This design comes from an exercise in tuning for small area on the open sky130 flow, not from production work. Function was checked by simulation only, so behaviour that the tests miss may differ from the original. The series may have gaps, and a smaller design here may also do less where the tests do not look. Power is estimated from default activity; no workload was simulated.

`design/flow/run.sh`:
```
#!/bin/bash
# synth_recipe.tcl (not shown) runs the flow's synth.tcl, then flattens the netlist and writes it again
# the make line also repeats each setting of config.mk as NAME=value (left out here)
make -C /OpenROAD-flow-scripts/flow DESIGN_CONFIG=/design/flow/config.mk WORK_HOME=/design/flow/orfs CLKGATE_MAP_FILE= SYNTH_SCRIPT=/design/flow/synth_recipe.tcl finish
```
`design/flow/config.mk`:
```
export PLATFORM = sky130hd
export DESIGN_NAME = top1
export DESIGN_NICKNAME = top1
export VERILOG_FILES = /design/flow/design.v
export SDC_FILE = /design/flow/constraint.sdc
export NUM_CORES = 8
export LEC_CHECK = 0
export CAP_MARGIN = 20
export CORE_MARGIN = 2
export CORE_UTILIZATION = 45
export CTS_BUF_LIST = sky130_fd_sc_hd__clkbuf_4 sky130_fd_sc_hd__clkbuf_8
export SLEW_MARGIN = 20
```
`design/flow/constraint.sdc`:
```
create_clock -name core_clock -period 20.0 [get_ports {CLOCK_50}]
set_input_delay 4.0000 -clock core_clock [delete_from_list [all_inputs] [get_ports {CLOCK_50}]]
set_output_delay 4.0000 -clock core_clock [all_outputs]
set_load 0.01 [all_outputs]
```
`design/flow/design.v`:
```
module bin2bcd
 #( parameter                W = 10)   
  ( input      [W-1      :0] bin   ,   
    output reg [W+(W-4)/3:0] bcd   );  
  integer i,j;
  always @(bin) begin
    for(i = 0; i <= W+(W-4)/3; i = i+1) bcd[i] = 0;      
    bcd[W-1:0] = bin;                                    
    for(i = 0; i <= W-4; i = i+1)                        
      for(j = 0; j <= i/3; j = j+1)                      
        if (bcd[W-i+4*j -: 4] > 4)                       
          bcd[W-i+4*j -: 4] = bcd[W-i+4*j -: 4] + 4'd3;  
  end
endmodule
module cb7s (
    input [3:0] numero,         
    output reg [6:0] segmentos  
);
always @ (numero) begin
    case(numero)
        4'b0000: segmentos = ~7'b0111111;  
        4'b0001: segmentos = ~7'b0000110;  
        4'b0010: segmentos = ~7'b1011011;  
        4'b0011: segmentos = ~7'b1001111;  
        4'b0100: segmentos = ~7'b1100110;  
        4'b0101: segmentos = ~7'b1101101;  
        4'b0110: segmentos = ~7'b1111101;  
        4'b0111: segmentos = ~7'b0000111;  
        4'b1000: segmentos = ~7'b1111111;  
        4'b1001: segmentos = ~7'b1101111;  
        default: segmentos = ~7'b0000000;  
    endcase
end
endmodule
module tela (input [3:0] spr, input [3:0] r, input [3:0] c, output pixbit);
function [8:0] sprite_row(input [3:0] spr, input [3:0] r);
	begin
		sprite_row = 9'd0;
		case ({spr, r})
			{4'd1, 4'd1}: sprite_row = 9'b000111000;
			{4'd1, 4'd2}: sprite_row = 9'b000111100;
			{4'd1, 4'd3}: sprite_row = 9'b000110110;
			{4'd1, 4'd4}: sprite_row = 9'b000110000;
			{4'd1, 4'd5}: sprite_row = 9'b000110000;
			{4'd1, 4'd6}: sprite_row = 9'b000110000;
			{4'd1, 4'd7}: sprite_row = 9'b000110000;
			{4'd1, 4'd8}: sprite_row = 9'b011111110;
			{4'd2, 4'd1}: sprite_row = 9'b001111110;
			{4'd2, 4'd2}: sprite_row = 9'b011100011;
			{4'd2, 4'd3}: sprite_row = 9'b011100000;
			{4'd2, 4'd4}: sprite_row = 9'b001110000;
			{4'd2, 4'd5}: sprite_row = 9'b000111000;
			{4'd2, 4'd6}: sprite_row = 9'b000011100;
			{4'd2, 4'd7}: sprite_row = 9'b000001110;
			{4'd2, 4'd8}: sprite_row = 9'b011111111;
			{4'd3, 4'd1}: sprite_row = 9'b011111111;
			{4'd3, 4'd2}: sprite_row = 9'b011111111;
			{4'd3, 4'd3}: sprite_row = 9'b011100000;
			{4'd3, 4'd4}: sprite_row = 9'b001111100;
			{4'd3, 4'd5}: sprite_row = 9'b001111100;
			{4'd3, 4'd6}: sprite_row = 9'b011100000;
			{4'd3, 4'd7}: sprite_row = 9'b011111111;
			{4'd3, 4'd8}: sprite_row = 9'b011111111;
			{4'd4, 4'd1}: sprite_row = 9'b001111000;
			{4'd4, 4'd2}: sprite_row = 9'b001111100;
			{4'd4, 4'd3}: sprite_row = 9'b001111110;
			{4'd4, 4'd4}: sprite_row = 9'b001110111;
			{4'd4, 4'd5}: sprite_row = 9'b011111111;
			{4'd4, 4'd6}: sprite_row = 9'b011111110;
			{4'd4, 4'd7}: sprite_row = 9'b001110000;
			{4'd4, 4'd8}: sprite_row = 9'b001110000;
			{4'd5, 4'd1}: sprite_row = 9'b011111111;
			{4'd5, 4'd2}: sprite_row = 9'b011111111;
			{4'd5, 4'd3}: sprite_row = 9'b000000011;
			{4'd5, 4'd4}: sprite_row = 9'b001111111;
			{4'd5, 4'd5}: sprite_row = 9'b011111111;
			{4'd5, 4'd6}: sprite_row = 9'b011100000;
			{4'd5, 4'd7}: sprite_row = 9'b011111111;
			{4'd5, 4'd8}: sprite_row = 9'b011111111;
			{4'd6, 4'd1}: sprite_row = 9'b011111111;
			{4'd6, 4'd2}: sprite_row = 9'b011111111;
			{4'd6, 4'd3}: sprite_row = 9'b000000011;
			{4'd6, 4'd4}: sprite_row = 9'b001111111;
			{4'd6, 4'd5}: sprite_row = 9'b011111111;
			{4'd6, 4'd6}: sprite_row = 9'b011100011;
			{4'd6, 4'd7}: sprite_row = 9'b011100011;
			{4'd6, 4'd8}: sprite_row = 9'b011111111;
			{4'd7, 4'd1}: sprite_row = 9'b011111111;
			{4'd7, 4'd2}: sprite_row = 9'b011111111;
			{4'd7, 4'd3}: sprite_row = 9'b011100000;
			{4'd7, 4'd4}: sprite_row = 9'b001110000;
			{4'd7, 4'd5}: sprite_row = 9'b000111000;
			{4'd7, 4'd6}: sprite_row = 9'b000011100;
			{4'd7, 4'd7}: sprite_row = 9'b000001110;
			{4'd7, 4'd8}: sprite_row = 9'b000001110;
			{4'd8, 4'd1}: sprite_row = 9'b001100000;
			{4'd8, 4'd2}: sprite_row = 9'b001110000;
			{4'd8, 4'd3}: sprite_row = 9'b001111000;
			{4'd8, 4'd4}: sprite_row = 9'b001111100;
			{4'd8, 4'd5}: sprite_row = 9'b001100000;
			{4'd8, 4'd6}: sprite_row = 9'b001100000;
			{4'd8, 4'd7}: sprite_row = 9'b001111100;
			{4'd8, 4'd8}: sprite_row = 9'b011111111;
			{4'd9, 4'd1}: sprite_row = 9'b000011000;
			{4'd9, 4'd2}: sprite_row = 9'b000111100;
			{4'd9, 4'd3}: sprite_row = 9'b001110110;
			{4'd9, 4'd4}: sprite_row = 9'b011111111;
			{4'd9, 4'd5}: sprite_row = 9'b011111111;
			{4'd9, 4'd6}: sprite_row = 9'b001111110;
			{4'd9, 4'd7}: sprite_row = 9'b000111100;
			{4'd9, 4'd8}: sprite_row = 9'b000011000;
			default: sprite_row = 9'd0;
		endcase
	end
endfunction
wire [15:0] row = {7'd0, sprite_row(spr, r)};
wire [3:0] cm1 = c - 4'd1;
assign pixbit = row[cm1];   
endmodule
module top1(
	input CLOCK_50,
	input RESET_N,
	input [7:0] KEY,
	input [9:0] SW,
	output [7:0] VGA_R,
	output [7:0] VGA_G,
	output [7:0] VGA_B,
	output VGA_CLK,
	output VGA_HS,
	output VGA_VS,
	output VGA_BLANK_N,
	output VGA_SYNC_N,
	output [6:0] HEX0,
	output [6:0] HEX1,
	output [6:0] HEX2,
	output [6:0] HEX3,
	output [6:0] HEX4,
	output [6:0] HEX5
);
	wire clk = CLOCK_50;
	wire rst = !RESET_N;      
	wire gr  = SW[9];         
	wire rr  = rst || gr;
	reg ph;
	always @(posedge clk) begin
		if (rr) ph <= 1'b0;
		else    ph <= ~ph;
	end
	assign VGA_CLK = ph;
	wire sobe = !ph && !gr;
	reg ant0, ant1, ab_p, bd_p;
	always @(posedge clk) begin
		if (rst) begin
			ant0 <= 0; ant1 <= 0; ab_p <= 0; bd_p <= 0;
		end else if (sobe) begin
			ab_p <= SW[0] != ant0;
			ant0 <= SW[0];
			bd_p <= SW[1] != ant1;
			ant1 <= SW[1];
		end
	end
	wire debug = SW[8];
	reg [4:0] hq; reg [5:0] hr;
	reg [4:0] vq; reg [5:0] vr;
	reg hs_r, vs_r;
	wire h_end = (hq == 5'd16) && (hr == 6'd15);    
	wire v_end = (vq == 5'd12) && (vr == 6'd9);     
	always @(posedge clk) begin
		if (rst) begin
			hq <= 5'd16; hr <= 6'd16; vq <= 5'd24; vr <= 6'd29;
			hs_r <= 0; vs_r <= 0;
		end else if (sobe) begin
			hs_r <= !((hq == 5'd16 && hr >= 6'd16) || (hq == 5'd17) || (hq == 5'd18 && hr < 6'd32));
			vs_r <= !(vq == 5'd24 && (vr == 6'd29 || vr == 6'd30));
			if (hr == 6'd39) begin
				hr <= 6'd0;
				hq <= (hq == 5'd19) ? 5'd0 : hq + 5'd1;
			end else hr <= hr + 6'd1;
			if (h_end) begin
				if (v_end) begin
					vq <= 5'd24; vr <= 6'd29;
				end else if (vq == 5'd25 && vr == 6'd23) begin
					vq <= 5'd0; vr <= 6'd0;
				end else if (vr == 6'd39) begin
					vq <= vq + 5'd1; vr <= 6'd0;
				end else begin
					vr <= vr + 6'd1;
				end
			end
		end
	end
	assign VGA_HS = hs_r;
	assign VGA_VS = vs_r;
	assign VGA_BLANK_N = 1'b1;
	assign VGA_SYNC_N = 1'b0;
	wire ativo = (hq < 5'd16) && (vq < 5'd12);
	reg z;
	always @(posedge clk) begin
		if (rst)     z <= 1'b1;
		else if (ph) z <= gr;
	end
	wire [4:0] linha   = z ? 5'd0 : vq;
	wire [4:0] coluna  = z ? 5'd0 : hq;
	wire [5:0] lin_int = z ? 6'd0 : vr;
	wire [5:0] col_int = z ? 6'd0 : hr;
	reg [10:0] kc0, kc1, kc2, kc3;
	reg kN, kS, kL, kO;
	always @(posedge clk) begin
		if (rst) begin
			kc0 <= 0; kc1 <= 0; kc2 <= 0; kc3 <= 0;
			kN <= 0; kS <= 0; kL <= 0; kO <= 0;
		end else begin
			if (!KEY[3]) begin
				if (kc0 == 11'd68) begin kc0 <= 0; kN <= 1; end
				else begin kc0 <= {kc0[9:0], ~(kc0[10] ^ kc0[8])}; kN <= 0; end
			end else kN <= 0;
			if (!KEY[2]) begin
				if (kc1 == 11'd68) begin kc1 <= 0; kS <= 1; end
				else begin kc1 <= {kc1[9:0], ~(kc1[10] ^ kc1[8])}; kS <= 0; end
			end else kS <= 0;
			if (!KEY[0]) begin
				if (kc2 == 11'd68) begin kc2 <= 0; kL <= 1; end
				else begin kc2 <= {kc2[9:0], ~(kc2[10] ^ kc2[8])}; kL <= 0; end
			end else kL <= 0;
			if (!KEY[1]) begin
				if (kc3 == 11'd68) begin kc3 <= 0; kO <= 1; end
				else begin kc3 <= {kc3[9:0], ~(kc3[10] ^ kc3[8])}; kO <= 0; end
			end else kO <= 0;
		end
	end
	reg [3:0] cx, cy;
	always @(posedge clk) begin
		if (rr) begin
			cx <= 0; cy <= 0;
		end else begin
			case ({kN, kS, kL, kO})
				4'b1000: cy <= (cy != 4'd0) ? cy - 4'd1 : 4'd11;
				4'b0100: cy <= (cy < 4'd11) ? cy + 4'd1 : 4'd0;
				4'b0010: cx <= cx + 4'd1;
				4'b0001: cx <= cx - 4'd1;
				default: ;
			endcase
		end
	end
	reg [2:0] up [0:191];
	reg [2:0] cn [0:191];
	reg [10:1] lfsr;
	always @(posedge clk) begin
		if (rst) lfsr <= 0;
		else if (sobe) lfsr <= {lfsr[9:1], lfsr[10] ~^ lfsr[7]};
	end
	reg [9:0] cont_random;
	reg reset_ant;
	always @(posedge clk) begin
		if (rst) begin
			cont_random <= 0; reset_ant <= 0;
		end else begin
			if (gr && !reset_ant) cont_random <= cont_random + 10'd1;
			reset_ant <= gr;
		end
	end
	wire [9:0] rsum = lfsr + cont_random;
	reg  [1:0] rmod3;
	always @(*) begin
		case (rsum[9:6])
			4'd0, 4'd3, 4'd6, 4'd9, 4'd12, 4'd15: rmod3 = 2'd0;
			4'd1, 4'd4, 4'd7, 4'd10, 4'd13:       rmod3 = 2'd1;
			default:                              rmod3 = 2'd2;
		endcase
	end
	wire [7:0] random_2 = {rmod3, rsum[5:0]};    
	reg done_clear, wr_en_clear;
	reg [1:0] estado_clear;
	reg done_minas;
	reg [7:0] av;
	reg [3:0] est;
	reg [7:0] P;
	reg candmode;           
	reg [4:0] wdg;
	reg weg;
	reg [5:0] minas_geradas;
	reg [2:0] cont_lfsr;
	reg [2:0] estado_ab, estado_bd;
	reg explodiu;
	reg wv;                 
	reg [7:0] rd_bd, wa_bd;
	reg [4:0] wd_bd;        
	reg we_bd;
	reg [9:0] num_minas;
	reg varre, abriu, venceu, pv;
	wire leitura_vga = (estado_bd == 0) && (estado_ab == 0);
	wire [7:0] vga_addr = {vq[3:0], hq[3:0]};
	wire [3:0] lin_m = P[7:4];
	wire [3:0] col_m = P[3:0];
	reg [7:0] roff, woff;
	always @(*) begin
		case (est)
			4'd2: roff = -8'd17;
			4'd3: roff = -8'd16;
			4'd4: roff = -8'd15;
			4'd5: roff = -8'd1;
			4'd6: roff = 8'd1;
			4'd7: roff = 8'd15;
			4'd8: roff = 8'd16;
			default: roff = 8'd17;
		endcase
		case (est)
			4'd3: woff = -8'd17;
			4'd4: woff = -8'd16;
			4'd5: woff = -8'd15;
			4'd6: woff = -8'd1;
			4'd7: woff = 8'd1;
			4'd8: woff = 8'd15;
			4'd9: woff = 8'd16;
			4'd10: woff = 8'd17;
			default: woff = 8'd0;
		endcase
	end
	wire [7:0] rd_gen = candmode ? P : P + roff;
	wire [7:0] wa_gen = P + woff;
	reg [7:0] ra;
	reg       swe;
	reg [7:0] swa;
	reg [5:0] swd;
	reg       sel_ab;
	always @(*) begin
		ra = 8'd0; swe = 0; swa = av; swd = 6'd0; sel_ab = 0;
		if (!done_clear) begin
			swe = wr_en_clear; swa = av; swd = 6'd0; ra = 8'd0;
		end else if (!done_minas) begin
			swe = weg; swa = wa_gen; swd = {1'b0, wdg}; ra = rd_gen;
		end else if (leitura_vga) begin
			swe = 0; ra = vga_addr;
		end else if (estado_ab == 0) begin
			swe = we_bd; swa = wa_bd; swd = {wd_bd[4:3], 1'b0, wd_bd[2:0]}; ra = rd_bd;
		end else begin
			swe = weg; swa = P; swd = {1'b0, wdg}; ra = P; sel_ab = 1;
		end
	end
	wire [5:0] y_in;
	wire [5:0] info = leitura_vga ? y_in : 6'd0;
	reg we_q;
	always @(posedge clk) begin
		if (rr) we_q <= 0;
		else    we_q <= swe;
	end
	wire [3:0] lin_v = av[7:4];
	wire [3:0] col_v = av[3:0];
	wire fim_varre = av >= 8'd192;
	wire [7:0] addr_prox = fim_varre ? 8'd0 : av + 8'd1;
	wire prox_campo = addr_prox < 8'd192;
	wire ab4 = (estado_ab == 3'd4) && done_minas;
	wire run_sw = done_minas && !we_q && !ab4 && varre;    
	wire gen_step = sobe && !done_minas && done_clear;
	wire ab_step  = sobe && done_clear && done_minas;
	wire [2:0] estado_ab_at = ab_p ? 3'd1 : estado_ab;
	wire [2:0] estado_bd_at = bd_p ? 3'd1 : estado_bd;
	reg [7:0] soff;
	always @(*) begin
		case (est)
			4'd1: soff = 8'd1;
			4'd2: soff = -8'd1;
			4'd3: soff = -8'd16;
			4'd4: soff = 8'd16;
			4'd5: soff = -8'd15;
			4'd6: soff = -8'd17;
			4'd7: soff = 8'd17;
			4'd8: soff = 8'd15;
			default: soff = 8'd1;
		endcase
	end
	wire [7:0] sa = (est == 4'd0 && fim_varre) ? 8'd0 : av + soff;
	wire [3:0] sv;
	wire [15:0] rc, sc;
	wire [11:0] rrw, srw;
	genvar g;
	generate for (g = 0; g < 16; g = g + 1) begin : dcol
		assign rc[g] = ra[3:0] == g;
		assign sc[g] = sa[3:0] == g;
	end
	for (g = 0; g < 12; g = g + 1) begin : drow
		assign rrw[g] = ra[7:4] == g;
		assign srw[g] = sa[7:4] == g;
	end endgenerate
	reg [5:0] rrow, rdv;
	reg [3:0] srow, sdv;
	integer i, j;
	always @(*) begin
		rdv = 0; sdv = 0;
		for (j = 0; j < 12; j = j + 1) begin
			rrow = 0; srow = 0;
			for (i = 0; i < 16; i = i + 1) begin
				rrow = rrow | ({6{rc[i]}} & {up[j*16+i], cn[j*16+i]});
				srow = srow | ({4{sc[i]}} & {up[j*16+i], cn[j*16+i] == 3'd0});
			end
			rdv = rdv | ({6{rrw[j]}} & rrow);
			sdv = sdv | ({4{srw[j]}} & srow);
		end
	end
	assign y_in = rdv;
	assign sv = sdv;
	wire nb_vazio = (sv == 4'b0011);
	wire [2:0] tipo_prox = sv[3:1];
	always @(posedge clk) begin
		if (rr) begin
			done_clear <= 0; wr_en_clear <= 0; estado_clear <= 0; av <= 0;
		end else if (!done_clear) begin
			if (sobe) begin
				case (estado_clear)
					2'd0: begin
						av <= 0; wr_en_clear <= 1; estado_clear <= 1;
					end
					2'd1: begin
						if (av >= 8'd192) begin
							wr_en_clear <= 0; estado_clear <= 2;
						end else wr_en_clear <= 1;
						av <= av + 8'd1;
					end
					2'd2: done_clear <= 1;
					default: ;
				endcase
			end
		end else if (!we_q && ab4) begin
			av <= 8'd192;
		end else if (run_sw && est == 4'd0) begin
			av <= addr_prox;
		end
	end
	always @(posedge clk) begin
		if (rst) cont_lfsr <= 0;
		if (rr) begin
			done_minas <= 0; est <= 0; minas_geradas <= 0; candmode <= 1;
		end else if (!done_minas) begin
			if (gen_step) begin
				case (est)
					4'd0: begin
						if (cont_lfsr == 3'b111) begin
							est <= 1; cont_lfsr <= 0; candmode <= 1;
						end else cont_lfsr <= cont_lfsr + 3'd1;
					end
					4'd1: begin
						if (y_in[4] == 1'b0) begin
							minas_geradas <= minas_geradas + 6'd1;
							candmode <= 0;
							est <= 2;
						end else est <= 0;
					end
					4'd11: begin
						if (minas_geradas >= 6'd38) begin
							done_minas <= 1; est <= 0;
						end else est <= 0;
					end
					default: est <= est + 4'd1;
				endcase
			end
		end else if (run_sw) begin
			case (est)
				4'd0: if (prox_campo && tipo_prox == 3'b000) est <= 1;
				4'd1: est <= (col_v < 15 && nb_vazio) ? 4'd9 : 4'd2;
				4'd2: est <= (col_v >= 1 && nb_vazio) ? 4'd9 : 4'd3;
				4'd3: est <= (lin_v >= 1 && nb_vazio) ? 4'd9 : 4'd4;
				4'd4: est <= (lin_v < 11 && nb_vazio) ? 4'd9 : 4'd5;
				4'd5: est <= (lin_v >= 1 && col_v < 15 && nb_vazio) ? 4'd9 : 4'd6;
				4'd6: est <= (lin_v >= 1 && col_v >= 1 && nb_vazio) ? 4'd9 : 4'd7;
				4'd7: est <= (lin_v < 11 && col_v < 15 && nb_vazio) ? 4'd9 : 4'd8;
				4'd8: est <= (lin_v < 11 && col_v >= 1 && nb_vazio) ? 4'd9 : 4'd0;
				4'd9: est <= 0;
				default: ;
			endcase
		end
	end
	reg gwr;    
	always @(*) begin
		case (est)
			4'd2: gwr = lin_m >= 1 && col_m >= 1;
			4'd3: gwr = lin_m >= 1;
			4'd4: gwr = lin_m >= 1 && col_m < 15;
			4'd5: gwr = col_m >= 1;
			4'd6: gwr = col_m < 15;
			4'd7: gwr = lin_m < 11 && col_m >= 1;
			4'd8: gwr = lin_m < 11;
			4'd9: gwr = lin_m < 11 && col_m < 15;
			default: gwr = 0;
		endcase
	end
	wire [5:0] y_inc = y_in + 6'd1;
	always @(posedge clk) begin
		if (rr) begin
			P <= 0; wdg <= 0; weg <= 0;
			estado_ab <= 0; explodiu <= 0; wv <= 0;
		end else if (!done_minas) begin
			if (gen_step) begin
				weg <= 0;
				if (est == 4'd0 && cont_lfsr == 3'b111) P <= random_2;
				if (est == 4'd1 && y_in[4] == 1'b0) begin
					wdg <= {1'b1, y_in[3:0]}; weg <= 1;
				end
				if (gwr) begin
					wdg <= y_inc[4:0]; weg <= 1;
				end
			end
		end else if (ab_step) begin
			wv <= 0;
			if (ab_p) estado_ab <= 1;
			case (estado_ab_at)
				3'd1: begin
					P <= {cy, cx}; estado_ab <= 2;
				end
				3'd2: begin
					if (y_in[5] != 1) begin
						wdg <= {y_in[4], 1'b1, y_in[2:0]};
						weg <= 1; wv <= 1;
						if (y_in[4] == 1) explodiu <= 1;
					end
					estado_ab <= 3;
				end
				3'd3: begin
					weg <= 0; estado_ab <= 4;
				end
				3'd4: estado_ab <= 0;
				default: ;
			endcase
		end
	end
	always @(posedge clk) begin
		if (rr) begin
			rd_bd <= 0; wa_bd <= 0; wd_bd <= 0; we_bd <= 0;
			estado_bd <= 0; num_minas <= 10'd38;
		end else if (ab_step) begin
			if (bd_p) estado_bd <= 1;
			case (estado_bd_at)
				3'd1: begin
					rd_bd <= {cy, cx}; estado_bd <= 2;
				end
				3'd2: begin
					if (y_in[3] != 1) begin
						if (y_in[5] == 0) num_minas <= num_minas - 10'd1;
						else              num_minas <= num_minas + 10'd1;
						wd_bd <= {~y_in[5], y_in[4], y_in[2:0]};
						wa_bd <= rd_bd;
						we_bd <= 1;
					end
					estado_bd <= 3;
				end
				3'd3: begin
					we_bd <= 0; estado_bd <= 4;
				end
				3'd4: estado_bd <= 0;
				default: ;
			endcase
		end
	end
	always @(posedge clk) begin
		if (rst) pv <= 0;
		if (rr) begin
			abriu <= 0; venceu <= 0; varre <= 0;
		end else if (!done_minas || we_q) begin
		end else if (ab4) begin
			varre <= 1; abriu <= 1; pv <= 0;
		end else if (varre) begin
			case (est)
				4'd0: begin
					if (fim_varre) begin
						if (!abriu) varre <= 0;
						abriu <= 0;
						venceu <= pv;
					end
					if (prox_campo && tipo_prox == 3'b000) pv <= 0;
					else if (prox_campo && tipo_prox == 3'b100) pv <= 0;
					else if (fim_varre) pv <= 1;
				end
				4'd9: abriu <= 1;
				default: ;
			endcase
		end
	end
	wire pipe_w = we_q && !ph && !rr && (!sel_ab || wv);
	wire sw_w   = run_sw && (est == 4'd9) && !rr;
	wire       m_we_up = pipe_w || sw_w;
	wire       m_we_cn = pipe_w;
	wire [7:0] m_wa = pipe_w ? swa : av;
	wire [2:0] m_wup = pipe_w ? swd[5:3] : 3'b001;
	integer k;
	always @(posedge clk) begin
		for (k = 0; k < 192; k = k + 1) begin
			if (m_we_up && m_wa == k) up[k] <= m_wup;
			if (m_we_cn && m_wa == k) cn[k] <= swd[2:0];
		end
	end
	wire bandeira = info[5];
	wire mina     = info[4];
	wire aberto   = info[3];
	wire [2:0] num = info[2:0];
	wire mc = debug || explodiu || venceu;
	reg [3:0] spr;
	always @(posedge clk) begin
		if (rr) spr <= 0;
		else if (sobe) begin
			if (bandeira) spr <= 4'd8;
			else if (mina && (aberto || mc)) spr <= 4'd9;
			else if (aberto || mc) spr <= {1'b0, num};
			else spr <= 0;
		end
	end
	wire pixbit;
	tela rom(.spr(spr), .r(lin_int[5:2]), .c(col_int[5:2]), .pixbit(pixbit));
	localparam [3:0] C_BLACK = 0, C_RED = 1, C_WHITE = 2, C_BLUE = 3, C_GREEN = 4,
	                 C_NAVY = 5, C_DRED = 6, C_DGREEN = 7, C_GRAY = 8, C_DGRAY = 9;
	reg [3:0] cor;
	wire borda = (lin_int < 6'd2) || (col_int < 6'd2);
	wire cursor = ((linha == {1'b0, cy} && coluna == {1'b0, cx}) && borda) ||
	              ((linha == {1'b0, cy} + 5'd1 && coluna == {1'b0, cx}) && lin_int < 6'd2) ||
	              ((linha == {1'b0, cy} && coluna == {1'b0, cx} + 5'd1) && col_int < 6'd2);
	always @(posedge clk) begin
		if (rr) cor <= C_BLACK;
		else if (sobe) begin
			if (ativo) begin
				if (cursor) cor <= C_RED;
				else if (borda) cor <= C_BLACK;
				else if ((bandeira || aberto || mc) && pixbit) begin
					if (bandeira) cor <= (lin_int < 6'd20) ? C_RED : (!mc ? C_WHITE : C_BLACK);
					else if (mina && (aberto || mc)) cor <= C_BLACK;
					else begin
						case (num)
							3'd0: cor <= C_WHITE;
							3'd1: cor <= C_BLUE;
							3'd2: cor <= C_GREEN;
							3'd3: cor <= C_RED;
							3'd4: cor <= C_NAVY;
							3'd5: cor <= C_DRED;
							3'd6: cor <= C_DGREEN;
							default: cor <= C_BLACK;
						endcase
					end
				end else if (!aberto && !mc) begin
					cor <= (linha[0] ^ coluna[0]) ? C_GRAY : C_DGRAY;
				end else begin
					cor <= (explodiu && aberto && mina) ? C_RED : C_WHITE;
				end
			end else cor <= C_BLACK;
		end
	end
	reg [7:0] r_o, g_o, b_o;
	always @(*) begin
		case (cor)
			C_RED:    begin r_o = 8'd255; g_o = 8'd0;   b_o = 8'd0;   end
			C_WHITE:  begin r_o = 8'd255; g_o = 8'd255; b_o = 8'd255; end
			C_BLUE:   begin r_o = 8'd0;   g_o = 8'd0;   b_o = 8'd255; end
			C_GREEN:  begin r_o = 8'd0;   g_o = 8'd255; b_o = 8'd0;   end
			C_NAVY:   begin r_o = 8'd0;   g_o = 8'd0;   b_o = 8'd60;  end
			C_DRED:   begin r_o = 8'd127; g_o = 8'd0;   b_o = 8'd0;   end
			C_DGREEN: begin r_o = 8'd0;   g_o = 8'd127; b_o = 8'd0;   end
			C_GRAY:   begin r_o = 8'd127; g_o = 8'd127; b_o = 8'd127; end
			C_DGRAY:  begin r_o = 8'd63;  g_o = 8'd63;  b_o = 8'd63;  end
			default:  begin r_o = 8'd0;   g_o = 8'd0;   b_o = 8'd0;   end
		endcase
	end
	assign VGA_R = r_o;
	assign VGA_G = g_o;
	assign VGA_B = b_o;
	reg [12:0] tcont;
	reg [3:0] d0, d1, d2;
	reg tk;
	wire stop = explodiu || venceu;
	always @(posedge clk) begin
		if (rr) begin
			tcont <= 0; d0 <= 0; d1 <= 0; d2 <= 0; tk <= 0;
		end else if (!stop && !tk) begin
			if (tcont == 13'd1504) begin
				tcont <= 0;
				if (d0 == 4'd9) begin
					d0 <= 0;
					if (d1 == 4'd9) begin
						d1 <= 0;
						if (d2 == 4'd9) begin
							d2 <= 0; tk <= 1;
						end else d2 <= d2 + 4'd1;
					end else d1 <= d1 + 4'd1;
				end else d0 <= d0 + 4'd1;
			end else tcont <= {tcont[11:0], ~(tcont[12] ^ tcont[2])};
		end
	end
	cb7s dig0(.numero(d0), .segmentos(HEX0));
	cb7s dig1(.numero(d1), .segmentos(HEX1));
	cb7s dig2(.numero(d2), .segmentos(HEX2));
	assign HEX3 = 7'b1111111;
	wire [12:0] bcd;
	bin2bcd b2b(.bin(num_minas), .bcd(bcd));
	cb7s dig4(.numero(bcd[3:0]), .segmentos(HEX4));
	cb7s dig5(.numero(bcd[7:4]), .segmentos(HEX5));
endmodule
```
==> reports/metrics.yaml, run 1 <==
setup_tns_ns: 0
status: "complete, no violations"
drt.antenna.violating_nets: 0
reg2reg_depth: 33
syn_area_per_cell_um2: 11.0
critPathKind: "reg -> out"
drc: 0
ir_worst_vdd_mv: 0.0773
ys_types: 105
holdPathStages: 2
portBuffers: 71
critPathArrivalTime_ns: 8.35
p_sw_uw: 1350
cts_max_path_buffers: 3
synth_warnings: 6
drv_slew: 0
max_stage_delay_ns: 0.57
cts_tree: "built"
synth_area_mm2: 0.0703
cp_common_cell: "ha_1"
hpwl_um: 189000
num_rows: 145
viasPerCell: 6.99
grt_pass1_vias: 57000
cts_resized: 0
switching_share_pct: 22.4
wl_per_cell_um: 34.9
clock_power_share_pct: 45.2
max_slew_margin_pct: 11.8
r2r_slack_ns: 9.35
maxCapViolations: 0
power_frac_seq_pct: 52.5
fmax_mhz: 81.0
finClkSkew_ns: 0.0684
cts_hold_buffers: 0
gp_congestion: 1.03
p_per_area_mw_per_mm2: 76.6
cts.sinks: 1418
drt_iter0_markers: 10600
async_flop_share_pct: 0
fin_crit_sh_pct: 61.7
critPathCaptureType: "output pin"
required_ns: 16.00
clkLatencyLatePin_ns: 1.05
startpoint_type: "flop"
internal-power_uw: 4660
grt.total_usage_pct: 37.2
endpoint: "HEX4[4]"
post_cts_buffers: 0
cts-buffers-inserted: 232
pwr-share-comb_pct: 2.3
path_max_fanout: 7
vias: 61000
reg2reg_to: "num_minas[9]"
dr.pass1.iters: 12
ctsRootBufferMaster: "clkbuf_8"
cp-startpoint: "num_minas[7]"
nets: 6612
dieArea_mm2: 0.159
yosysTopAreaCellShare_pct: 49.2
[run 1: registers in the layout (all words and copies together), names as in the netlist, 10 cells and up]
name / flops
kc0: 11
up: 576
num_minas: 10
kc3: 11
cont_random: 10
kc2: 11
lfsr: 10
tcont: 13
kc1: 11
cn: 576
[run 1: logic make-up after synthesis]
kind of cell | synth area share, %
buffers and inverters | 3.54
other | 0.0107
and+or+nand+nor | 15.3
DFF | 56.8
muxes | 3.44
adders and majority gates | 2.52
xor gates and xnor gates | 1.43
AOI/OAI and AO/OA | 17.0
[run 1: worst min path at each step]
stage / slack [ns] / to
finish: 0.46 / lfsr[9]
floorplan: 0.44 / tcont[5]
CTS: 0.45 / lfsr[9]
global route: 0.48 / tcont[6]
detailed placement: 0.46 / tcont[6]
global placement: 0.45 / tcont[6]
[run 1: cells in the final DEF (no fill, tap or decap), types with 121 or more instances in the layout]
cell / n
clkbuf_8: 249
mux2i_1: 201
ha_1: 131
buf_4: 181
o21ai_0: 190
nor2_1: 718
edfxtp_1: 1152
a22oi_1: 215
nor4_1: 138
nand3_1: 186
a31oi_1: 121
nand2_1: 549
nor3_1: 145
a21oi_1: 351
dfxtp_1: 265
[run 1: metrics by stage]
step | power, uW | setup WS [ns] | cell area [um2] | instances | hold WS (ns)
5_1_grt | 6150 | 6.77 | 78400 | 8705 | 0.484
2_1_floorplan | 3290 | 9.61 | 70300 | 6414 | 0.440
4_1_cts | 6010 | 7.48 | 78400 | 8703 | 0.454
6_report | 6010 | 7.65 | 78400 | 8720 | 0.458
3_3_place_gp | 3340 | 8.86 | 73500 | 8278 | 0.454
3_5_place_dp | 3350 | 8.57 | 73500 | 8278 | 0.458
[run 1: power by group through the flow]
| stage | logic, uW | registers [uW] | clock network [uW] |
|---|---|---|---|
| 2_1_floorplan | 72.9 | 3220 | 0 |
| 3_3_place_gp | 128 | 3220 | 0 |
| 3_5_place_dp | 128 | 3220 | 0 |
| 4_1_cts | 129 | 3150 | 2730 |
| 5_1_grt | 138 | 3150 | 2860 |
| 6_report | 137 | 3150 | 2720 |
[run 1: worst max-delay path: cells and delay by family, from the launching register on]
| family | cells | cell delay [ns] |
|---|---|---|
| AOI/OAI and AO/OA | 8 | 1.49 |
| xor gates and xnor gates | 7 | 1.87 |
| DFF | 1 | 0.39 |
| buffers and inverters | 9 | 1.24 |
| adders and majority gates | 9 | 2.20 |
| and+or+nand+nor | 2 | 0.15 |
[run 1: per-layer routing]
layer  part of all wire [%]  GRT usage, %  wire length (um)  up-vias
li1                       -             -                 -    24900
met1                     36          46.6            109000    29300
met2                     41          52.4            124000     5306
met3                     15          15.3             46300     1422
met4                    8.2          25.3             25100       33
met5                   0.11             0               327        -
[run 1: area by class of cell]
cell class,instances,area (um2),share of cell area (%)
sequential,1418,39900,50.9
multi-input combinational,4431,28400,36.2
clock buffer,318,3950,5.03
tap,2058,2570,3.28
timing repair buffer,256,2140,2.73
clock inverter,107,946,1.21
inverter,115,432,0.550
antenna,17,42.5,0.0542
[run 1: cells in the mapped netlist, drive strengths merged, types with 85 or more instances]
cell and count:
a21oi 357, a221oi 111, a22o 91, a22oi 215, a31oi 123, and3 85
buf 171, clkbuf 279, dfxtp 266, edfxtp 1152, ha 132, inv 113
mux2i 201, nand2 568, nand3 189, nor2 753, nor2b 93, nor3 154
nor4 144, o21ai 205
Figure 1. A small window of the routed layout (run 1).
Window x 175 to 225, y 95 to 145 um. Cells in grey, sequential cells in the stronger grey; small squares are vias.
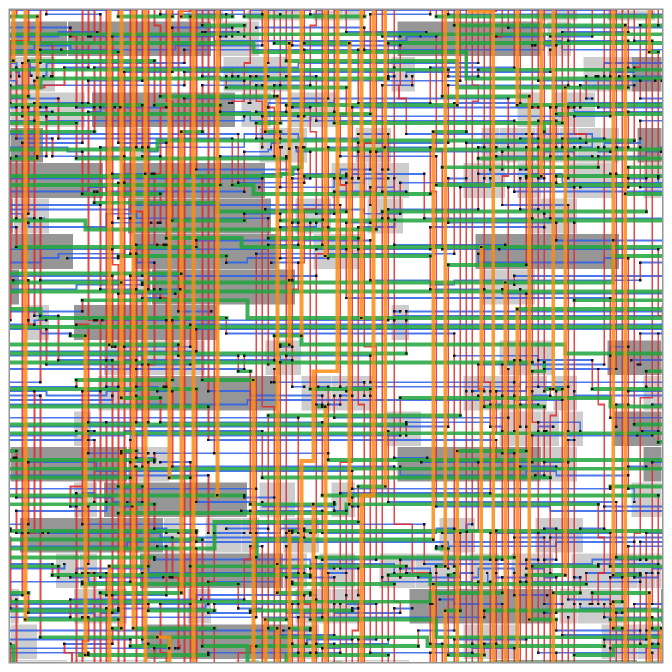
| colour | layer |
|---|---|
| green | metal 3 |
| blue | metal 1 |
| orange | metal 4 |
| red | metal 2 |
cells with their middle in the window: 102
netlist names of flops here include: up (18)
most frequent: edfxtp_1 (18), nand2_1 (9), a22oi_1 (8)
sequential cells in the window: 18

Figure 2. Where the registers sit (run 1).
Scale: 1 px per um.
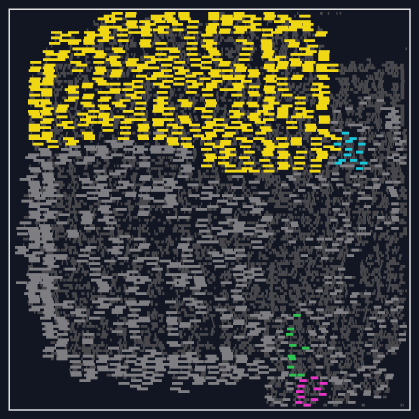
| colour | name in the netlist | placed flops |
|---|---|---|
| yellow | cn | 576 |
| cyan | tcont | 13 |
| magenta | kc2 | 11 |
| green | lfsr | 10 |
not coloured: 808
P_seq: 3150 uW
Register Area: 0.0399 mm2
Seq/total area: 50.9%
final core utilization: 50.4%

Figure 3. Ports around the boundary (run 1).
Scale: 1 px per um. Pins as bars across the die edge, other pins in grey.
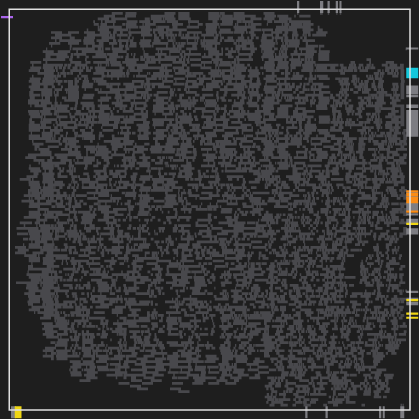
| colour | port | pins | direction | edge |
|---|---|---|---|---|
| purple | CLOCK_50 | 1 | input | left |
| cyan | HEX5 | 7 | output | right |
| yellow | SW | 10 | input | 6 bottom, 4 right |
| orange | VGA_G | 8 | output | right |
die span in x: 399 um
chip height: 399 um

Figure 4. Clock distribution (run 1).
Scale: 1.5 px per um.
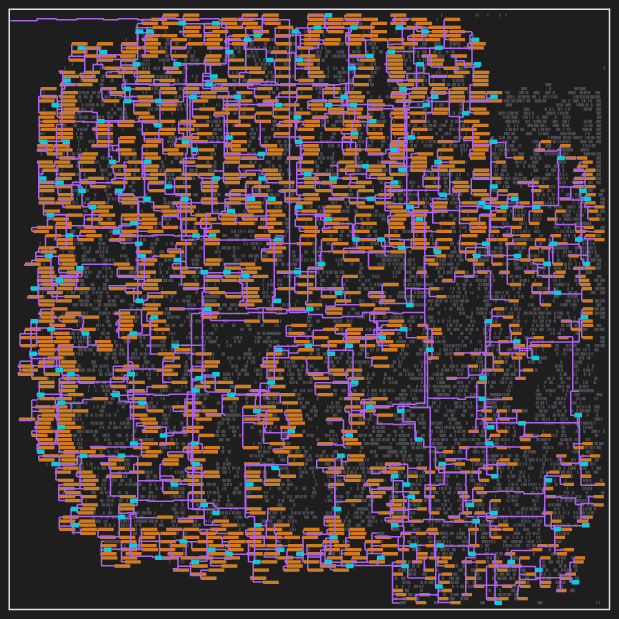

==> run 2: changes to the inputs <==
==> design/flow/flow/run.sh (new file) <==
#!/bin/bash
# Own flow: the standard layout (standard.sh) with two changes:
#  - synthesis maps the logic with an area-oriented ABC script (flow/abc_speed.script)
#    and leaves adders to ABC (no separate full/half adder mapping);
#    every yosys step before ABC, flip-flop mapping included, is the standard one,
#    so the registers are the same as the standard synthesis's;
#  - clock tree synthesis without dummy loads and with larger sink clusters.
set -euo pipefail
W=$PWD
cp -r "$FLOW_HOME/scripts" "$W/scr"
cp "$W/flow/abc_speed.script" "$W/scr/abc_speed.script"
make -C "$FLOW_HOME" DESIGN_CONFIG="$W/config.mk" WORK_HOME="$W/orfs" CLKGATE_MAP_FILE= \
  SYNTH_SCRIPT="$W/synth_recipe.tcl" SCRIPTS_DIR="$W/scr" ADDER_MAP_FILE= synth > "$W/synth.log" 2>&1
CTS="-sink_clustering_enable -repair_clock_nets -dont_use_dummy_load"
CTS="$CTS -buf_list {sky130_fd_sc_hd__clkbuf_8}"
CTS="$CTS -sink_clustering_size 15 -sink_clustering_max_diameter 50"
bash "$W/standard.sh" "CTS_ARGS=$CTS" finish > "$W/layout.log" 2>&1
==> design/flow/flow/abc_speed.script (new file) <==
strash
&get -n
&fraig -x
&put
dc2
strash
&get -n
&dch -f
&nf -R 1000
&put
strash
&get -n
&dch -f
&nf -R 1000
&put
topo
==> design/flow/standard.sh (new file) <==
#!/bin/bash
# synth_recipe.tcl (not shown) runs the flow's synth.tcl, then flattens the netlist and writes it again
# the make line also repeats each setting of config.mk as NAME=value (left out here)
make -C /OpenROAD-flow-scripts/flow DESIGN_CONFIG=/design/flow/config.mk WORK_HOME=/design/flow/orfs CLKGATE_MAP_FILE= SYNTH_SCRIPT=/design/flow/synth_recipe.tcl "${@:-finish}"
==> design/flow/config.mk (replaced) <==
export PLATFORM = sky130hd
export DESIGN_NAME = top1
export DESIGN_NICKNAME = top1
export VERILOG_FILES = /design/flow/design.v
export SDC_FILE = /design/flow/constraint.sdc
export NUM_CORES = 8
export LEC_CHECK = 0
export CAP_MARGIN = 30
export CORE_MARGIN = 2
export CORE_UTILIZATION = 40
export SLEW_MARGIN = 20
removed: design/flow/run.sh
Figure 5. Clock distribution (run 2).
Scale: 1.5 px per um.
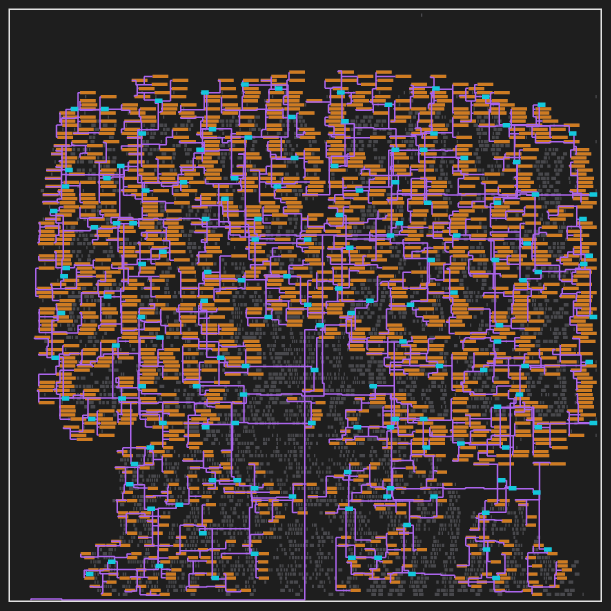
[purple] clock wires | length: 16600 um
[orange] flip-flops | count: 1418
[cyan] clock drivers | count: 148
routed clock nets: 149
clk_skew: 0.122 ns
Clock power frac: 33.2%
clk latency of the worst-skew pair: 0.97 ns

Figure 6. Routing view (run 2).
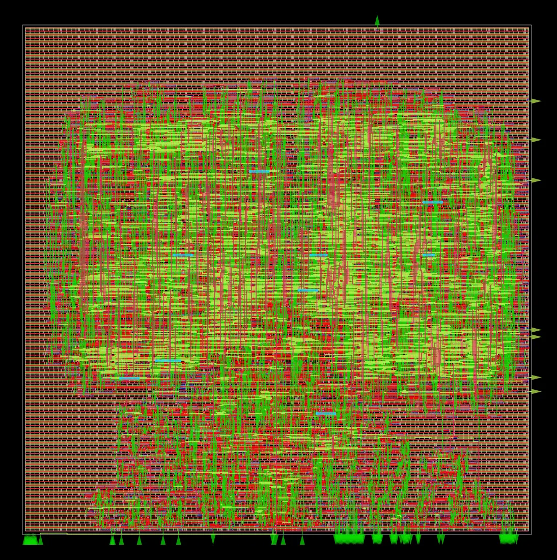
Top Metal Used: met5
met2 WL: 97500 um
via count: 50200

Figure 7. Ports around the boundary (run 2).
Scale: 1 px per um. Pins as bars across the die edge, other pins in grey.
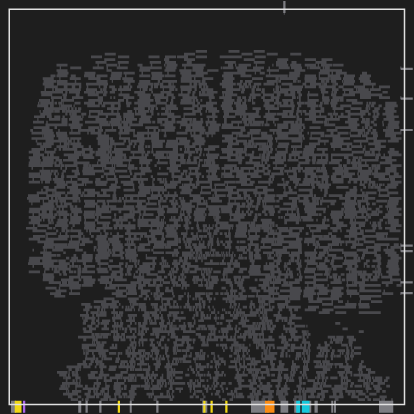
| colour | port | pins | direction | edge |
|---|---|---|---|---|
| yellow | SW | 10 | input | bottom |
| cyan | HEX5 | 7 | output | bottom |
| purple | CLOCK_50 | 1 | input | bottom |
| orange | VGA_G | 8 | output | bottom |
chip height: 394 um
I/O Buffers: 71
die span in x: 394 um

==> run 2 against run 1 <==
Fmax is 11% higher. Synthesized cell count is 23% lower. Sequential share of layout area rose by 8.1 points. Critical path depth is 8 lower. Largest cell class unchanged. Combinational power down 28%. Largest power group unchanged.
==> reports/metrics.yaml, run 2 <==
status: "complete, no violations"
min_from: "kc1[7]"
ctsRootBufferMaster: "clkbuf_8"
syn_area_per_cell_um2: 12.3  # +12%
rsz0062_at_grt: "false"
syn_inst: 4954
use_met2_pct: 42.1  # -10 points
path_clk_slew_ns: 0.09
dieArea_mm2: 0.155  # -2.7%
io_pins: 91
setup_tns_ns: 0  # unchanged
r2r-start: "est[1]"
hpwl_um: 138000  # -27%
grt.total_usage_pct: 28.2  # -9.1 points
cts_tree: "built"
reg2reg_depth: 30  # -9.1%
post_cts_buffers: 0  # unchanged
p_per_area_mw_per_mm2: 72.2  # -5.7%
synth_warnings: 6  # unchanged
whs_ns: 0.420  # -0.0386 ns
drive_gt1_share_pct: 6.68
wl_per_cell_um: 30.8  # -12%
ir_worst_vdd_mv: 0.0690  # -11%
grt_max_degree: 90
reg2reg_to: "woff[3]"
async_flop_share_pct: 0  # unchanged
fp.coreArea_mm2: 0.151
gp_congestion: 0.979  # -4.7%
final-setup-viol-count: 0
antenna_found_initial: 13
dr.pass1.iters: 12  # unchanged
hold_class: "reg -> reg"
cts-buffers-inserted: 148  # -36%
h-tree-depth: 4
cts_hold_buffers: 0  # unchanged
num_rows: 143  # -1.4%
critPathKind: "reg -> out"
gr-total-overflow: 0
start_util_pct: 40.1
required_ns: 16.00  # about the same
synth_top_area_cell: "edfxtp_1"
synth_seq_cells: 1418
critical_path_buf_inv_count: 1  # -8
grt_pass1_vias: 48300  # -15%
drv_slew: 0  # unchanged
grt_util_met3_pct: 8.30  # -7.0 points
cts_max_path_buffers: 3  # unchanged
yosysTopAreaCellShare_pct: 56.9  # +7.7 points
areaGrowthSynthToFinish_pct: 11.3
r2r_slack_ns: 10.61  # +1.26 ns
cts.sinks: 1418  # unchanged
seq_area_frac_synth_pct: 65.7
yosys-top-cells-area: "edfxtp_1 57%, dfxtp_1 8.8%, a222oi_1 6.4%"
synth.most_common_cell: "edfxtp_1"
fin_crit_ns: 11.12
ys_types: 62  # -41%
drt_iter0_markers: 11500  # +8.1%
use_met1_pct: 36.9  # -9.7 points
mostFrequentLayoutCells: "1152 x edfxtp_1, 774 x nor2_1, 395 x nand2_1, 389 x a222oi_1, 265 x dfxtp_1"
crit_family: "simple AND/OR/NAND/NOR gates"
max_slew_margin_pct: 27.0  # +15 points
layout_commonest_cell: "edfxtp_1"
critPathCaptureType: "output pin"
path_max_fanout: 9  # +2
drt.antenna.violating_nets: 0  # unchanged
drc: 0  # unchanged
tightest_slew_ns: 1.09
synth_top_flop_cell: "edfxtp_1"
critPathArrivalTime_ns: 7.12  # -1.23 ns
grt_pass1_wl_um: 325000
max_stage_delay_ns: 0.51  # -0.06 ns
startpoint_type: "flop"
slowest_stage: "clkdlybuf4s50_1"
hold_viol: 0
synth_common_cells: "1152 x edfxtp_1, 810 x nor2_1, 402 x nand2_1"
cp_common_cell: "o21ai_0"
synth-edff-count: 1152
cts_resized: 0  # unchanged
synth_area_mm2: 0.0607  # -14%
viasPerCell: 6.84  # -2.2%
busiest_layer: "met2"
holdPathStages: 2  # unchanged
fmax_mhz: 89.9  # +11%
wirelength_um: 226000
top_regs: "cn (576), up (576), tcont (13)"
maxCapViolations: 0  # unchanged
fill_cells: 14000
nets: 5335  # -19%
fin_crit_sh_pct: 55.6  # -6.1 points
power_leakage_uw: 0.0205
hold_path_end: "kc1[8]"
==> run 2: cell count changes in the layout (fill, tap and decap cells not counted), sizes merged, moves of 59 or more <==
cell and delta:
a22oi -92, a21oi -130, nor3 -68, mux2i -185, clkbuf -169, nand2 -166
nand3 -59, a31oi -72, a22o -81, inv -121, nor4 +111, a222oi +328
ha -132
==> run 2: power by group <==
part | switching (uW) | internal, uW | total (uW) | leakage (uW)
sequential | 12.1 | 3150 | 3170 | 0.0125
clock | 963 | 656 | 1620 | 0.00106
combinational | 64.2 | 34.3 | 98.4 | 0.00700
==> run 2: cell families after synthesis <==
| kind of cell | share of synthesized area [%] |
|---|---|
| other cells | 0.0124 |
| compound gates | 16.8 |
| mux | 0.282 |
| xor+xnor | 1.59 |
| flops | 65.7 |
| buf+inv | 0.593 |
| simple gates | 14.8 |
| fa+ha+maj | 0.214 |
==> run 2: worst max-delay path by stage <==
stage | startpoint | endpoint | cells past startpoint
2_1_floorplan | SW[9] | up[0][1] | 6
3_3_place_gp | num_minas[7] | HEX4[5] | 27
5_1_grt | num_minas[7] | HEX4[5] | 27
4_1_cts | num_minas[7] | HEX4[5] | 27
6_report | num_minas[7] | HEX4[5] | 27
3_5_place_dp | num_minas[7] | HEX4[5] | 27
==> run 2: worst min-delay path, stage by stage (launching register included) <==
cell,delay (ns)
dfxtp_1,0.30
nor2_1,0.08
nor2_1,0.05
==> run 2: per-stage QoR <==
stage	worst slack (ns)	std cells	power (uW)	utilization [%]	cell area, um2
after floorplan	7.57	4961	3290	-	60800
after global placement	10.17	7176	3330	43.1	65200
after detailed placement	9.89	7190	3330	43.3	65500
after CTS	8.84	7338	4900	44.6	67500
after global routing	7.94	7344	5010	44.7	67600
final	8.88	7347	4880	44.7	67600
==> run 2: layer usage <==
metal	share of wire, %	vias up
met5	0.053	-
met4	6.0	18
li1	-	21000
met3	14	914
met2	43	4022
met1	37	24200
==> run 2: layout make-up <==
type | count | area (um2) | share of cell area, %
sequential | 1418 | 39900 | 59.0
multi-input combinational | 3470 | 20800 | 30.8
tap | 2030 | 2540 | 3.76
timing repair buffer | 227 | 2100 | 3.11
clock buffer | 148 | 2040 | 3.01
inverter | 50 | 188 | 0.278
antenna | 4 | 10.0 | 0.0148
Figure 8. Where the registers sit (run 2).
Scale: 1 px per um.
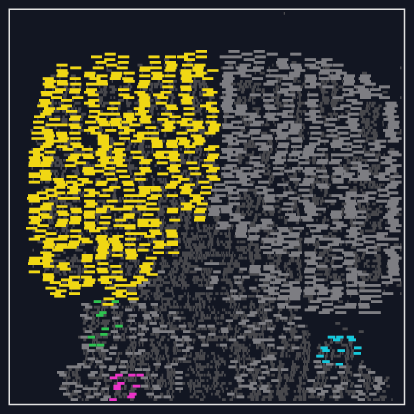

==> run 3: changes to the inputs <==
--- a/design/flow/design.v
+++ b/design/flow/design.v
@@ -279,5 +279,4 @@
 	reg [4:0] wdg;
 	reg weg;
-	reg [5:0] minas_geradas;
 	reg [2:0] cont_lfsr;
 	reg [2:0] estado_ab, estado_bd;
@@ -421,5 +420,7 @@
 				endcase
 			end
-		end else if (!we_q && ab4) begin
+		end else if (!done_minas) begin
+			if (gen_step && est == 4'd1 && y_in[4] == 1'b0) av <= av + 8'd1;    
+end else if (!we_q && ab4) begin
 			av <= 8'd192;
 		end else if (run_sw && est == 4'd0) begin
@@ -430,5 +431,5 @@
 		if (rst) cont_lfsr <= 0;
 		if (rr) begin
-			done_minas <= 0; est <= 0; minas_geradas <= 0; candmode <= 1;
+			done_minas <= 0; est <= 0; candmode <= 1;
 		end else if (!done_minas) begin
 			if (gen_step) begin
@@ -441,5 +442,4 @@
 					4'd1: begin
 						if (y_in[4] == 1'b0) begin
-							minas_geradas <= minas_geradas + 6'd1;
 							candmode <= 0;
 							est <= 2;
@@ -447,5 +447,5 @@
 					end
 					4'd11: begin
-						if (minas_geradas >= 6'd38) begin
+						if (av >= 8'd231) begin    
 							done_minas <= 1; est <= 0;
 						end else est <= 0;
--- a/design/flow/flow/run.sh
+++ b/design/flow/flow/run.sh
@@ -1,9 +1,10 @@
 #!/bin/bash
-# Own flow: the standard layout (standard.sh) with two changes:
+# Own flow: the standard layout (standard.sh) with these changes:
 #  - synthesis maps the logic with an area-oriented ABC script (flow/abc_speed.script)
 #    and leaves adders to ABC (no separate full/half adder mapping);
 #    every yosys step before ABC, flip-flop mapping included, is the standard one,
 #    so the registers are the same as the standard synthesis's;
-#  - clock tree synthesis without dummy loads and with larger sink clusters.
+#  - clock tree synthesis without dummy loads and with larger sink clusters;
+#  - the port buffers are the smallest buffer (buf_1).
 set -euo pipefail
 W=$PWD
@@ -15,3 +16,3 @@
 CTS="$CTS -buf_list {sky130_fd_sc_hd__clkbuf_8}"
 CTS="$CTS -sink_clustering_size 15 -sink_clustering_max_diameter 50"
-bash "$W/standard.sh" "CTS_ARGS=$CTS" finish > "$W/layout.log" 2>&1
+bash "$W/standard.sh" "CTS_ARGS=$CTS" "BUFFER_PORTS_ARGS=-buffer_cell sky130_fd_sc_hd__buf_1" finish > "$W/layout.log" 2>&1
--- a/design/flow/config.mk
+++ b/design/flow/config.mk
@@ -6,6 +6,6 @@
 export NUM_CORES = 8
 export LEC_CHECK = 0
-export CAP_MARGIN = 30
+export CAP_MARGIN = 15
 export CORE_MARGIN = 2
 export CORE_UTILIZATION = 40
-export SLEW_MARGIN = 20
+export SLEW_MARGIN = 5
Figure 9. Where the registers sit (run 3).
Scale: 1 px per um.
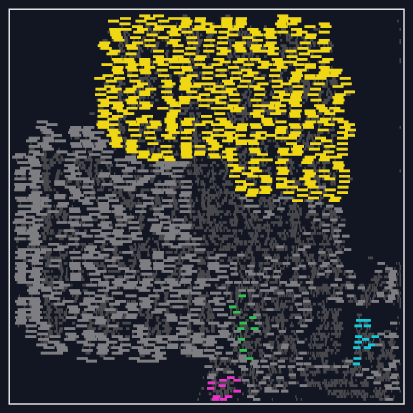
| colour | name in the netlist | placed flops |
|---|---|---|
| yellow | cn | 576 |
| green | lfsr | 10 |
| magenta | kc2 | 11 |
| cyan | tcont | 13 |
Register Area: 0.0398 mm2
Seq/total area: 59.7%
final core utilization: 44.4%

Figure 10. Ports around the boundary (run 3).
Scale: 1 px per um. Pins as bars across the die edge, other pins in grey.
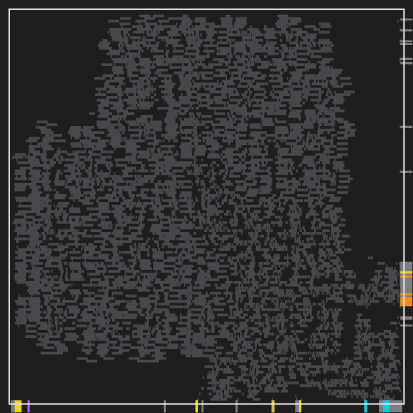
| colour | port | pins | direction | edge |
|---|---|---|---|---|
| orange | VGA_G | 8 | output | right |
| cyan | HEX5 | 7 | output | bottom |
| purple | CLOCK_50 | 1 | input | bottom |
| yellow | SW | 10 | input | 9 bottom, 1 right |
die span in x: 393 um
chip height: 393 um

Figure 11. A small window of the routed layout (run 3).
Window x 172 to 222, y 93 to 143 um. Cells in grey, sequential cells in the stronger grey; small squares are vias.
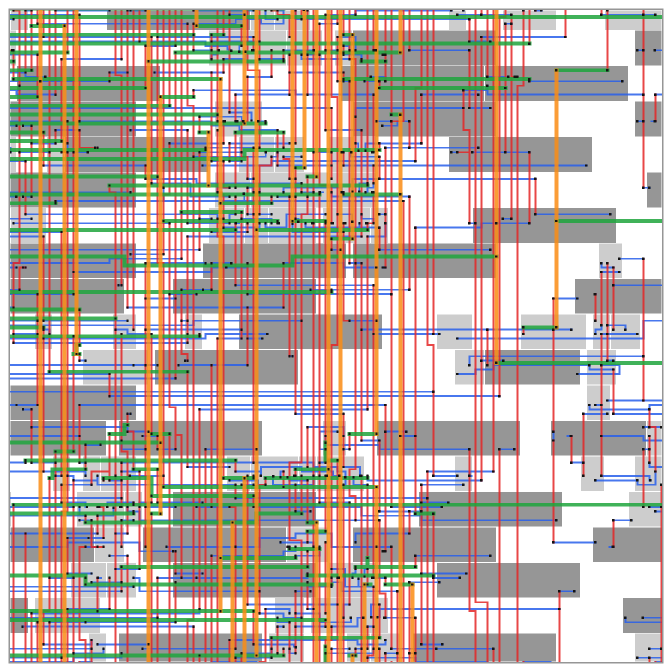
| colour | layer |
|---|---|
| blue | metal 1 |
| red | metal 2 |
| orange | metal 4 |
| green | metal 3 |
cells with their middle in the window: 101
sequential cells in the window: 35
most frequent: edfxtp_1 (31), nor2_1 (12), a222oi_1 (11)
netlist names of flops here include: up (31), cont_random (3)

==> run 3 against run 2 <==
Still clean on timing, DRC and antenna. Core utilization decreased by 0.26 points. Via count about the same. Setup slack better by 0.22 ns. Area after synthesis decreased by 0.17%. Non-clock buffer count fell by 23. Critical path depth up 3. Clock skew rose by 0.011 ns. Fmax up 2.0%. Cell area down 1.4%. First-iteration DRC count rose by 4.2%. Sequential share of layout area rose by 0.66 points. Sequential cell count decreased by 6. Critical endpoint is now HEX4[3]. Largest power group unchanged. Highest routed layer unchanged.
==> reports/metrics.yaml, run 3 <==
h-tree-depth: 4  # unchanged
wl_per_cell_um: 31.2  # +1.4%
hold_viol: 0  # unchanged
fmax_mhz: 91.7  # +2.0%
synth_top_area_cell: "edfxtp_1"
synth-edff-count: 1152  # unchanged
grt_pass1_wl_um: 326000  # +0.21%
drc: 0  # unchanged
cts_resized: 0  # unchanged
r2r-start: "est[1]"
r2r_slack_ns: 9.94  # -0.67 ns
max_slew_margin_pct: 10.5  # -16 points
internal-power_uw: 3830  # -0.42%
p_sw_uw: 1070  # +2.8%
cts-buffers-inserted: 146  # -1.4%
max_stage_delay_ns: 0.49  # -0.02 ns
synth_seq_cells: 1412  # -0.42%
path_max_fanout: 10  # +1
grt.total_usage_pct: 28.3  # +0.10 points
syn_area_per_cell_um2: 12.2  # -0.23%
finalWorstSetupSlack_ns: 9.09  # +0.218 ns
start_util_pct: 40.4  # +0.26 points
layout_commonest_cell: "edfxtp_1"
cp_common_cell: "nor2_1"
slowest_stage: "o21ai_0"
grt_max_degree: 102  # +13%
seq_area_frac_synth_pct: 65.6  # -0.084 points
min_from: "hr[0]"
antenna_found_initial: 7  # -6
power_leakage_uw: 0.0205  # -0.18%
yosysTopAreaCellShare_pct: 57.0  # +0.099 points
synth_warnings: 6  # unchanged
ys_types: 66  # +6.5%
status: "complete, no violations"
hold_path_end: "hr[0]"
required_ns: 16.00  # about the same
drt.antenna.violating_nets: 0  # unchanged
switching_share_pct: 21.8  # +0.54 points
hold_class: "reg -> reg"
reg2reg_to: "num_minas[8]"
drive_gt1_share_pct: 6.20  # -0.48 points
startpoint_type: "flop"
tightest_slew_ns: 1.34  # +0.244 ns
num_rows: 142  # -0.70%
top_regs: "cn (576), up (576), tcont (13)"
syn_inst: 4957  # +0.061%
post_cts_buffers: 0  # unchanged
cts_tree: "built"
cts_max_path_buffers: 3  # unchanged
synth_top_flop_cell: "edfxtp_1"
cts_hold_buffers: 0  # unchanged
async_flop_share_pct: 0  # unchanged
gp_congestion: 0.947  # -3.2%
synth.most_common_cell: "edfxtp_1"
portBuffers: 71  # unchanged
dr.pass1.iters: 15  # +3
synth_area_mm2: 0.0606  # -0.17%
dieArea_mm2: 0.155  # -0.17%
setup_tns_ns: 0  # unchanged
io_pins: 91  # unchanged
design_area_mm2: 0.0667  # -1.4%
fill_cells: 13700  # -1.8%
fin_crit_ns: 10.91  # -0.218 ns
drv_slew: 0  # unchanged
synth_common_cells: "1152 x edfxtp_1, 823 x nor2_1, 402 x a222oi_1"
critPathKind: "reg -> out"
grt_pass1_vias: 47500  # -1.7%
ir_worst_vdd_mv: 0.0616  # -11%
fin_crit_sh_pct: 54.5  # -1.1 points
final-setup-viol-count: 0  # unchanged
dpl_worst_slack_ns: 10.03  # +0.138 ns
viasPerCell: 6.87  # +0.55%
path_clk_slew_ns: 0.08  # about the same
finClkSkew_ns: 0.132  # +0.0109 ns
vias: 50300  # +0.088%
gr-total-overflow: 0  # unchanged
placed_cell_area_mm2: 0.0646  # -1.3%
clkLatencyLatePin_ns: 0.93  # -0.04 ns
drt_iter0_markers: 12000  # +4.2%
yosys-top-cells-area: "edfxtp_1 57%, dfxtp_1 8.6%, a222oi_1 6.6%"
p_per_area_mw_per_mm2: 73.4  # +1.7%
holdPathStages: 1  # -1
nets: 5313  # -0.41%
wirelength_um: 228000  # +0.94%
multi_input_area_mm2: 0.0209  # +0.26%
maxCapViolations: 0  # unchanged
fp.coreArea_mm2: 0.150  # -0.82%
critPathCaptureType: "output pin"
reg2reg_depth: 36  # +20%
power_frac_seq_pct: 64.4  # -0.4 points
critPathArrivalTime_ns: 6.91  # -0.21 ns
pwr-share-comb_pct: 2.8  # +0.8 points
cts.sinks: 1412  # -0.42%
ctsRootBufferMaster: "clkbuf_8"
mostFrequentLayoutCells: "1152 x edfxtp_1, 789 x nor2_1, 402 x a222oi_1, 386 x nand2_1, 290 x o21ai_0"
areaGrowthSynthToFinish_pct: 9.94
[run 3: cell types whose count changed in the layout (fill, tap and decap cells not counted), moves of 12 or more]
| cell | delta |
|---|---|
| a21oi_1 | -28 |
| a222oi_1 | +13 |
| buf_1 | +70 |
| clkdlybuf4s50_1 | -70 |
| clkinv_1 | -12 |
| nand3_1 | +25 |
| nor2_1 | +15 |
| nor2b_1 | +12 |
| nor4_1 | -18 |
| o21ai_0 | +50 |
| o22ai_1 | -14 |
[run 3: worst max path at each step]
stage | from | to | slack (ns) | cells after the start
final | num_minas[7] | HEX4[3] | 9.09 | 30
after global routing | num_minas[7] | HEX4[3] | 8.35 | 29
after CTS | num_minas[7] | HEX4[3] | 9.03 | 30
after detailed placement | num_minas[7] | HEX4[3] | 10.03 | 30
after global placement | num_minas[7] | HEX4[3] | 10.13 | 30
after floorplan | SW[9] | up[0][1] | 8.49 | 4
[run 3: stage by stage]
step                      hold slack [ns]  power (uW)  cells
final                               0.476        4900   7313
after detailed placement            0.462        3350   7161
after floorplan                     0.436        3300   4964
after global placement              0.457        3350   7160
after global routing                0.485        5030   7310
after CTS                           0.478        4910   7307
[run 3: critical path, delay by kind of cell, from the launching register on]
family / cells / cell delay (ns)
AO/OA/AOI/OAI: 12 / 2.48
XOR/XNOR: 1 / 0.20
buffers and inverters: 4 / 0.61
flip-flops: 1 / 0.39
AND/OR/NAND/NOR: 13 / 2.35
[run 3: power groups by stage]
| stage | combinational [uW] | clock (uW) | sequential, uW |
|---|---|---|---|
| 2_1_floorplan | 78.4 | 0 | 3220 |
| 4_1_cts | 133 | 1620 | 3150 |
| 5_1_grt | 145 | 1730 | 3160 |
| 3_5_place_dp | 132 | 0 | 3220 |
| 6_report | 137 | 1600 | 3150 |
| 3_3_place_gp | 132 | 0 | 3220 |
[run 3: final cells by class]
type                    count  share of cell area [%]
flip-flops and latches   1412                    59.7
multi-input cells        3491                    31.3
well taps                2016                    3.78
clock buffers             146                    3.01
repair buffers            204                    1.97
inverters                  38                   0.214
diodes                      6                  0.0225
[run 3: layer usage]
layer,part of all wire (%),track usage [%]
met1,36,36.5
met2,43,42.6
met3,15,8.90
met4,6.1,14.8
met5,0.063,0
[run 3: logic make-up after synthesis]
family / Yosys count / share of synthesized area (%)
flip-flops: 1412 / 65.6
AND/OR/NAND/NOR: 1992 / 15.2
AO/OA/AOI/OAI: 1365 / 16.8
buffers and inverters: 61 / 0.520
XOR/XNOR: 108 / 1.56
multiplexers: 5 / 0.0825
other: 2 / 0.0124
adder cells (fa/ha/maj): 12 / 0.198
Figure 12. Clock distribution (run 3).
Scale: 1.5 px per um.
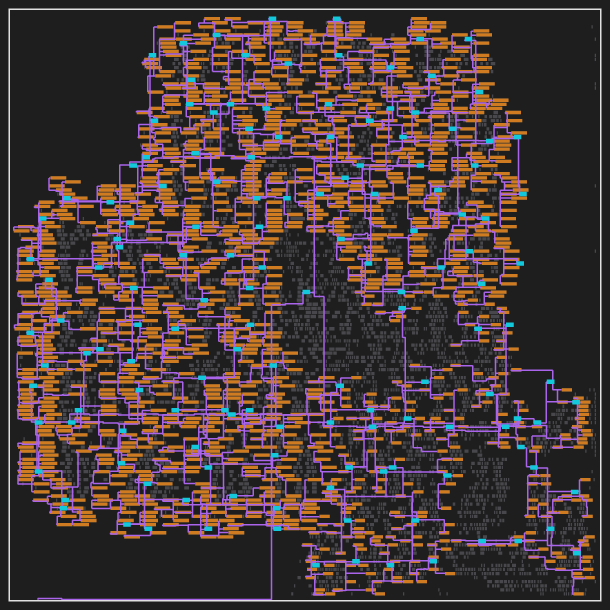

==> run 4: changes to the inputs <==
--- a/design/flow/config.mk
+++ b/design/flow/config.mk
@@ -6,6 +6,6 @@
 export NUM_CORES = 8
 export LEC_CHECK = 0
-export CAP_MARGIN = 15
+export CAP_MARGIN = 30
 export CORE_MARGIN = 2
 export CORE_UTILIZATION = 40
-export SLEW_MARGIN = 5
+export SLEW_MARGIN = 20
Figure 13. Clock distribution (run 4).
Scale: 1.5 px per um.
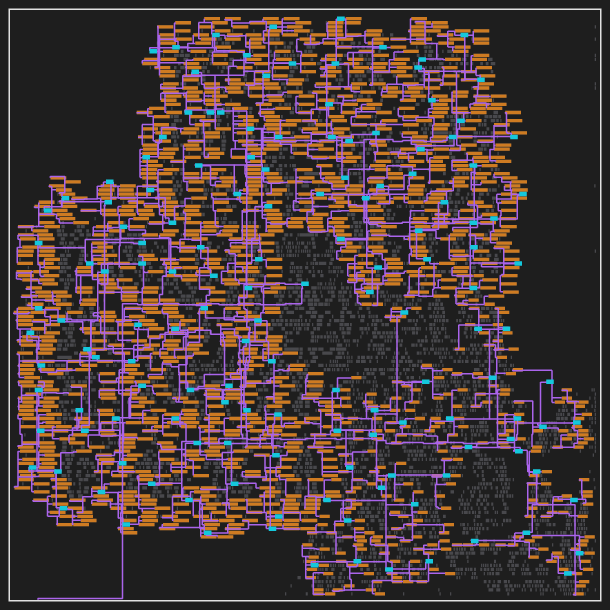
[cyan] clock drivers | count: 147
[purple] clock wires | length: 16700 um
[orange] flip-flops | count: 1412
routed clock nets: 148
Clock power frac: 32.9%
Clk. pwr: 1610 uW
clk latency of the worst-skew pair: 0.98 ns
clk_skew: 0.121 ns

Figure 14. Routing view (run 4).
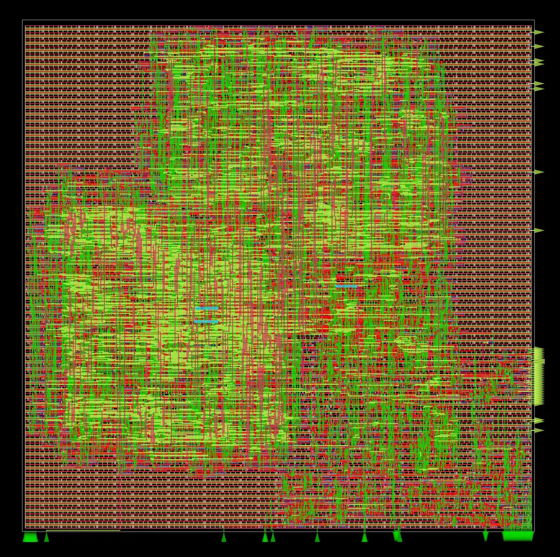
met2 WL: 98800 um
Routed Wire Length: 229000 um
met1 wire length: 83300 um
metal3 WL: 33100 um

Figure 15. A small window of the routed layout (run 4).
Window x 172 to 222, y 93 to 143 um. Cells in grey, sequential cells in the stronger grey; small squares are vias.
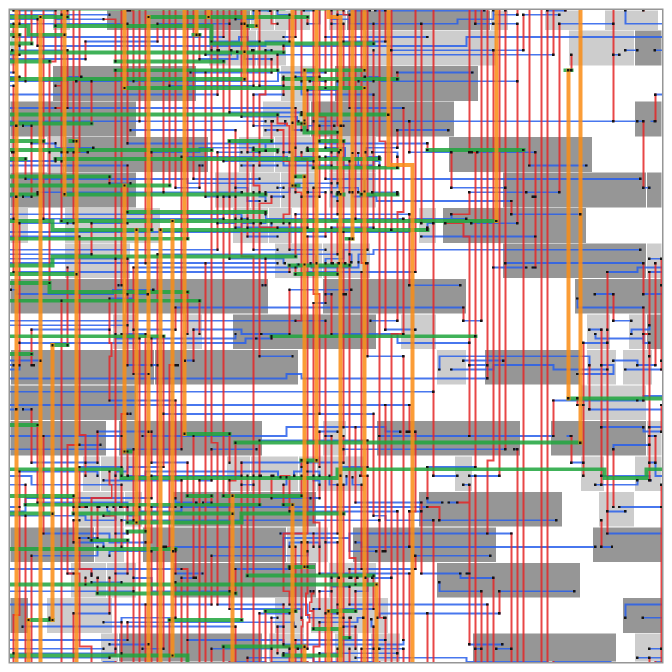
| colour | layer |
|---|---|
| red | metal 2 |
| green | metal 3 |
| blue | metal 1 |
| orange | metal 4 |
most frequent: edfxtp_1 (31), a222oi_1 (11), nor2_1 (10)
sequential cells in the window: 35
netlist names of flops here include: up (31), cont_random (3)
cells with their middle in the window: 102

==> run 4 against run 3 <==
Area after synthesis is the same. Die area unchanged. Clock skew fell by 0.012 ns. Via count is 0.86% higher. Fmax shrank 0.17%. Clock power barely moved. Cell area up 0.59%. Combinational power is essentially flat. Sequential cell count unchanged. Cell count is 0.29% higher. Critical path type unchanged. Highest routed layer unchanged.
==> reports/metrics.yaml, run 4 <==
hold_class: "reg -> reg"
async_flop_share_pct: 0  # unchanged
setup_tns_ns: 0  # unchanged
die_h_um: 393  # unchanged
fmax_mhz: 91.5  # -0.17%
fin_crit_sh_pct: 54.6  # +0.090 points
max_slew_margin_pct: 18.4  # +7.9 points
die_w_um: 393  # unchanged
cts_max_path_buffers: 3  # unchanged
fp.coreArea_mm2: 0.150  # unchanged
synth.most_common_cell: "edfxtp_1"
vias: 50700  # +0.86%
synth_seq_cells: 1412  # unchanged
hold_viol: 0  # unchanged
synth_top_family_by_area: "compound AO/OA/AOI/OAI gates"
synth_top_flop_cell: "edfxtp_1"
post_cts_buffers: 0  # unchanged
maxCapViolations: 0  # unchanged
cts.sinks: 1412  # unchanged
nets: 5335  # +0.41%
drv_slew: 0  # unchanged
cts_tree: "built"
drive_gt1_share_pct: 6.66  # +0.46 points
hpwl_um: 144000
synth_top_area_cell: "edfxtp_1"
rsz0062_at_grt: "false"
drc: 0  # unchanged
ir_worst_vdd_mv: 0.0587  # -4.6%
antenna_found_initial: 6  # -1
drt_iter0_markers: 11800  # -1.5%
path_clk_slew_ns: 0.07  # about the same
start_util_pct: 40.4  # unchanged
synth_compound_area_share_pct: 16.8  # unchanged
status: "complete, no violations"
wl_per_cell_um: 31.2  # -0.17%
grt_pass1_wl_um: 328000  # +0.64%
p_per_area_mw_per_mm2: 73.1  # -0.43%
grt_pass1_vias: 48000  # +1.0%
dieArea_mm2: 0.155  # unchanged
syn_inst: 4957  # unchanged
drt.antenna.violating_nets: 0  # unchanged
ctsRootBufferMaster: "clkbuf_8"
synthAdderAreaFrac_pct: 0.198  # unchanged
synth_warnings: 6  # unchanged
startpoint_type: "flop"
grt.total_usage_pct: 28.5  # +0.18 points
dr.pass1.iters: 12  # -3
cts-buffers-inserted: 147  # +0.68%
syn_area_per_cell_um2: 12.2  # unchanged
mostFrequentLayoutCells: "1152 x edfxtp_1, 789 x nor2_1, 402 x a222oi_1, 383 x nand2_1, 290 x o21ai_0"
synthMuxAreaShare_pct: 0.0825  # unchanged
yosys-top-cells-area: "edfxtp_1 57%, dfxtp_1 8.6%, a222oi_1 6.6%"
gr-total-overflow: 0  # unchanged
critPathArrivalTime_ns: 6.92  # about the same
fin_crit_ns: 10.92  # +0.0181 ns
num_rows: 142  # unchanged
critPathKind: "reg -> out"
cp_common_cell: "nor2_1"
h-tree-depth: 4  # unchanged
viasPerCell: 6.91  # +0.57%
critPathCaptureType: "output pin"
synth_common_cells: "1152 x edfxtp_1, 823 x nor2_1, 402 x a222oi_1"
top_regs: "cn (576), up (576), tcont (13)"
seq_area_frac_synth_pct: 65.6  # unchanged
dp_cells: 7175  # +0.20%
path_max_fanout: 10  # unchanged
synth-xor-area-share_pct: 1.56  # unchanged
grt_max_degree: 93  # -8.8%
fill_cells: 13800  # +0.61%
ys_types: 66  # unchanged
cts_hold_buffers: 0  # unchanged
tightest_slew_ns: 1.22  # -0.120 ns
yosys.area_share.simple_pct: 15.2  # unchanged
portBuffers: 71  # unchanged
synth-edff-count: 1152  # unchanged
required_ns: 16.00  # about the same
areaGrowthSynthToFinish_pct: 10.6
power_leakage_uw: 0.0207  # +0.95%
max_stage_delay_ns: 0.48  # about the same
cts_resized: 0  # unchanged
slowest_stage: "o21ai_0"
yosysTopAreaCellShare_pct: 57.0  # unchanged
final-setup-viol-count: 0  # unchanged
gp_congestion: 0.947  # unchanged
synth_area_mm2: 0.0606  # unchanged
layout_commonest_cell: "edfxtp_1"
fin_cells: 7334  # +0.29%
io_pins: 91  # unchanged
## run 4: cell count changes in the layout (fill, tap and decap cells not counted), moves of 3 or more
| cell | previous run | this run |
|---|---|---|
| buf_16 | 1 | 9 |
| buf_8 | 0 | 6 |
| buf_2 | 1 | 4 |
| nand2_1 | 386 | 383 |
| nand2_2 | 6 | 9 |
## run 4: area by class of cell
| type | instances | area [um2] | share of cell area, % |
|---|---|---|---|
| Multi-Input combinational cell | 3491 | 20900 | 31.1 |
| Sequential cell | 1412 | 39800 | 59.3 |
| Clock buffer | 147 | 2020 | 3.02 |
| Inverter | 38 | 143 | 0.213 |
| Tap cell | 2016 | 2520 | 3.76 |
| Antenna cell | 5 | 12.5 | 0.0187 |
| Timing Repair Buffer | 225 | 1680 | 2.51 |
## run 4: worst paths after layout
kind	endpoint	startpoint	slack, ns	cells after the start
setup / recovery	HEX4[3]	num_minas[7]	9.08	29
hold / removal	hr[0]	hr[0]	0.47	1
setup reg to reg	num_minas[8]	est[1]	10.05	37
hold reg to reg	hr[0]	hr[0]	0.47	1
## run 4: worst max-delay path, delay by kind of cell, from the launching register on
kind                   cells  cell delay (ns)
AO/OA/AOI/OAI             13             2.66
AND/OR/NAND/NOR           14             2.55
flip-flops                 1             0.39
buffers and inverters      2             0.38
## run 4: cells by family after synthesis
family / count (synthesis)
simple gates: 1992
flops: 1412
compound gates: 1365
xor+xnor: 108
buf+inv: 61
fa+ha+maj: 12
mux: 5
other cells: 2
## run 4: per-layer routing
layer | up-vias | share of wire [%] | GRT usage (%)
met5 | - | 0.020 | 0
met4 | 6 | 5.9 | 14.6
met3 | 953 | 14 | 8.81
met2 | 4288 | 43 | 42.7
met1 | 24400 | 36 | 37.1
li1 | 21100 | - | -
## run 4: where the power goes
part / internal [uW] / total [uW] / switching [uW]
Combinational: 37.6 / 137 / 99.8
Clock: 652 / 1610 / 960
Sequential: 3140 / 3150 / 12.3
## run 4: per-stage QoR
stage	hold WS, ns	power, uW	utilization [%]	area [um2]	setup slack, ns
after floorplan	0.436	3300	-	60700	8.49
after global placement	0.457	3350	43.0	64600	10.13
after detailed placement	0.467	3350	43.3	65000	10.0
after CTS	0.475	4910	44.6	67000	8.98
after global routing	0.498	5040	44.7	67100	8.26
final	0.470	4900	44.7	67100	9.08
Figure 16. Where the registers sit (run 4).
Scale: 1 px per um.
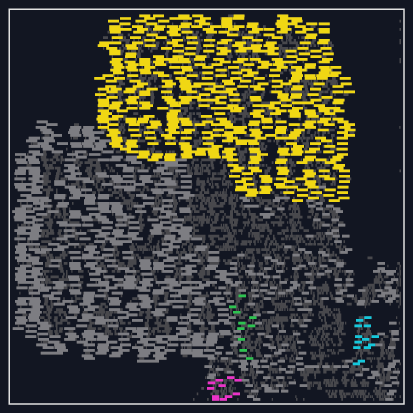

==> run 5: changes to the inputs <==
--- a/design/flow/flow/run.sh
+++ b/design/flow/flow/run.sh
@@ -15,4 +15,4 @@
 CTS="-sink_clustering_enable -repair_clock_nets -dont_use_dummy_load"
 CTS="$CTS -buf_list {sky130_fd_sc_hd__clkbuf_8}"
-CTS="$CTS -sink_clustering_size 15 -sink_clustering_max_diameter 50"
+CTS="$CTS -sink_clustering_size 12 -sink_clustering_max_diameter 60"
 bash "$W/standard.sh" "CTS_ARGS=$CTS" "BUFFER_PORTS_ARGS=-buffer_cell sky130_fd_sc_hd__buf_1" finish > "$W/layout.log" 2>&1
==> design/flow/flow/abc_speed.script (replaced) <==
strash
&get -n
&fraig -x
&put
dc2
strash
&get -n
&deepsyn -T 300
&put
strash
&get -n
&dch -f
&nf -R 1000
&put
strash
&get -n
&dch -f
&nf -R 1000
&put
topo
Figure 17. Where the registers sit (run 5).
Scale: 1 px per um.
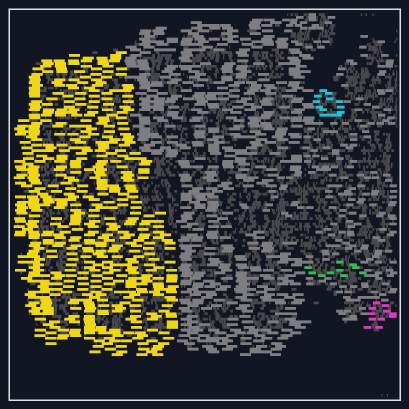
| colour | name in the netlist | placed flops |
|---|---|---|
| magenta | kc2 | 11 |
| cyan | tcont | 13 |
| yellow | cn | 576 |
| green | lfsr | 10 |
P_seq: 3140 uW
final core utilization: 44.2%
Seq/total area: 60.9%

Figure 18. Clock distribution (run 5).
Scale: 1.5 px per um.
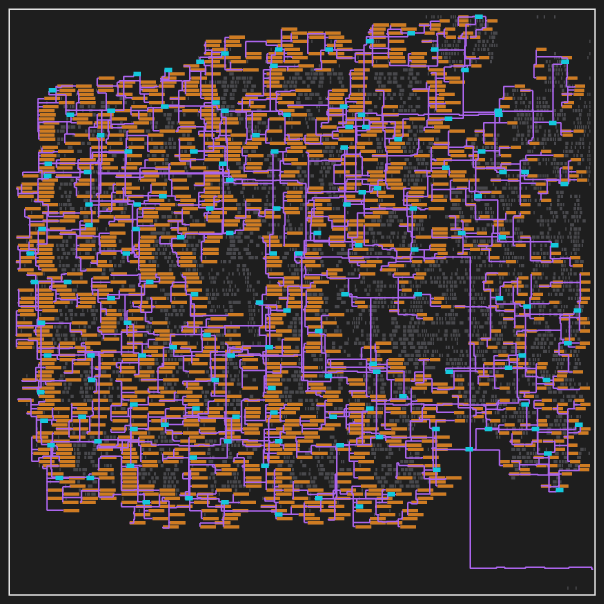
[cyan] clock drivers | count: 142
[purple] clock wires | length: 16900 um
[orange] flip-flops | count: 1412
routed clock nets: 143
flops lie: widely spread
clk latency of the worst-skew pair: 0.95 ns
Clock power frac: 33.1%
Clk. pwr: 1590 uW
clk_skew: 0.0721 ns

==> run 5 against run 4 <==
Still clean on timing, DRC and antenna. Clock skew down 0.049 ns. Register-to-register slack better by 1.2 ns. Critical path depth down 9. Global-route usage up 0.68 points. Core utilization down 0.44 points. Routed wire length down 0.49%. Largest cell class unchanged. Largest power group unchanged. Highest routed layer unchanged.
==> reports/metrics.yaml, run 5 <==
cts_tree: "built"
mostFrequentLayoutCells: "1152 x edfxtp_1, 628 x nor2_1, 380 x nand2_1, 380 x a222oi_1, 260 x dfxtp_1"
seq_area_frac_synth_pct: 67.0  # +1.3 points
synth_top_flop_cell: "edfxtp_1"
critPathCaptureType: "output pin"
r2r_slack_ns: 11.29  # +1.24 ns
tightest_slew_ns: 1.10  # -0.114 ns
drt_iter0_markers: 11200  # -4.9%
critPathArrivalTime_ns: 5.64  # -1.28 ns
yosys-top-cells-area: "edfxtp_1 58%, dfxtp_1 8.8%, a222oi_1 6.4%"
fin_crit_sh_pct: 48.2  # -6.4 points
vias: 48600  # -4.1%
drive_gt1_share_pct: 6.57  # -0.096 points
drv_slew: 0  # unchanged
dieArea_mm2: 0.152  # -2.0%
grt_pass1_wl_um: 324000  # -1.2%
layout_commonest_cell: "edfxtp_1"
drt.antenna.violating_nets: 0  # unchanged
nets: 5017  # -6.0%
yosysTopAreaCellShare_pct: 58.2  # +1.2 points
gp_congestion: 0.965  # +1.9%
holdPathStages: 1  # unchanged
synth_common_cells: "1152 x edfxtp_1, 659 x nor2_1, 397 x nand2_1"
r2r-start: "est[1]"
design_area_mm2: 0.0653  # -2.6%
grt_max_degree: 92  # -1.1%
grt_pass1_vias: 46400  # -3.4%
fp.coreArea_mm2: 0.148  # -1.6%
path_max_fanout: 12  # +2
cts_max_path_buffers: 3  # unchanged
ctsRootBufferMaster: "clkbuf_8"
synth-edff-count: 1152  # unchanged
antenna_found_initial: 5  # -1
grt.total_usage_pct: 29.2  # +0.68 points
maxCapViolations: 0  # unchanged
synth_area_mm2: 0.0594  # -2.0%
fmax_mhz: 104  # +13%
reg2reg_depth: 26  # -30%
dp_cells: 6779  # -5.5%
setup_tns_ns: 0  # unchanged
num_rows: 141  # -0.70%
hold_path_end: "wr_en_clear"
cts_hold_buffers: 0  # unchanged
dr.pass1.iters: 15  # +3
power_leakage_uw: 0.0220  # +6.2%
max_slew_margin_pct: 26.0  # +7.6 points
placed_cell_area_mm2: 0.0633  # -2.6%
status: "complete, no violations"
post_cts_buffers: 0  # unchanged
top_regs: "cn (576), up (576), tcont (13)"
syn_area_per_cell_um2: 12.7  # +3.9%
io_pins: 91  # unchanged
critPathKind: "reg -> out"
synth_top_area_cell: "edfxtp_1"
hpwl_um: 140000  # -3.2%
cts_resized: 0  # unchanged
h-tree-depth: 4  # unchanged
areaGrowthSynthToFinish_pct: 9.91
cp-startpoint: "num_minas[6]"
synth_warnings: 6  # unchanged
final-setup-viol-count: 0  # unchanged
Figure 19. Routing view (run 5).
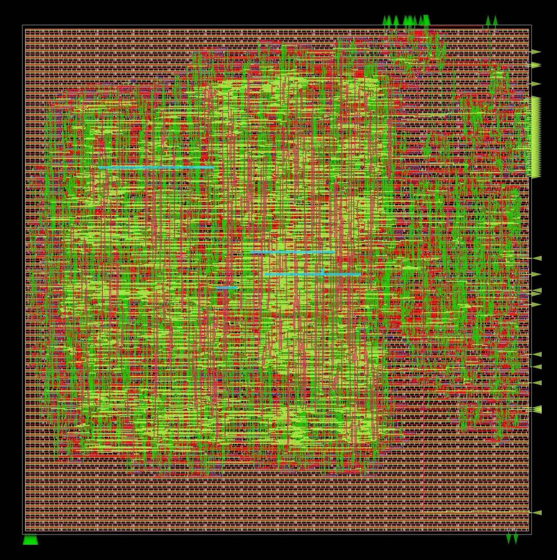
metal3 WL: 33300 um
met2 WL: 96600 um
Routed Wire Length: 228000 um
met1 wire length: 82400 um
Avg WL per Cell: 32.8 um

## run 5: cell count changes after synthesis, sizes merged, moves of 15 or more
| cell | change |
|---|---|
| a221oi | -61 |
| a222oi | -22 |
| a22o | +102 |
| a22oi | +66 |
| and3 | +18 |
| nand3 | -18 |
| nor2 | -164 |
| nor2b | -15 |
| o21ai | -131 |
| xnor2 | -36 |
## run 5: how the worst max path moves through the flow
stage,to,slack [ns]
5_1_grt,HEX4[2],9.75
2_1_floorplan,up[0][2],9.67
4_1_cts,HEX4[2],10.28
3_5_place_dp,up[75][2],9.76
3_3_place_gp,up[79][0],9.77
6_report,HEX4[2],10.36
## run 5: cell type report
cell class | instances | area (um2)
Timing Repair Buffer | 196 | 1250
Fill cell | 13500 | 82400
Inverter | 42 | 158
Tap cell | 1930 | 2410
Clock buffer | 142 | 1950
Multi-Input combinational cell | 3203 | 19700
Sequential cell | 1412 | 39800
Antenna cell | 4 | 10.0
## run 5: report_power, final
group	internal, uW	total [uW]	switching, uW
registers	3130	3140	5.91
clock network	632	1590	958
logic	19.4	72.9	53.5
## run 5: kinds of logic after synthesis
logic type | synth area share [%]
other | 0.0126
multiplexers | 0.122
AO/OA/AOI/OAI | 16.9
adder cells (fa/ha/maj) | 0.0168
flip-flops | 67.0
AND/OR/NAND/NOR | 14.4
XOR/XNOR | 0.958
buffers and inverters | 0.556
## run 5: per-layer routing
layer  GRT usage (%)  routed length, um  vias to the layer above
li1                -                  -                    20000
met1            37.7              82400                    23500
met2            43.1              96600                     4250
met3            9.26              33300                      934
met4            16.6              14900                        9
met5           0.670                238                        -
## run 5: critical path: stages (launching register included)
cell	delay [ns]
dfxtp_1	0.57
nor2b_1	0.15
or2_0	0.33
o32ai_1	0.36
o21ai_0	0.23
and3_1	0.23
nand2b_1	0.15
a31o_1	0.27
nand2_1	0.09
o21ai_0	0.24
a21oi_1	0.26
nand2_1	0.15
xnor2_1	0.49
nand2_1	0.11
o22ai_1	0.17
nand2_1	0.08
a31oi_1	0.28
nand2b_1	0.08
a21boi_0	0.23
nor2b_1	0.16
buf_1	0.15
## run 5: stage by stage
step	hold slack, ns	setup slack, ns
4_1_cts	0.469	10.28
5_1_grt	0.490	9.75
2_1_floorplan	0.418	9.67
3_3_place_gp	0.445	9.77
3_5_place_dp	0.449	9.76
6_report	0.462	10.36
Figure 20. Ports around the boundary (run 5).
Scale: 1 px per um. Pins as bars across the die edge, other pins in grey.
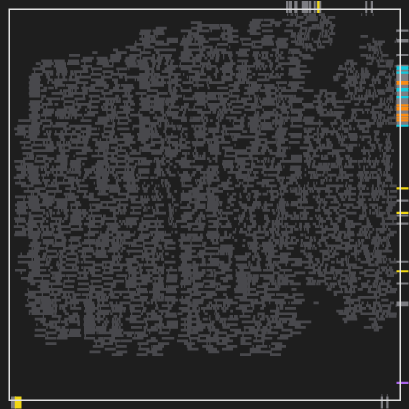

==> run 6: changes to the inputs <==
--- a/design/flow/config.mk
+++ b/design/flow/config.mk
@@ -6,6 +6,6 @@
 export NUM_CORES = 8
 export LEC_CHECK = 0
-export CAP_MARGIN = 30
+export CAP_MARGIN = 15
 export CORE_MARGIN = 2
 export CORE_UTILIZATION = 40
-export SLEW_MARGIN = 20
+export SLEW_MARGIN = 5
Figure 21. Ports around the boundary (run 6).
Scale: 1 px per um. Pins as bars across the die edge, other pins in grey.
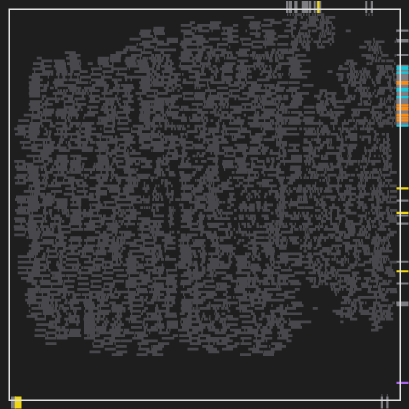
| colour | port | pins | direction | edge |
|---|---|---|---|---|
| yellow | SW | 10 | input | 6 bottom, 3 right, 1 top |
| purple | CLOCK_50 | 1 | input | right |
| orange | VGA_G | 8 | output | right |
| cyan | HEX5 | 7 | output | right |
all pins by edge: 61 right, 18 top, 12 bottom
chip height: 389 um
die span in x: 389 um

Figure 22. Clock distribution (run 6).
Scale: 1.5 px per um.
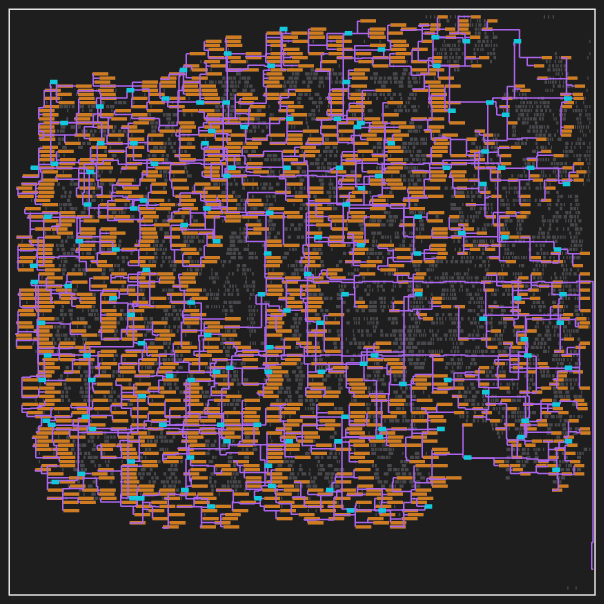
[purple] clock wires | length: 16700 um
[orange] flip-flops | count: 1412
[cyan] clock drivers | count: 142
routed clock nets: 143
flops lie: widely spread
clk_skew: 0.0847 ns

==> run 6 against run 5 <==
Still clean. Fmax fell by 0.92%. Sequential power barely moved. Hold slack improved by 0.0098 ns. Highest routed layer unchanged.
==> reports/metrics.yaml, run 6 <==
status: "complete, no violations"
synth_seq_cells: 1412
yosys-top-cells-area: "edfxtp_1 58%, dfxtp_1 8.8%, a222oi_1 6.4%"
layout_commonest_cell: "edfxtp_1"
synth_common_cells: "1152 x edfxtp_1, 659 x nor2_1, 397 x nand2_1"
antenna_found_initial: 4  # -1
ctsRootBufferMaster: "clkbuf_8"
hpwl_um: 140000  # about the same
cts.sinks: 1412
hold_class: "reg -> reg"
io_pins: 91  # unchanged
cts-buffers-inserted: 142
portBuffers: 71
tightest_slew_ns: 1.27  # +0.170 ns
grt.total_usage_pct: 29.1  # -0.030 points
areaGrowthSynthToFinish_pct: 9.75
critPathArrivalTime_ns: 10.25  # +4.61 ns
synth-edff-count: 1152  # unchanged
nets: 5008  # -0.18%
dr.pass1.iters: 22  # +7
hold_viol: 0
total_power_uw: 4800
synth_area_mm2: 0.0594  # unchanged
placed_cell_area_mm2: 0.0632  # about the same
post_cts_buffers: 0  # unchanged
synth.most_common_cell: "edfxtp_1"
gp_congestion: 0.965  # unchanged
cts_hold_buffers: 0  # unchanged
wl_per_cell_um: 32.8  # about the same
viasPerCell: 7.02
setup_tns_ns: 0  # unchanged
syn_area_per_cell_um2: 12.7  # unchanged
clkLatencyLatePin_ns: 0.95  # about the same
drive_gt1_share_pct: 6.40  # -0.17 points
dieArea_mm2: 0.152  # unchanged
seq_area_frac_synth_pct: 67.0  # unchanged
mostFrequentLayoutCells: "1152 x edfxtp_1, 628 x nor2_1, 380 x nand2_1, 380 x a222oi_1, 260 x dfxtp_1"
post-route-util_pct: 44.2  # -0.063 points
path_clk_slew_ns: 0.07
critPathKind: "in -> reg"
grt_max_degree: 92  # unchanged
top_regs: "cn (576), up (576), tcont (13)"
gr-total-overflow: 0
p_per_area_mw_per_mm2: 73.6
power_leakage_uw: 0.0219  # -0.25%
drt_iter0_markers: 11300  # +0.94%
fin_crit_ns: 9.73
grt_pass1_wl_um: 324000  # -0.10%
fmax_mhz: 103  # -0.92%
fp.coreArea_mm2: 0.148  # unchanged
start_util_pct: 40.2
maxCapViolations: 0  # unchanged
synth_top_area_cell: "edfxtp_1"
drt.antenna.violating_nets: 0  # unchanged
fin_crit_sh_pct: 48.7  # +0.45 points
grt_pass1_vias: 46400  # -0.015%
h-tree-depth: 4  # unchanged
path_max_fanout: 18  # +6
drv_slew: 0  # unchanged
syn_inst: 4673
required_ns: 20.52
startpoint_type: "primary input"
final-setup-viol-count: 0  # unchanged
max_slew_margin_pct: 15.0  # -11 points
cts_max_path_buffers: 3  # unchanged
design_area_mm2: 0.0652  # -0.14%
whs_ns: 0.472  # +0.00985 ns
synth_warnings: 6  # unchanged
fill_cells: 13500  # +0.081%
ys_types: 66
ir_worst_vdd_mv: 0.0648
async_flop_share_pct: 0
rsz0062_at_grt: "false"
critPathCaptureType: "flop"
cts_tree: "built"
yosysTopAreaCellShare_pct: 58.2  # unchanged
num_rows: 141  # unchanged
cts_resized: 0  # unchanged
drc: 0
synth_top_flop_cell: "edfxtp_1"
Figure 23. Routing view (run 6).
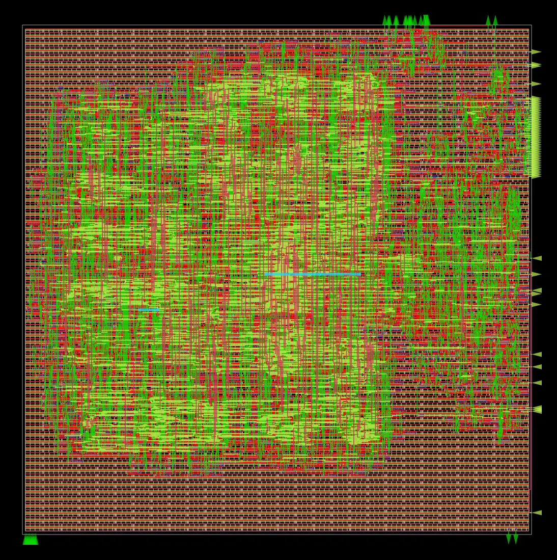
Routed Wire Length: 227000 um
met1 wire length: 82300 um
met2 WL: 97200 um
metal3 WL: 34000 um
via count: 48600

[run 6: metal layers]
metal  vias to the layer above  share of wire [%]  track usage, %
met4                         5                6.1            15.2
li1                      20000                  -               -
met2                      4299                 43            43.5
met1                     23400                 36            38.2
met3                       924                 15            8.78
met5                         -              0.037           0.351
[run 6: where the power goes]
group	switching, uW	internal (uW)	total, uW
registers	5.97	3130	3140
clock network	956	632	1590
logic	53.4	19.2	72.6
total	1020	3780	4800
[run 6: area by class of cell]
type                       count  area [um2]  share of cell area (%)
inverter                      42         158                   0.242
sequential                  1412       39800                    61.0
tap                         1930        2410                    3.70
clock buffer                 142        1950                    3.00
multi-input combinational   3203       19700                    30.2
antenna                        7        17.5                  0.0269
timing repair buffer         187        1150                    1.76
[run 6: through the flow]
stage / cells / setup WS [ns]
floorplan: 4680 / 9.67
global placement: 6773 / 9.77
detailed placement: 6773 / 9.69
CTS: 6915 / 10.28
global route: 6919 / 9.76
finish: 6923 / 10.27
[run 6: worst paths after layout]
check | startpoint | end | slack, ns | cells after the start
max | SW[9] | up[75][1] | 10.27 | 14
min | wr_en_clear | wr_en_clear | 0.47 | 1
max reg2reg | est[3] | VGA_B[6] | 11.13 | 26
min reg2reg | wr_en_clear | wr_en_clear | 0.47 | 1
[run 6: kinds of logic (layout without fill, tap and decap cells)]
logic type | Yosys count | after routing | synth area share [%]
multiplexers | 7 | 7 | 0.122
buffers and inverters | 65 | 371 | 0.556
other | 2 | 16 | 0.0126
AO/OA/AOI/OAI | 1301 | 1301 | 16.9
flip-flops | 1412 | 1412 | 67.0
AND/OR/NAND/NOR | 1820 | 1820 | 14.4
adder cells (fa/ha/maj) | 1 | 1 | 0.0168
XOR/XNOR | 65 | 65 | 0.958
[run 6: worst max-delay path, cell delays in order]
cell and delay [ns]:
buf_1 0.28, nor2_1 0.48, nand2_1 0.40, clkinv_1 0.48, nand2_1 0.13, a31oi_2 0.16, buf_4 0.37, and3_1 0.49
nor2_1 0.25, a221oi_1 1.08, nand2_1 0.25, nor2_1 0.72, nand2_1 0.66, nor2_1 0.46
Figure 24. Where the registers sit (run 6).
Scale: 1 px per um.
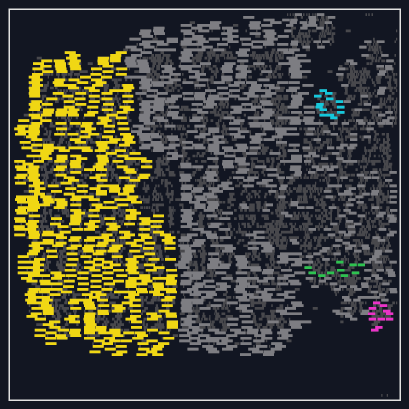

==> run 7: changes to the inputs <==
--- a/design/flow/flow/run.sh
+++ b/design/flow/flow/run.sh
@@ -15,4 +15,4 @@
 CTS="-sink_clustering_enable -repair_clock_nets -dont_use_dummy_load"
 CTS="$CTS -buf_list {sky130_fd_sc_hd__clkbuf_8}"
-CTS="$CTS -sink_clustering_size 12 -sink_clustering_max_diameter 60"
+CTS="$CTS -sink_clustering_size 14 -sink_clustering_max_diameter 80"
 bash "$W/standard.sh" "CTS_ARGS=$CTS" "BUFFER_PORTS_ARGS=-buffer_cell sky130_fd_sc_hd__buf_1" finish > "$W/layout.log" 2>&1
--- a/design/flow/config.mk
+++ b/design/flow/config.mk
@@ -8,4 +8,4 @@
 export CAP_MARGIN = 15
 export CORE_MARGIN = 2
-export CORE_UTILIZATION = 40
+export CORE_UTILIZATION = 55
 export SLEW_MARGIN = 5
Figure 25. Where the registers sit (run 7).
Scale: 1.5 px per um.
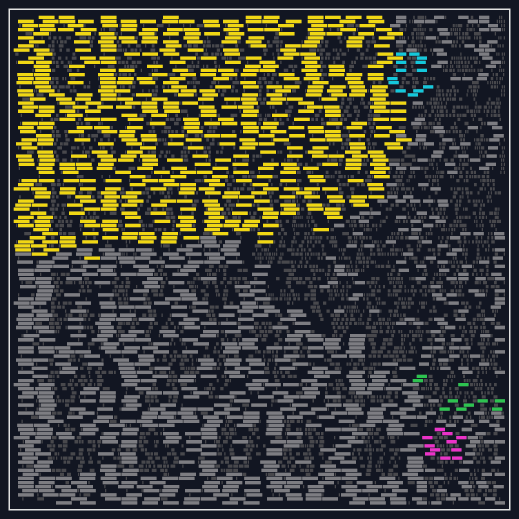
| colour | name in the netlist | placed flops |
|---|---|---|
| magenta | kc2 | 11 |
| green | lfsr | 10 |
| cyan | tcont | 13 |
| yellow | cn | 576 |
final core utilization: 59.9%
Seq/total area: 62.1%

Figure 26. A small window of the routed layout (run 7).
Window x 141 to 191, y 75 to 125 um. Cells in grey, sequential cells in the stronger grey; small squares are vias.
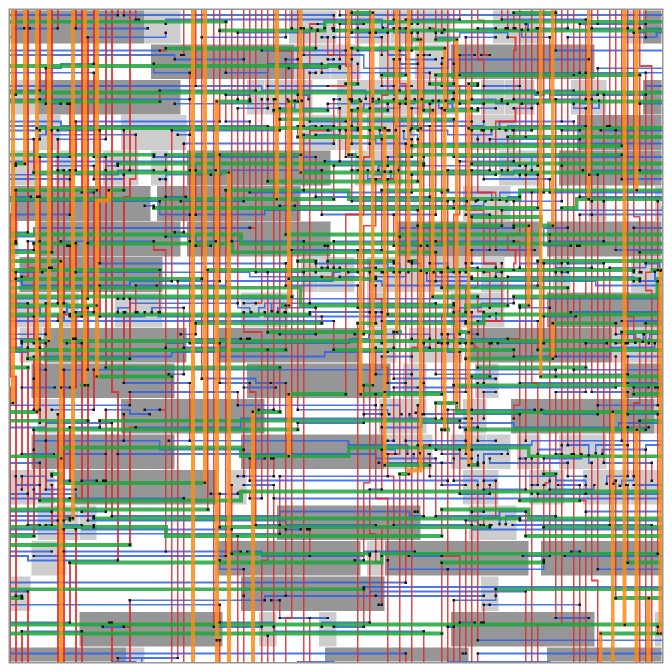
| colour | layer |
|---|---|
| red | metal 2 |
| orange | metal 4 |
| green | metal 3 |
| blue | metal 1 |
cells with their middle in the window: 112
netlist names of flops here include: up (32)
sequential cells in the window: 32
most frequent: edfxtp_1 (32), a222oi_1 (19), nor2_1 (12)

Figure 27. Clock distribution (run 7).
Scale: 2 px per um.
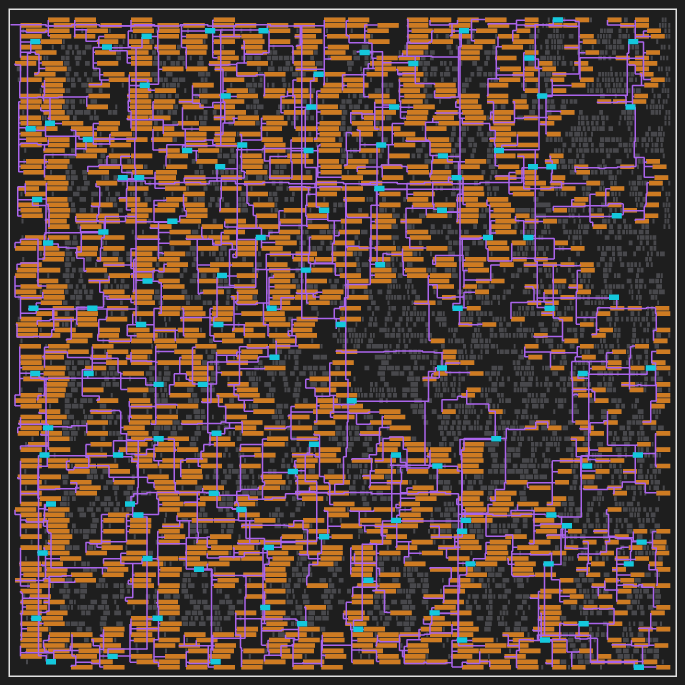
[orange] flip-flops | count: 1412
[purple] clock wires | length: 15300 um
[cyan] clock drivers | count: 111
routed clock nets: 112
clk_skew: 0.0887 ns
Clk. pwr: 1390 uW
clk latency of the worst-skew pair: 0.86 ns

==> run 7 against run 6 <==
Global-route usage is 9.8 points higher. Routed wire length is 3.1% lower. First-iteration DRC count is 1.7% higher. Critical endpoint is now cn[59][2]. Setup slack worse by 0.0094 ns. Still clean on timing, DRC and antenna.
==> reports/metrics.yaml, run 7 <==
hold_class: "reg -> reg"
dpl_worst_slack_ns: 9.49  # -0.206 ns
use_met1_pct: 52.1  # +14 points
areaGrowthSynthToFinish_pct: 7.87
synth_top_area_cell: "edfxtp_1"
die_w_um: 333  # -15%
dr.pass1.iters: 15  # -32%
syn_area_per_cell_um2: 12.7  # unchanged
critPathKind: "in -> reg"
power_leakage_uw: 0.0217  # -1.3%
antenna_found_initial: 10  # +6
seq_area_frac_synth_pct: 67.0  # unchanged
synth_seq_cells: 1412  # unchanged
maxCapViolations: 0  # unchanged
fin_crit_ns: 9.74  # +0.00940 ns
path_clk_slew_ns: 0.09  # +0.02 ns
synth.most_common_cell: "edfxtp_1"
slowest_stage: "a221oi_1"
drt_iter0_markers: 11500  # +1.7%
grt_util_met3_pct: 13.6  # +4.9 points
max_slew_margin_pct: 3.31  # -12 points
gp_congestion: 0.971  # +0.66%
top_regs: "cn (576), up (576), tcont (13)"
viasPerCell: 7.58  # +8.0%
portBuffers: 71  # unchanged
vias: 48200  # -0.75%
fmax_mhz: 103  # about the same
use_met2_pct: 55.7  # +12 points
synth_warnings: 6  # unchanged
startpoint_type: "primary input"
rsz0062_at_grt: "false"
synth-edff-count: 1152  # unchanged
finalWorstSetupSlack_ns: 10.26  # -0.00940 ns
hold_viol: 0  # unchanged
num_rows: 120  # -15%
drive_gt1_share_pct: 5.79  # -0.61 points
mostFrequentLayoutCells: "1152 x edfxtp_1, 628 x nor2_1, 380 x nand2_1, 380 x a222oi_1, 260 x dfxtp_1"
max_stage_delay_ns: 0.95  # -0.13 ns
gr-total-overflow: 0  # unchanged
grt_pass1_wl_um: 314000  # -3.0%
h-tree-depth: 3  # -1
setup_tns_ns: 0  # unchanged
tightest_slew_ns: 1.45  # +0.176 ns
synth_top_flop_cell: "edfxtp_1"
required_ns: 20.53  # about the same
cts_hold_buffers: 0  # unchanged
yosys-top-cells-area: "edfxtp_1 58%, dfxtp_1 8.8%, a222oi_1 6.4%"
drv_slew: 0  # unchanged
cts_max_path_buffers: 3  # unchanged
post_cts_buffers: 0  # unchanged
nets: 4977  # -0.62%
critPathCaptureType: "flop"
status: "complete, no violations"
path_max_fanout: 18  # unchanged
placed_cell_area_mm2: 0.0625  # -1.1%
design_area_mm2: 0.0641  # -1.7%
p_per_area_mw_per_mm2: 71.9  # -2.4%
cts_tree: "built"
crit_chain: "buf_1, buf_4, nor2_1, nand2_1, clkinv_1, nand2_1, a31oi_2, buf_4, and3_1, nor2_1, a221oi_1, nand2_1, nor2_1, nand2_1, nor2_1"
start_util_pct: 55.5  # +15 points
fp.coreArea_mm2: 0.107  # -28%
drc: 0  # unchanged
fin_crit_sh_pct: 48.7  # about the same
ctsRootBufferMaster: "clkbuf_8"
fill_cells: 8754  # -35%
layout_commonest_cell: "edfxtp_1"
yosysTopAreaCellShare_pct: 58.2  # unchanged
synth_area_mm2: 0.0594  # unchanged
final-setup-viol-count: 0  # unchanged
grt_pass1_vias: 45600  # -1.6%
syn_inst: 4673  # unchanged
ys_types: 66  # unchanged
synth_common_cells: "1152 x edfxtp_1, 659 x nor2_1, 397 x nand2_1"
die_h_um: 333  # -15%
hpwl_um: 133000  # -4.4%
ir_worst_vdd_mv: 0.0597  # -7.9%
wirelength_um: 220000  # -3.1%
grt_max_degree: 101  # +9.8%
wl_per_cell_um: 34.6  # +5.4%
cts_resized: 0  # unchanged
cts.sinks: 1412  # unchanged
grt.total_usage_pct: 38.9  # +9.8 points
drt.antenna.violating_nets: 0  # unchanged
cts-buffers-inserted: 111  # -22%
async_flop_share_pct: 0  # unchanged
io_pins: 91  # unchanged
critPathArrivalTime_ns: 10.27  # +0.02 ns
dieArea_mm2: 0.111  # -27%
busiest_layer: "met2"
## run 7: cell count changes in the layout (fill, tap and decap cells not counted)
cell / previous run / this run
buf_2: 0 / 1
nand2_4: 7 / 3
nand2_2: 10 / 14
clkbuf_4: 0 / 1
clkbuf_8: 142 / 111
nor4_1: 241 / 242
nor4_2: 2 / 1
buf_4: 115 / 113
## run 7: final cells by class
type | count | area, um2 | area share (%)
Antenna cell | 7 | 17.5 | 0.0273
Clock buffer | 111 | 1530 | 2.38
Inverter | 42 | 158 | 0.246
Multi-Input combinational cell | 3203 | 19700 | 30.7
Sequential cell | 1412 | 39800 | 62.1
Tap cell | 1403 | 1760 | 2.74
Timing Repair Buffer | 187 | 1150 | 1.79
## run 7: worst paths after layout
check              startpoint          end  slack [ns]  depth (start not counted)
setup / recovery        SW[9]    cn[59][2]       10.26                         15
setup reg to reg       est[1]     VGA_B[6]       11.26                         26
hold reg to reg   wr_en_clear  wr_en_clear        0.47                          1
hold / removal    wr_en_clear  wr_en_clear        0.47                          1
## run 7: power breakdown
group | switching [uW] | internal, uW | leakage, uW
logic | 53.5 | 19.7 | 0.00652
clock network | 901 | 493 | 0.000798
registers | 5.85 | 3130 | 0.0143
## run 7: worst max-delay path, delay by kind of cell
kind            cells  cell delay, ns
simple gates        9            4.07
compound gates      2            1.10
buf+inv             4            1.05
## run 7: metrics by stage
step / total power [uW] / hold WS [ns] / cells
final: 4610 / 0.467 / 6365
after global routing: 4720 / 0.489 / 6360
after CTS: 4620 / 0.473 / 6356
after detailed placement: 3280 / 0.450 / 6245
after global placement: 3280 / 0.444 / 6245
after floorplan: 3240 / 0.418 / 4680
## run 7: cells by family after synthesis
group	Yosys count	share of synthesized area, %
adder cells (fa/ha/maj)	1	0.0168
multiplexers	7	0.122
buffers and inverters	65	0.556
other	2	0.0126
AO/OA/AOI/OAI	1301	16.9
AND/OR/NAND/NOR	1820	14.4
flip-flops	1412	67.0
XOR/XNOR	65	0.958
## run 7: metal layers
metal / routed length [um] / vias up
li1: - / 20000
met1: 80200 / 23100
met2: 92200 / 4193
met3: 33700 / 940
met4: 14200 / 14
met5: 167 / -
Figure 28. Ports around the boundary (run 7).
Scale: 1 px per um. Pins as bars across the die edge, other pins in grey.
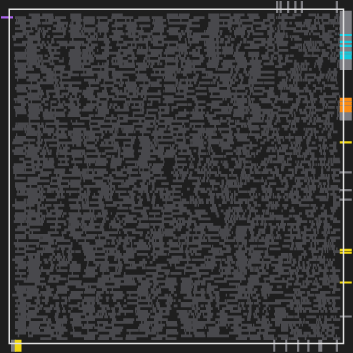

==> run 8: changes to the inputs <==
--- a/design/flow/design.v
+++ b/design/flow/design.v
@@ -200,8 +200,8 @@
 		else if (ph) z <= gr;
 	end
-	wire [4:0] linha   = z ? 5'd0 : vq;
-	wire [4:0] coluna  = z ? 5'd0 : hq;
-	wire [5:0] lin_int = z ? 6'd0 : vr;
-	wire [5:0] col_int = z ? 6'd0 : hr;
+	wire [4:0] linha   = vq;
+	wire [4:0] coluna  = hq;
+	wire [5:0] lin_int = vr;
+	wire [5:0] col_int = hr;
 	reg [10:0] kc0, kc1, kc2, kc3;
 	reg kN, kS, kL, kO;
@@ -593,4 +593,21 @@
 	wire [2:0] num = info[2:0];
 	wire mc = debug || explodiu || venceu;
+	localparam [3:0] C_BLACK = 0, C_RED = 1, C_WHITE = 2, C_BLUE = 3, C_GREEN = 4,
+	                 C_NAVY = 5, C_DRED = 6, C_DGREEN = 7, C_GRAY = 8, C_DGRAY = 9;
+	reg [9:0] cb;    
+	function [9:0] grp(input [3:0] c);
+		case (c)
+			C_RED:    grp = 10'b111_000_0000;
+			C_WHITE:  grp = 10'b111_111_1111;
+			C_BLUE:   grp = 10'b000_000_1111;
+			C_GREEN:  grp = 10'b000_111_0000;
+			C_NAVY:   grp = 10'b000_000_0010;
+			C_DRED:   grp = 10'b011_000_0000;
+			C_DGREEN: grp = 10'b000_011_0000;
+			C_GRAY:   grp = 10'b011_011_0111;
+			C_DGRAY:  grp = 10'b001_001_0011;
+			default:  grp = 10'b000_000_0000;
+		endcase
+	endfunction
 	reg [3:0] spr;
 	always @(posedge clk) begin
@@ -605,7 +622,4 @@
 	wire pixbit;
 	tela rom(.spr(spr), .r(lin_int[5:2]), .c(col_int[5:2]), .pixbit(pixbit));
-	localparam [3:0] C_BLACK = 0, C_RED = 1, C_WHITE = 2, C_BLUE = 3, C_GREEN = 4,
-	                 C_NAVY = 5, C_DRED = 6, C_DGREEN = 7, C_GRAY = 8, C_DGRAY = 9;
-	reg [3:0] cor;
 	wire borda = (lin_int < 6'd2) || (col_int < 6'd2);
 	wire cursor = ((linha == {1'b0, cy} && coluna == {1'b0, cx}) && borda) ||
@@ -613,47 +627,36 @@
 	              ((linha == {1'b0, cy} && coluna == {1'b0, cx} + 5'd1) && col_int < 6'd2);
 	always @(posedge clk) begin
-		if (rr) cor <= C_BLACK;
+		if (rr) cb <= grp(C_BLACK);
 		else if (sobe) begin
 			if (ativo) begin
-				if (cursor) cor <= C_RED;
-				else if (borda) cor <= C_BLACK;
+				if (z) cb <= grp(C_RED);
+				else if (cursor) cb <= grp(C_RED);
+				else if (borda) cb <= grp(C_BLACK);
 				else if ((bandeira || aberto || mc) && pixbit) begin
-					if (bandeira) cor <= (lin_int < 6'd20) ? C_RED : (!mc ? C_WHITE : C_BLACK);
-					else if (mina && (aberto || mc)) cor <= C_BLACK;
+					if (bandeira) cb <= grp((lin_int < 6'd20) ? C_RED : (!mc ? C_WHITE : C_BLACK));
+					else if (mina && (aberto || mc)) cb <= grp(C_BLACK);
 					else begin
 						case (num)
-							3'd0: cor <= C_WHITE;
-							3'd1: cor <= C_BLUE;
-							3'd2: cor <= C_GREEN;
-							3'd3: cor <= C_RED;
-							3'd4: cor <= C_NAVY;
-							3'd5: cor <= C_DRED;
-							3'd6: cor <= C_DGREEN;
-							default: cor <= C_BLACK;
+							3'd0: cb <= grp(C_WHITE);
+							3'd1: cb <= grp(C_BLUE);
+							3'd2: cb <= grp(C_GREEN);
+							3'd3: cb <= grp(C_RED);
+							3'd4: cb <= grp(C_NAVY);
+							3'd5: cb <= grp(C_DRED);
+							3'd6: cb <= grp(C_DGREEN);
+							default: cb <= grp(C_BLACK);
 						endcase
 					end
 				end else if (!aberto && !mc) begin
-					cor <= (linha[0] ^ coluna[0]) ? C_GRAY : C_DGRAY;
+					cb <= grp((linha[0] ^ coluna[0]) ? C_GRAY : C_DGRAY);
 				end else begin
-					cor <= (explodiu && aberto && mina) ? C_RED : C_WHITE;
+					cb <= grp((explodiu && aberto && mina) ? C_RED : C_WHITE);
 				end
-			end else cor <= C_BLACK;
+			end else cb <= grp(C_BLACK);
 		end
 	end
-	reg [7:0] r_o, g_o, b_o;
-	always @(*) begin
-		case (cor)
-			C_RED:    begin r_o = 8'd255; g_o = 8'd0;   b_o = 8'd0;   end
-			C_WHITE:  begin r_o = 8'd255; g_o = 8'd255; b_o = 8'd255; end
-			C_BLUE:   begin r_o = 8'd0;   g_o = 8'd0;   b_o = 8'd255; end
-			C_GREEN:  begin r_o = 8'd0;   g_o = 8'd255; b_o = 8'd0;   end
-			C_NAVY:   begin r_o = 8'd0;   g_o = 8'd0;   b_o = 8'd60;  end
-			C_DRED:   begin r_o = 8'd127; g_o = 8'd0;   b_o = 8'd0;   end
-			C_DGREEN: begin r_o = 8'd0;   g_o = 8'd127; b_o = 8'd0;   end
-			C_GRAY:   begin r_o = 8'd127; g_o = 8'd127; b_o = 8'd127; end
-			C_DGRAY:  begin r_o = 8'd63;  g_o = 8'd63;  b_o = 8'd63;  end
-			default:  begin r_o = 8'd0;   g_o = 8'd0;   b_o = 8'd0;   end
-		endcase
-	end
+	wire [7:0] r_o = {cb[9], cb[8], {6{cb[7]}}};
+	wire [7:0] g_o = {cb[6], cb[5], {6{cb[4]}}};
+	wire [7:0] b_o = {cb[3], cb[2], {4{cb[1]}}, {2{cb[0]}}};
 	assign VGA_R = r_o;
 	assign VGA_G = g_o;
--- a/design/flow/config.mk
+++ b/design/flow/config.mk
@@ -8,4 +8,4 @@
 export CAP_MARGIN = 15
 export CORE_MARGIN = 2
-export CORE_UTILIZATION = 55
+export CORE_UTILIZATION = 65
 export SLEW_MARGIN = 5
Figure 29. Ports around the boundary (run 8).
Scale: 1 px per um. Pins as bars across the die edge, other pins in grey.
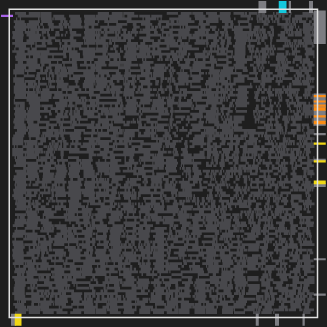
| colour | port | pins | direction | edge |
|---|---|---|---|---|
| purple | CLOCK_50 | 1 | input | left |
| orange | VGA_G | 8 | output | right |
| cyan | HEX5 | 7 | output | top |
| yellow | SW | 10 | input | 6 bottom, 4 right |
all pins by edge: 57 right, 18 top, 15 bottom, 1 left
die span in x: 307 um
chip height: 307 um

Figure 30. Routing view (run 8).
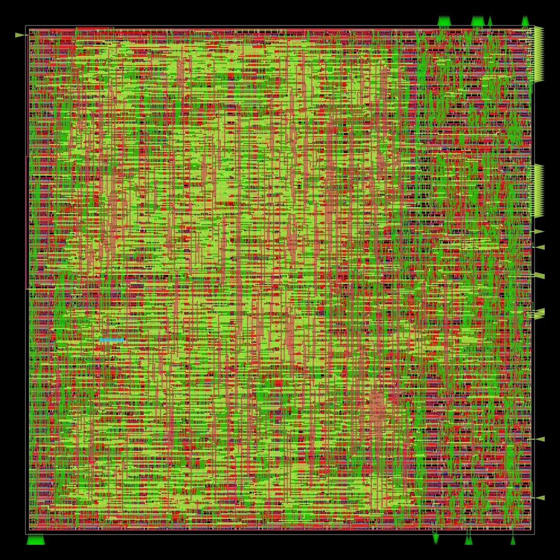
met2 WL: 89300 um
via count: 49400
met1 wire length: 71100 um
metal3 WL: 39200 um
Routed Wire Length: 215000 um

Figure 31. Clock distribution (run 8).
Scale: 2 px per um.
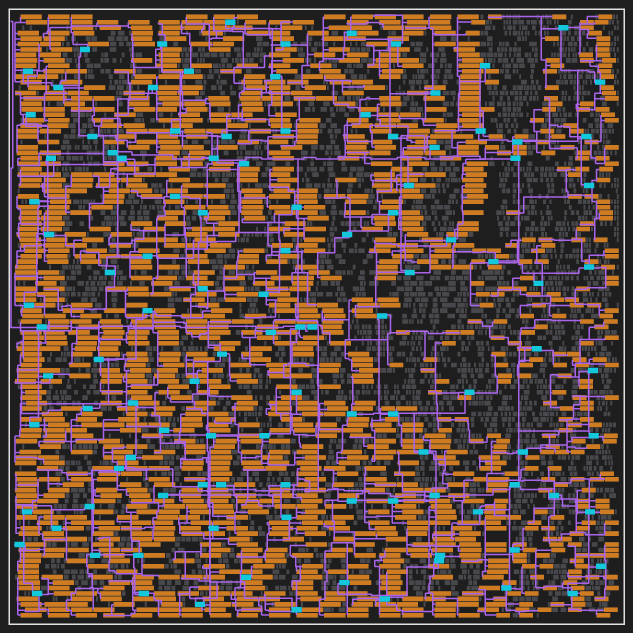
[orange] flip-flops | count: 1408
[purple] clock wires | length: 14600 um
[cyan] clock drivers | count: 111
routed clock nets: 112
flops lie: widely spread
clk_skew: 0.109 ns
clk latency of the worst-skew pair: 0.87 ns
Clock power frac: 30.2%

==> run 8 against run 7 <==
Clock-buffer cell count unchanged. Still clean on timing, DRC and antenna. Critical path type unchanged. Sequential cell count decreased by 4. Register-to-register slack got worse by 0.51 ns. Highest routed layer unchanged. Critical path depth decreased by 3. Sequential share of layout area about the same.
==> reports/metrics.yaml, run 8 <==
status: "complete, no violations"
cts_max_path_buffers: 3  # unchanged
critical_path_buf_inv_count: 2  # -2
synth_warnings: 6  # unchanged
ir_worst_vdd_mv: 0.0639  # +7.0%
fin_crit_sh_pct: 52.4  # +3.7 points
grt_pass1_wl_um: 309000  # -1.8%
power_frac_seq_pct: 67.9  # -0.2 points
fin_crit_ns: 10.48  # +0.736 ns
fill_cells: 6645  # -24%
crit_family: "simple AND/OR/NAND/NOR gates"
syn_inst: 4716  # +0.92%
required_ns: 20.44  # -0.09 ns
viasPerCell: 7.98  # +5.3%
synth_top_area_cell: "edfxtp_1"
layout_commonest_cell: "edfxtp_1"
synth-edff-count: 1152  # unchanged
mostFrequentLayoutCells: "1152 x edfxtp_1, 618 x nor2_1, 428 x nand2_1, 349 x a222oi_1, 256 x dfxtp_1"
dieArea_mm2: 0.0941  # -15%
ctsRootBufferMaster: "clkbuf_8"
post_cts_buffers: 0  # unchanged
hpwl_um: 131000  # -2.2%
cts_tree: "built"
finalWorstSetupSlack_ns: 9.52  # -0.736 ns
p_sw_uw: 967  # +0.65%
grt_max_degree: 104  # +3.0%
final-seq-area_mm2: 0.0397  # -0.20%
drt.antenna.violating_nets: 0  # unchanged
path_clk_slew_ns: 0.09  # about the same
tightest_slew_ns: 1.27  # -0.181 ns
internal-power_uw: 3640  # -0.16%
multi_input_area_mm2: 0.0199  # +0.83%
syn_area_per_cell_um2: 12.6  # -0.69%
pwr-share-comb_pct: 1.9  # +0.3 points
max_slew_margin_pct: 15.1  # +12 points
grt_pass1_vias: 46400  # +1.6%
cts-buffers-inserted: 111  # unchanged
start_util_pct: 65.3  # +9.8 points
rsz0062_at_grt: "false"
switching_share_pct: 21.0  # +0.13 points
final-setup-viol-count: 0  # unchanged
cts.sinks: 1408  # -0.28%
post-route-util_pct: 70.1  # +10 points
drv_slew: 0  # unchanged
synth_common_cells: "1152 x edfxtp_1, 650 x nor2_1, 445 x nand2_1"
power_leakage_uw: 0.0210  # -3.1%
ys_types: 64  # -3.0%
gr-total-overflow: 0  # unchanged
synth_seq_cells: 1408  # -0.28%
num_rows: 111  # -7.5%
max_stage_delay_ns: 1.02  # +0.07 ns
nets: 5018  # +0.82%
maxCapViolations: 0  # unchanged
async_flop_share_pct: 0  # unchanged
cp_common_cell: "nor2_1"
crit_chain: "buf_1, nor2_1, nand2_1, clkinv_1, nand3_1, nor3_1, nor2_1, a2111oi_0, a21oi_1, nor3b_1, nand2_1, nor2_1"
startpoint_type: "primary input"
slowest_stage: "nor3_1"
cts_resized: 0  # unchanged
fmax_mhz: 95.4  # -7.0%
whs_ns: 0.458  # -0.00887 ns
gp_congestion: 1.05  # +7.9%
yosysTopAreaCellShare_pct: 58.1  # -0.13 points
top_regs: "cn (576), up (576), tcont (13)"
wl_per_cell_um: 34.7  # +0.32%
p_per_area_mw_per_mm2: 72.1  # +0.27%
critPathCaptureType: "flop"
drive_gt1_share_pct: 5.70  # -0.088 points
synth_area_mm2: 0.0596  # +0.22%
hold_class: "reg -> reg"
drt_iter0_markers: 11800  # +2.2%
synth_top_flop_cell: "edfxtp_1"
path_max_fanout: 16  # -2
h-tree-depth: 3  # unchanged
grt.total_usage_pct: 44.9  # +6.1 points
io_pins: 91  # unchanged
dpl_worst_slack_ns: 9.28  # -0.202 ns
yosys-top-cells-area: "edfxtp_1 58%, dfxtp_1 8.6%, a222oi_1 5.9%"
cts_hold_buffers: 0  # unchanged
drc: 0  # unchanged
hold_viol: 0  # unchanged
critPathArrivalTime_ns: 10.92  # +0.65 ns
critPathKind: "in -> reg"
setup_tns_ns: 0  # unchanged
antenna_found_initial: 3  # -7
synth.most_common_cell: "edfxtp_1"
seq_area_frac_synth_pct: 66.7  # -0.28 points
dr.pass1.iters: 17  # +2
areaGrowthSynthToFinish_pct: 7.36
portBuffers: 71  # unchanged
fp.coreArea_mm2: 0.0912  # -15%
total_power_uw: 4610  # about the same
[run 8: changes by cell type in the layout (fill, tap and decap cells not counted), sizes merged, moves of 14 or more]
cell / delta
nand2: +48
a22oi: -37
a222oi: -31
a221oi: +24
nand3: -24
nor3: +21
a21oi: -19
a221o: +16
a31oi: +14
[run 8: metal layers]
| metal | vias to the layer above | part of all wire (%) | GRT usage [%] |
|---|---|---|---|
| met4 | 2 | 7.1 | 24.8 |
| met2 | 5102 | 42 | 64.2 |
| met3 | 1100 | 18 | 17.1 |
| li1 | 20000 | - | - |
| met5 | - | 0.0056 | 0.258 |
| met1 | 23200 | 33 | 59.5 |
[run 8: worst reg2reg max path: stages (launching register included)]
cell and delay [ns]:
dfxtp_1 0.68, nand2_1 0.20, or2_0 0.34, o32a_1 0.24, and2_0 0.18, nand2_1 0.11
a21o_1 0.11, a21oi_1 0.05, xnor2_1 0.19, nor2_1 0.06, a221oi_1 0.67, or2_0 0.60
nor2_4 0.22, buf_4 0.36, buf_4 0.49, a222oi_1 0.48, and4_1 0.25, a31oi_1 0.18
nor4_1 1.08, and3_1 0.70, o2111ai_1 0.34, nor2_1 0.26, o211a_1 0.20, nor3b_1 0.39
nand2_1 0.18, nor3_1 0.25, a21oi_1 0.07, a311oi_1 0.25
[run 8: cell families after synthesis]
family / count (synthesis) / share of synthesized area [%]
simple gates: 1856 / 14.7
flops: 1408 / 66.7
xor+xnor: 70 / 1.03
fa+ha+maj: 1 / 0.0168
mux: 6 / 0.107
buf+inv: 73 / 0.605
compound gates: 1300 / 16.9
other cells: 2 / 0.0126
[run 8: path summary, 6_finish.rpt]
check / from / endpoint / slack (ns) / cells after the start
max reg2reg: est[0] / num_minas[9] / 10.75 / 27
max: SW[9] / up[122][0] / 9.52 / 12
min: cb[5] / cb[5] / 0.46 / 2
min reg2reg: cb[5] / cb[5] / 0.46 / 2
[run 8: power groups by stage]
stage	clock network, uW	logic [uW]	registers (uW)
3_3_place_gp	0	79.7	3200
5_1_grt	1480	88.0	3130
2_1_floorplan	0	43.4	3200
3_5_place_dp	0	80.4	3200
6_report	1390	85.6	3130
4_1_cts	1380	80.6	3130
[run 8: final cells by class]
cell class,count,area share (%)
Sequential cell,1408,62.1
Clock buffer,111,2.39
Inverter,50,0.294
Tap cell,1186,2.32
Antenna cell,5,0.0196
Timing Repair Buffer,185,1.79
Multi-Input combinational cell,3242,31.1
[run 8: through the flow]
step	std cells	area (um2)
CTS	6181	63900
global route	6184	63900
floorplan	4723	59600
finish	6187	63900
global placement	6070	62400
detailed placement	6070	62400

==> screenshots <==
Routing view.
panel A
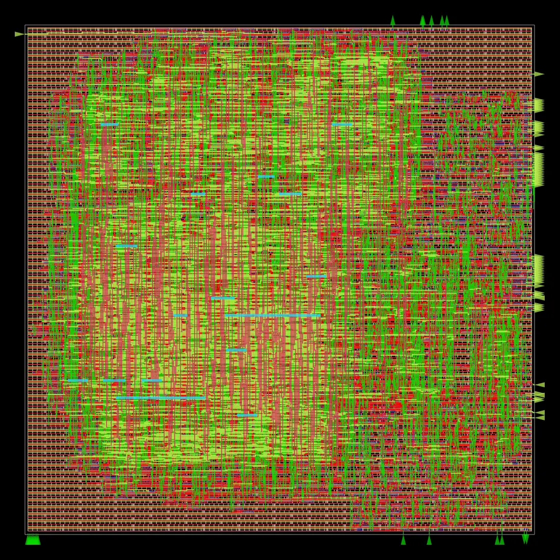
panel B
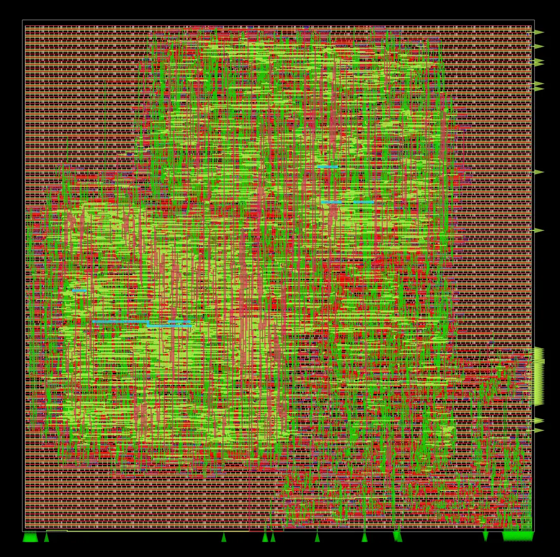
panel C
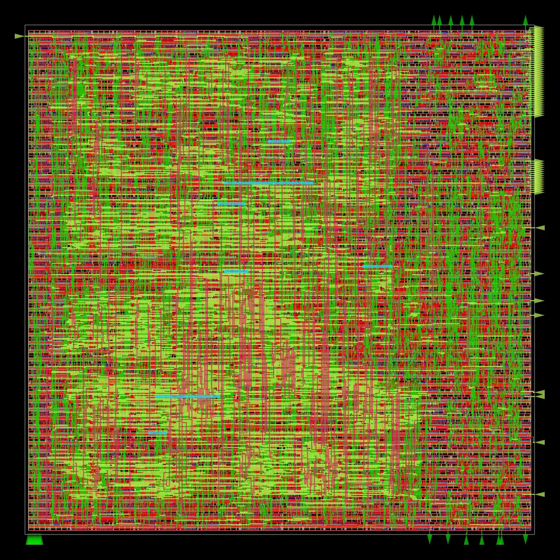
Run 7 is panel C.
Run 3 is panel B.
Run 1 is panel A.
Of these, lowest track usage: panel B


==> layout pictures side by side <==
A small window of the routed layout.
shot_01.png
Window x 172 to 222, y 93 to 143 um. Cells in grey, sequential cells in the stronger grey; small squares are vias.
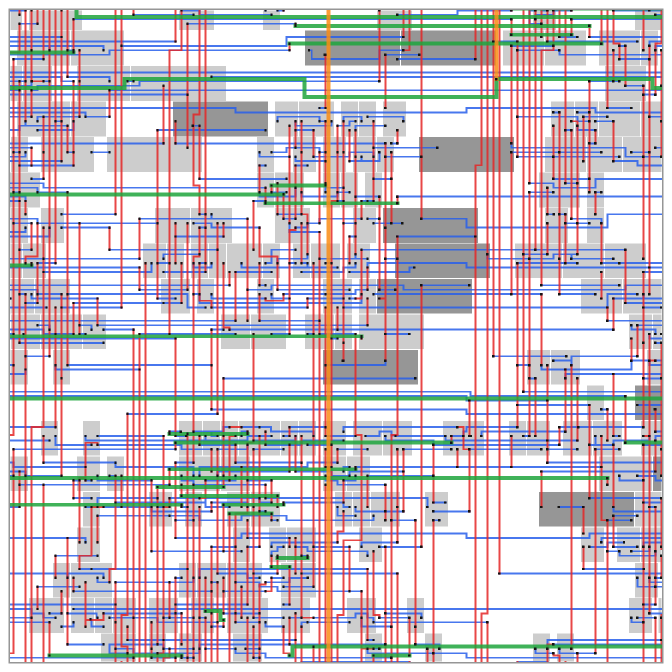
shot_02.png
Window x 170 to 220, y 92 to 142 um. Cells in grey, sequential cells in the stronger grey; small squares are vias.
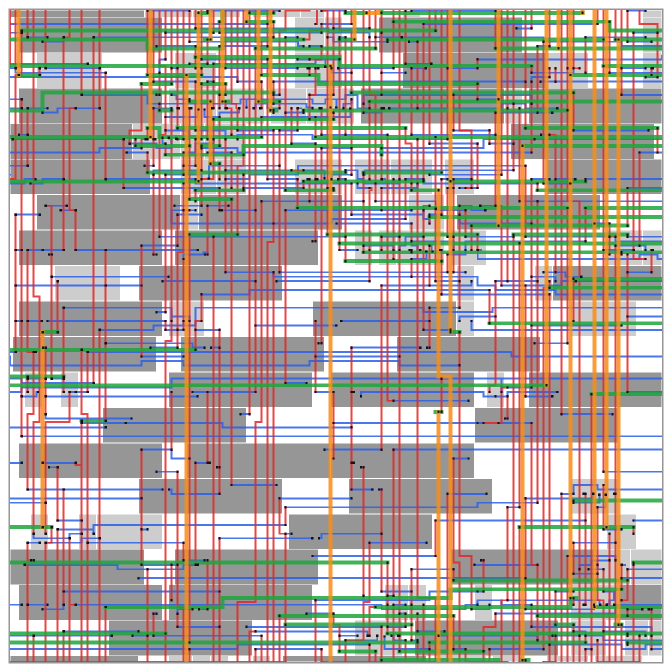
shot_03.png
Window x 128 to 178, y 67 to 117 um. Cells in grey, sequential cells in the stronger grey; small squares are vias.
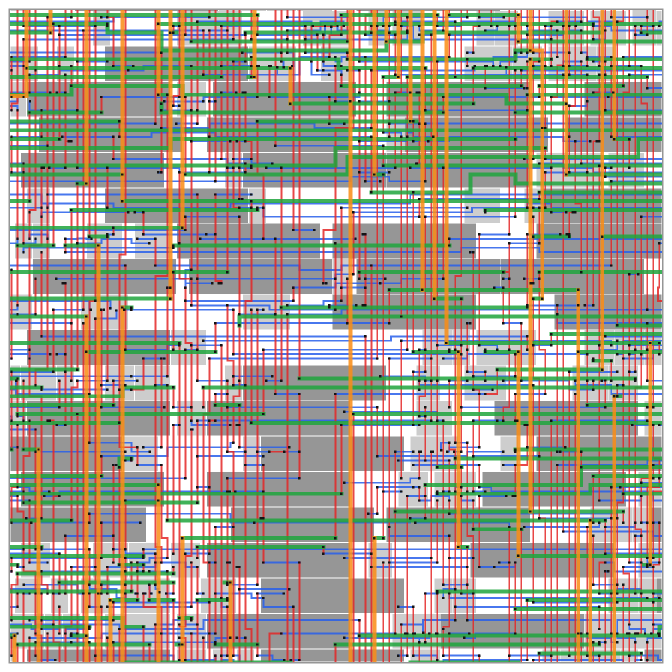
run 5: shot_02.png
run 8: shot_03.png
run 2: shot_01.png

Key to shot_02.png:
| colour | layer |
|---|---|
| red | metal 2 |
| orange | metal 4 |
| blue | metal 1 |
| green | metal 3 |
netlist names of flops here include: up (40)
most frequent: edfxtp_1 (40), nor2_1 (13), a222oi_1 (10)
cells with their middle in the window: 92
sequential cells in the window: 40

==> what the ideal ports hide <==
The flow's constraints put no driver on any port. The routed layouts listed below were extracted and timed again, unchanged, in two steps.
Step 1 (the two cells are an assumption about what drives the block):
set clk [get_ports {CLOCK_50}]
set_driving_cell -lib_cell sky130_fd_sc_hd__clkbuf_16 $clk
set_driving_cell -lib_cell sky130_fd_sc_hd__buf_2 [delete_from_list [all_inputs] $clk]
Step 2 times the ports against the registers' clock, not the clock port: input delays grow and output delays shrink by t, the midpoint of the rising clock arrivals with the driver on.
Slacks: ideal / step 1 / step 2; pairs: ideal / step 1.
run | t, ns | setup slack, ns | hold WS [ns] | worst setup path after step 2
run 1 | 1.099 | 7.652 / 7.570 / 8.669 | 0.458 / 0.458 / 0.458 | register to output
run 2 | 0.974 | 8.875 / 8.800 / 9.774 | 0.420 / 0.420 / 0.420 | register to output
run 3 | 0.942 | 9.093 / 9.019 / 9.942 | 0.476 / 0.476 / 0.476 | register to register
run 4 | 1.005 | 9.075 / 8.989 / 9.994 | 0.470 / 0.470 / 0.470 | register to output
run 5 | 0.986 | 10.356 / 10.269 / 9.671 | 0.462 / 0.462 / 0.462 | input to register
run 6 | 0.978 | 10.266 / 10.310 / 9.344 | 0.472 / 0.472 / 0.472 | input to register
run 7 | 0.891 | 10.256 / 10.308 / 9.417 | 0.467 / 0.467 / 0.467 | input to register
run 8 | 0.879 | 9.521 / 9.559 / 8.680 | 0.458 / 0.458 / 0.458 | input to register
After both steps setup and hold are still met in every run listed. For run 6, which loses most, drivers alone change the setup slack by +0.044 ns; drivers and shift together by -0.922 ns.
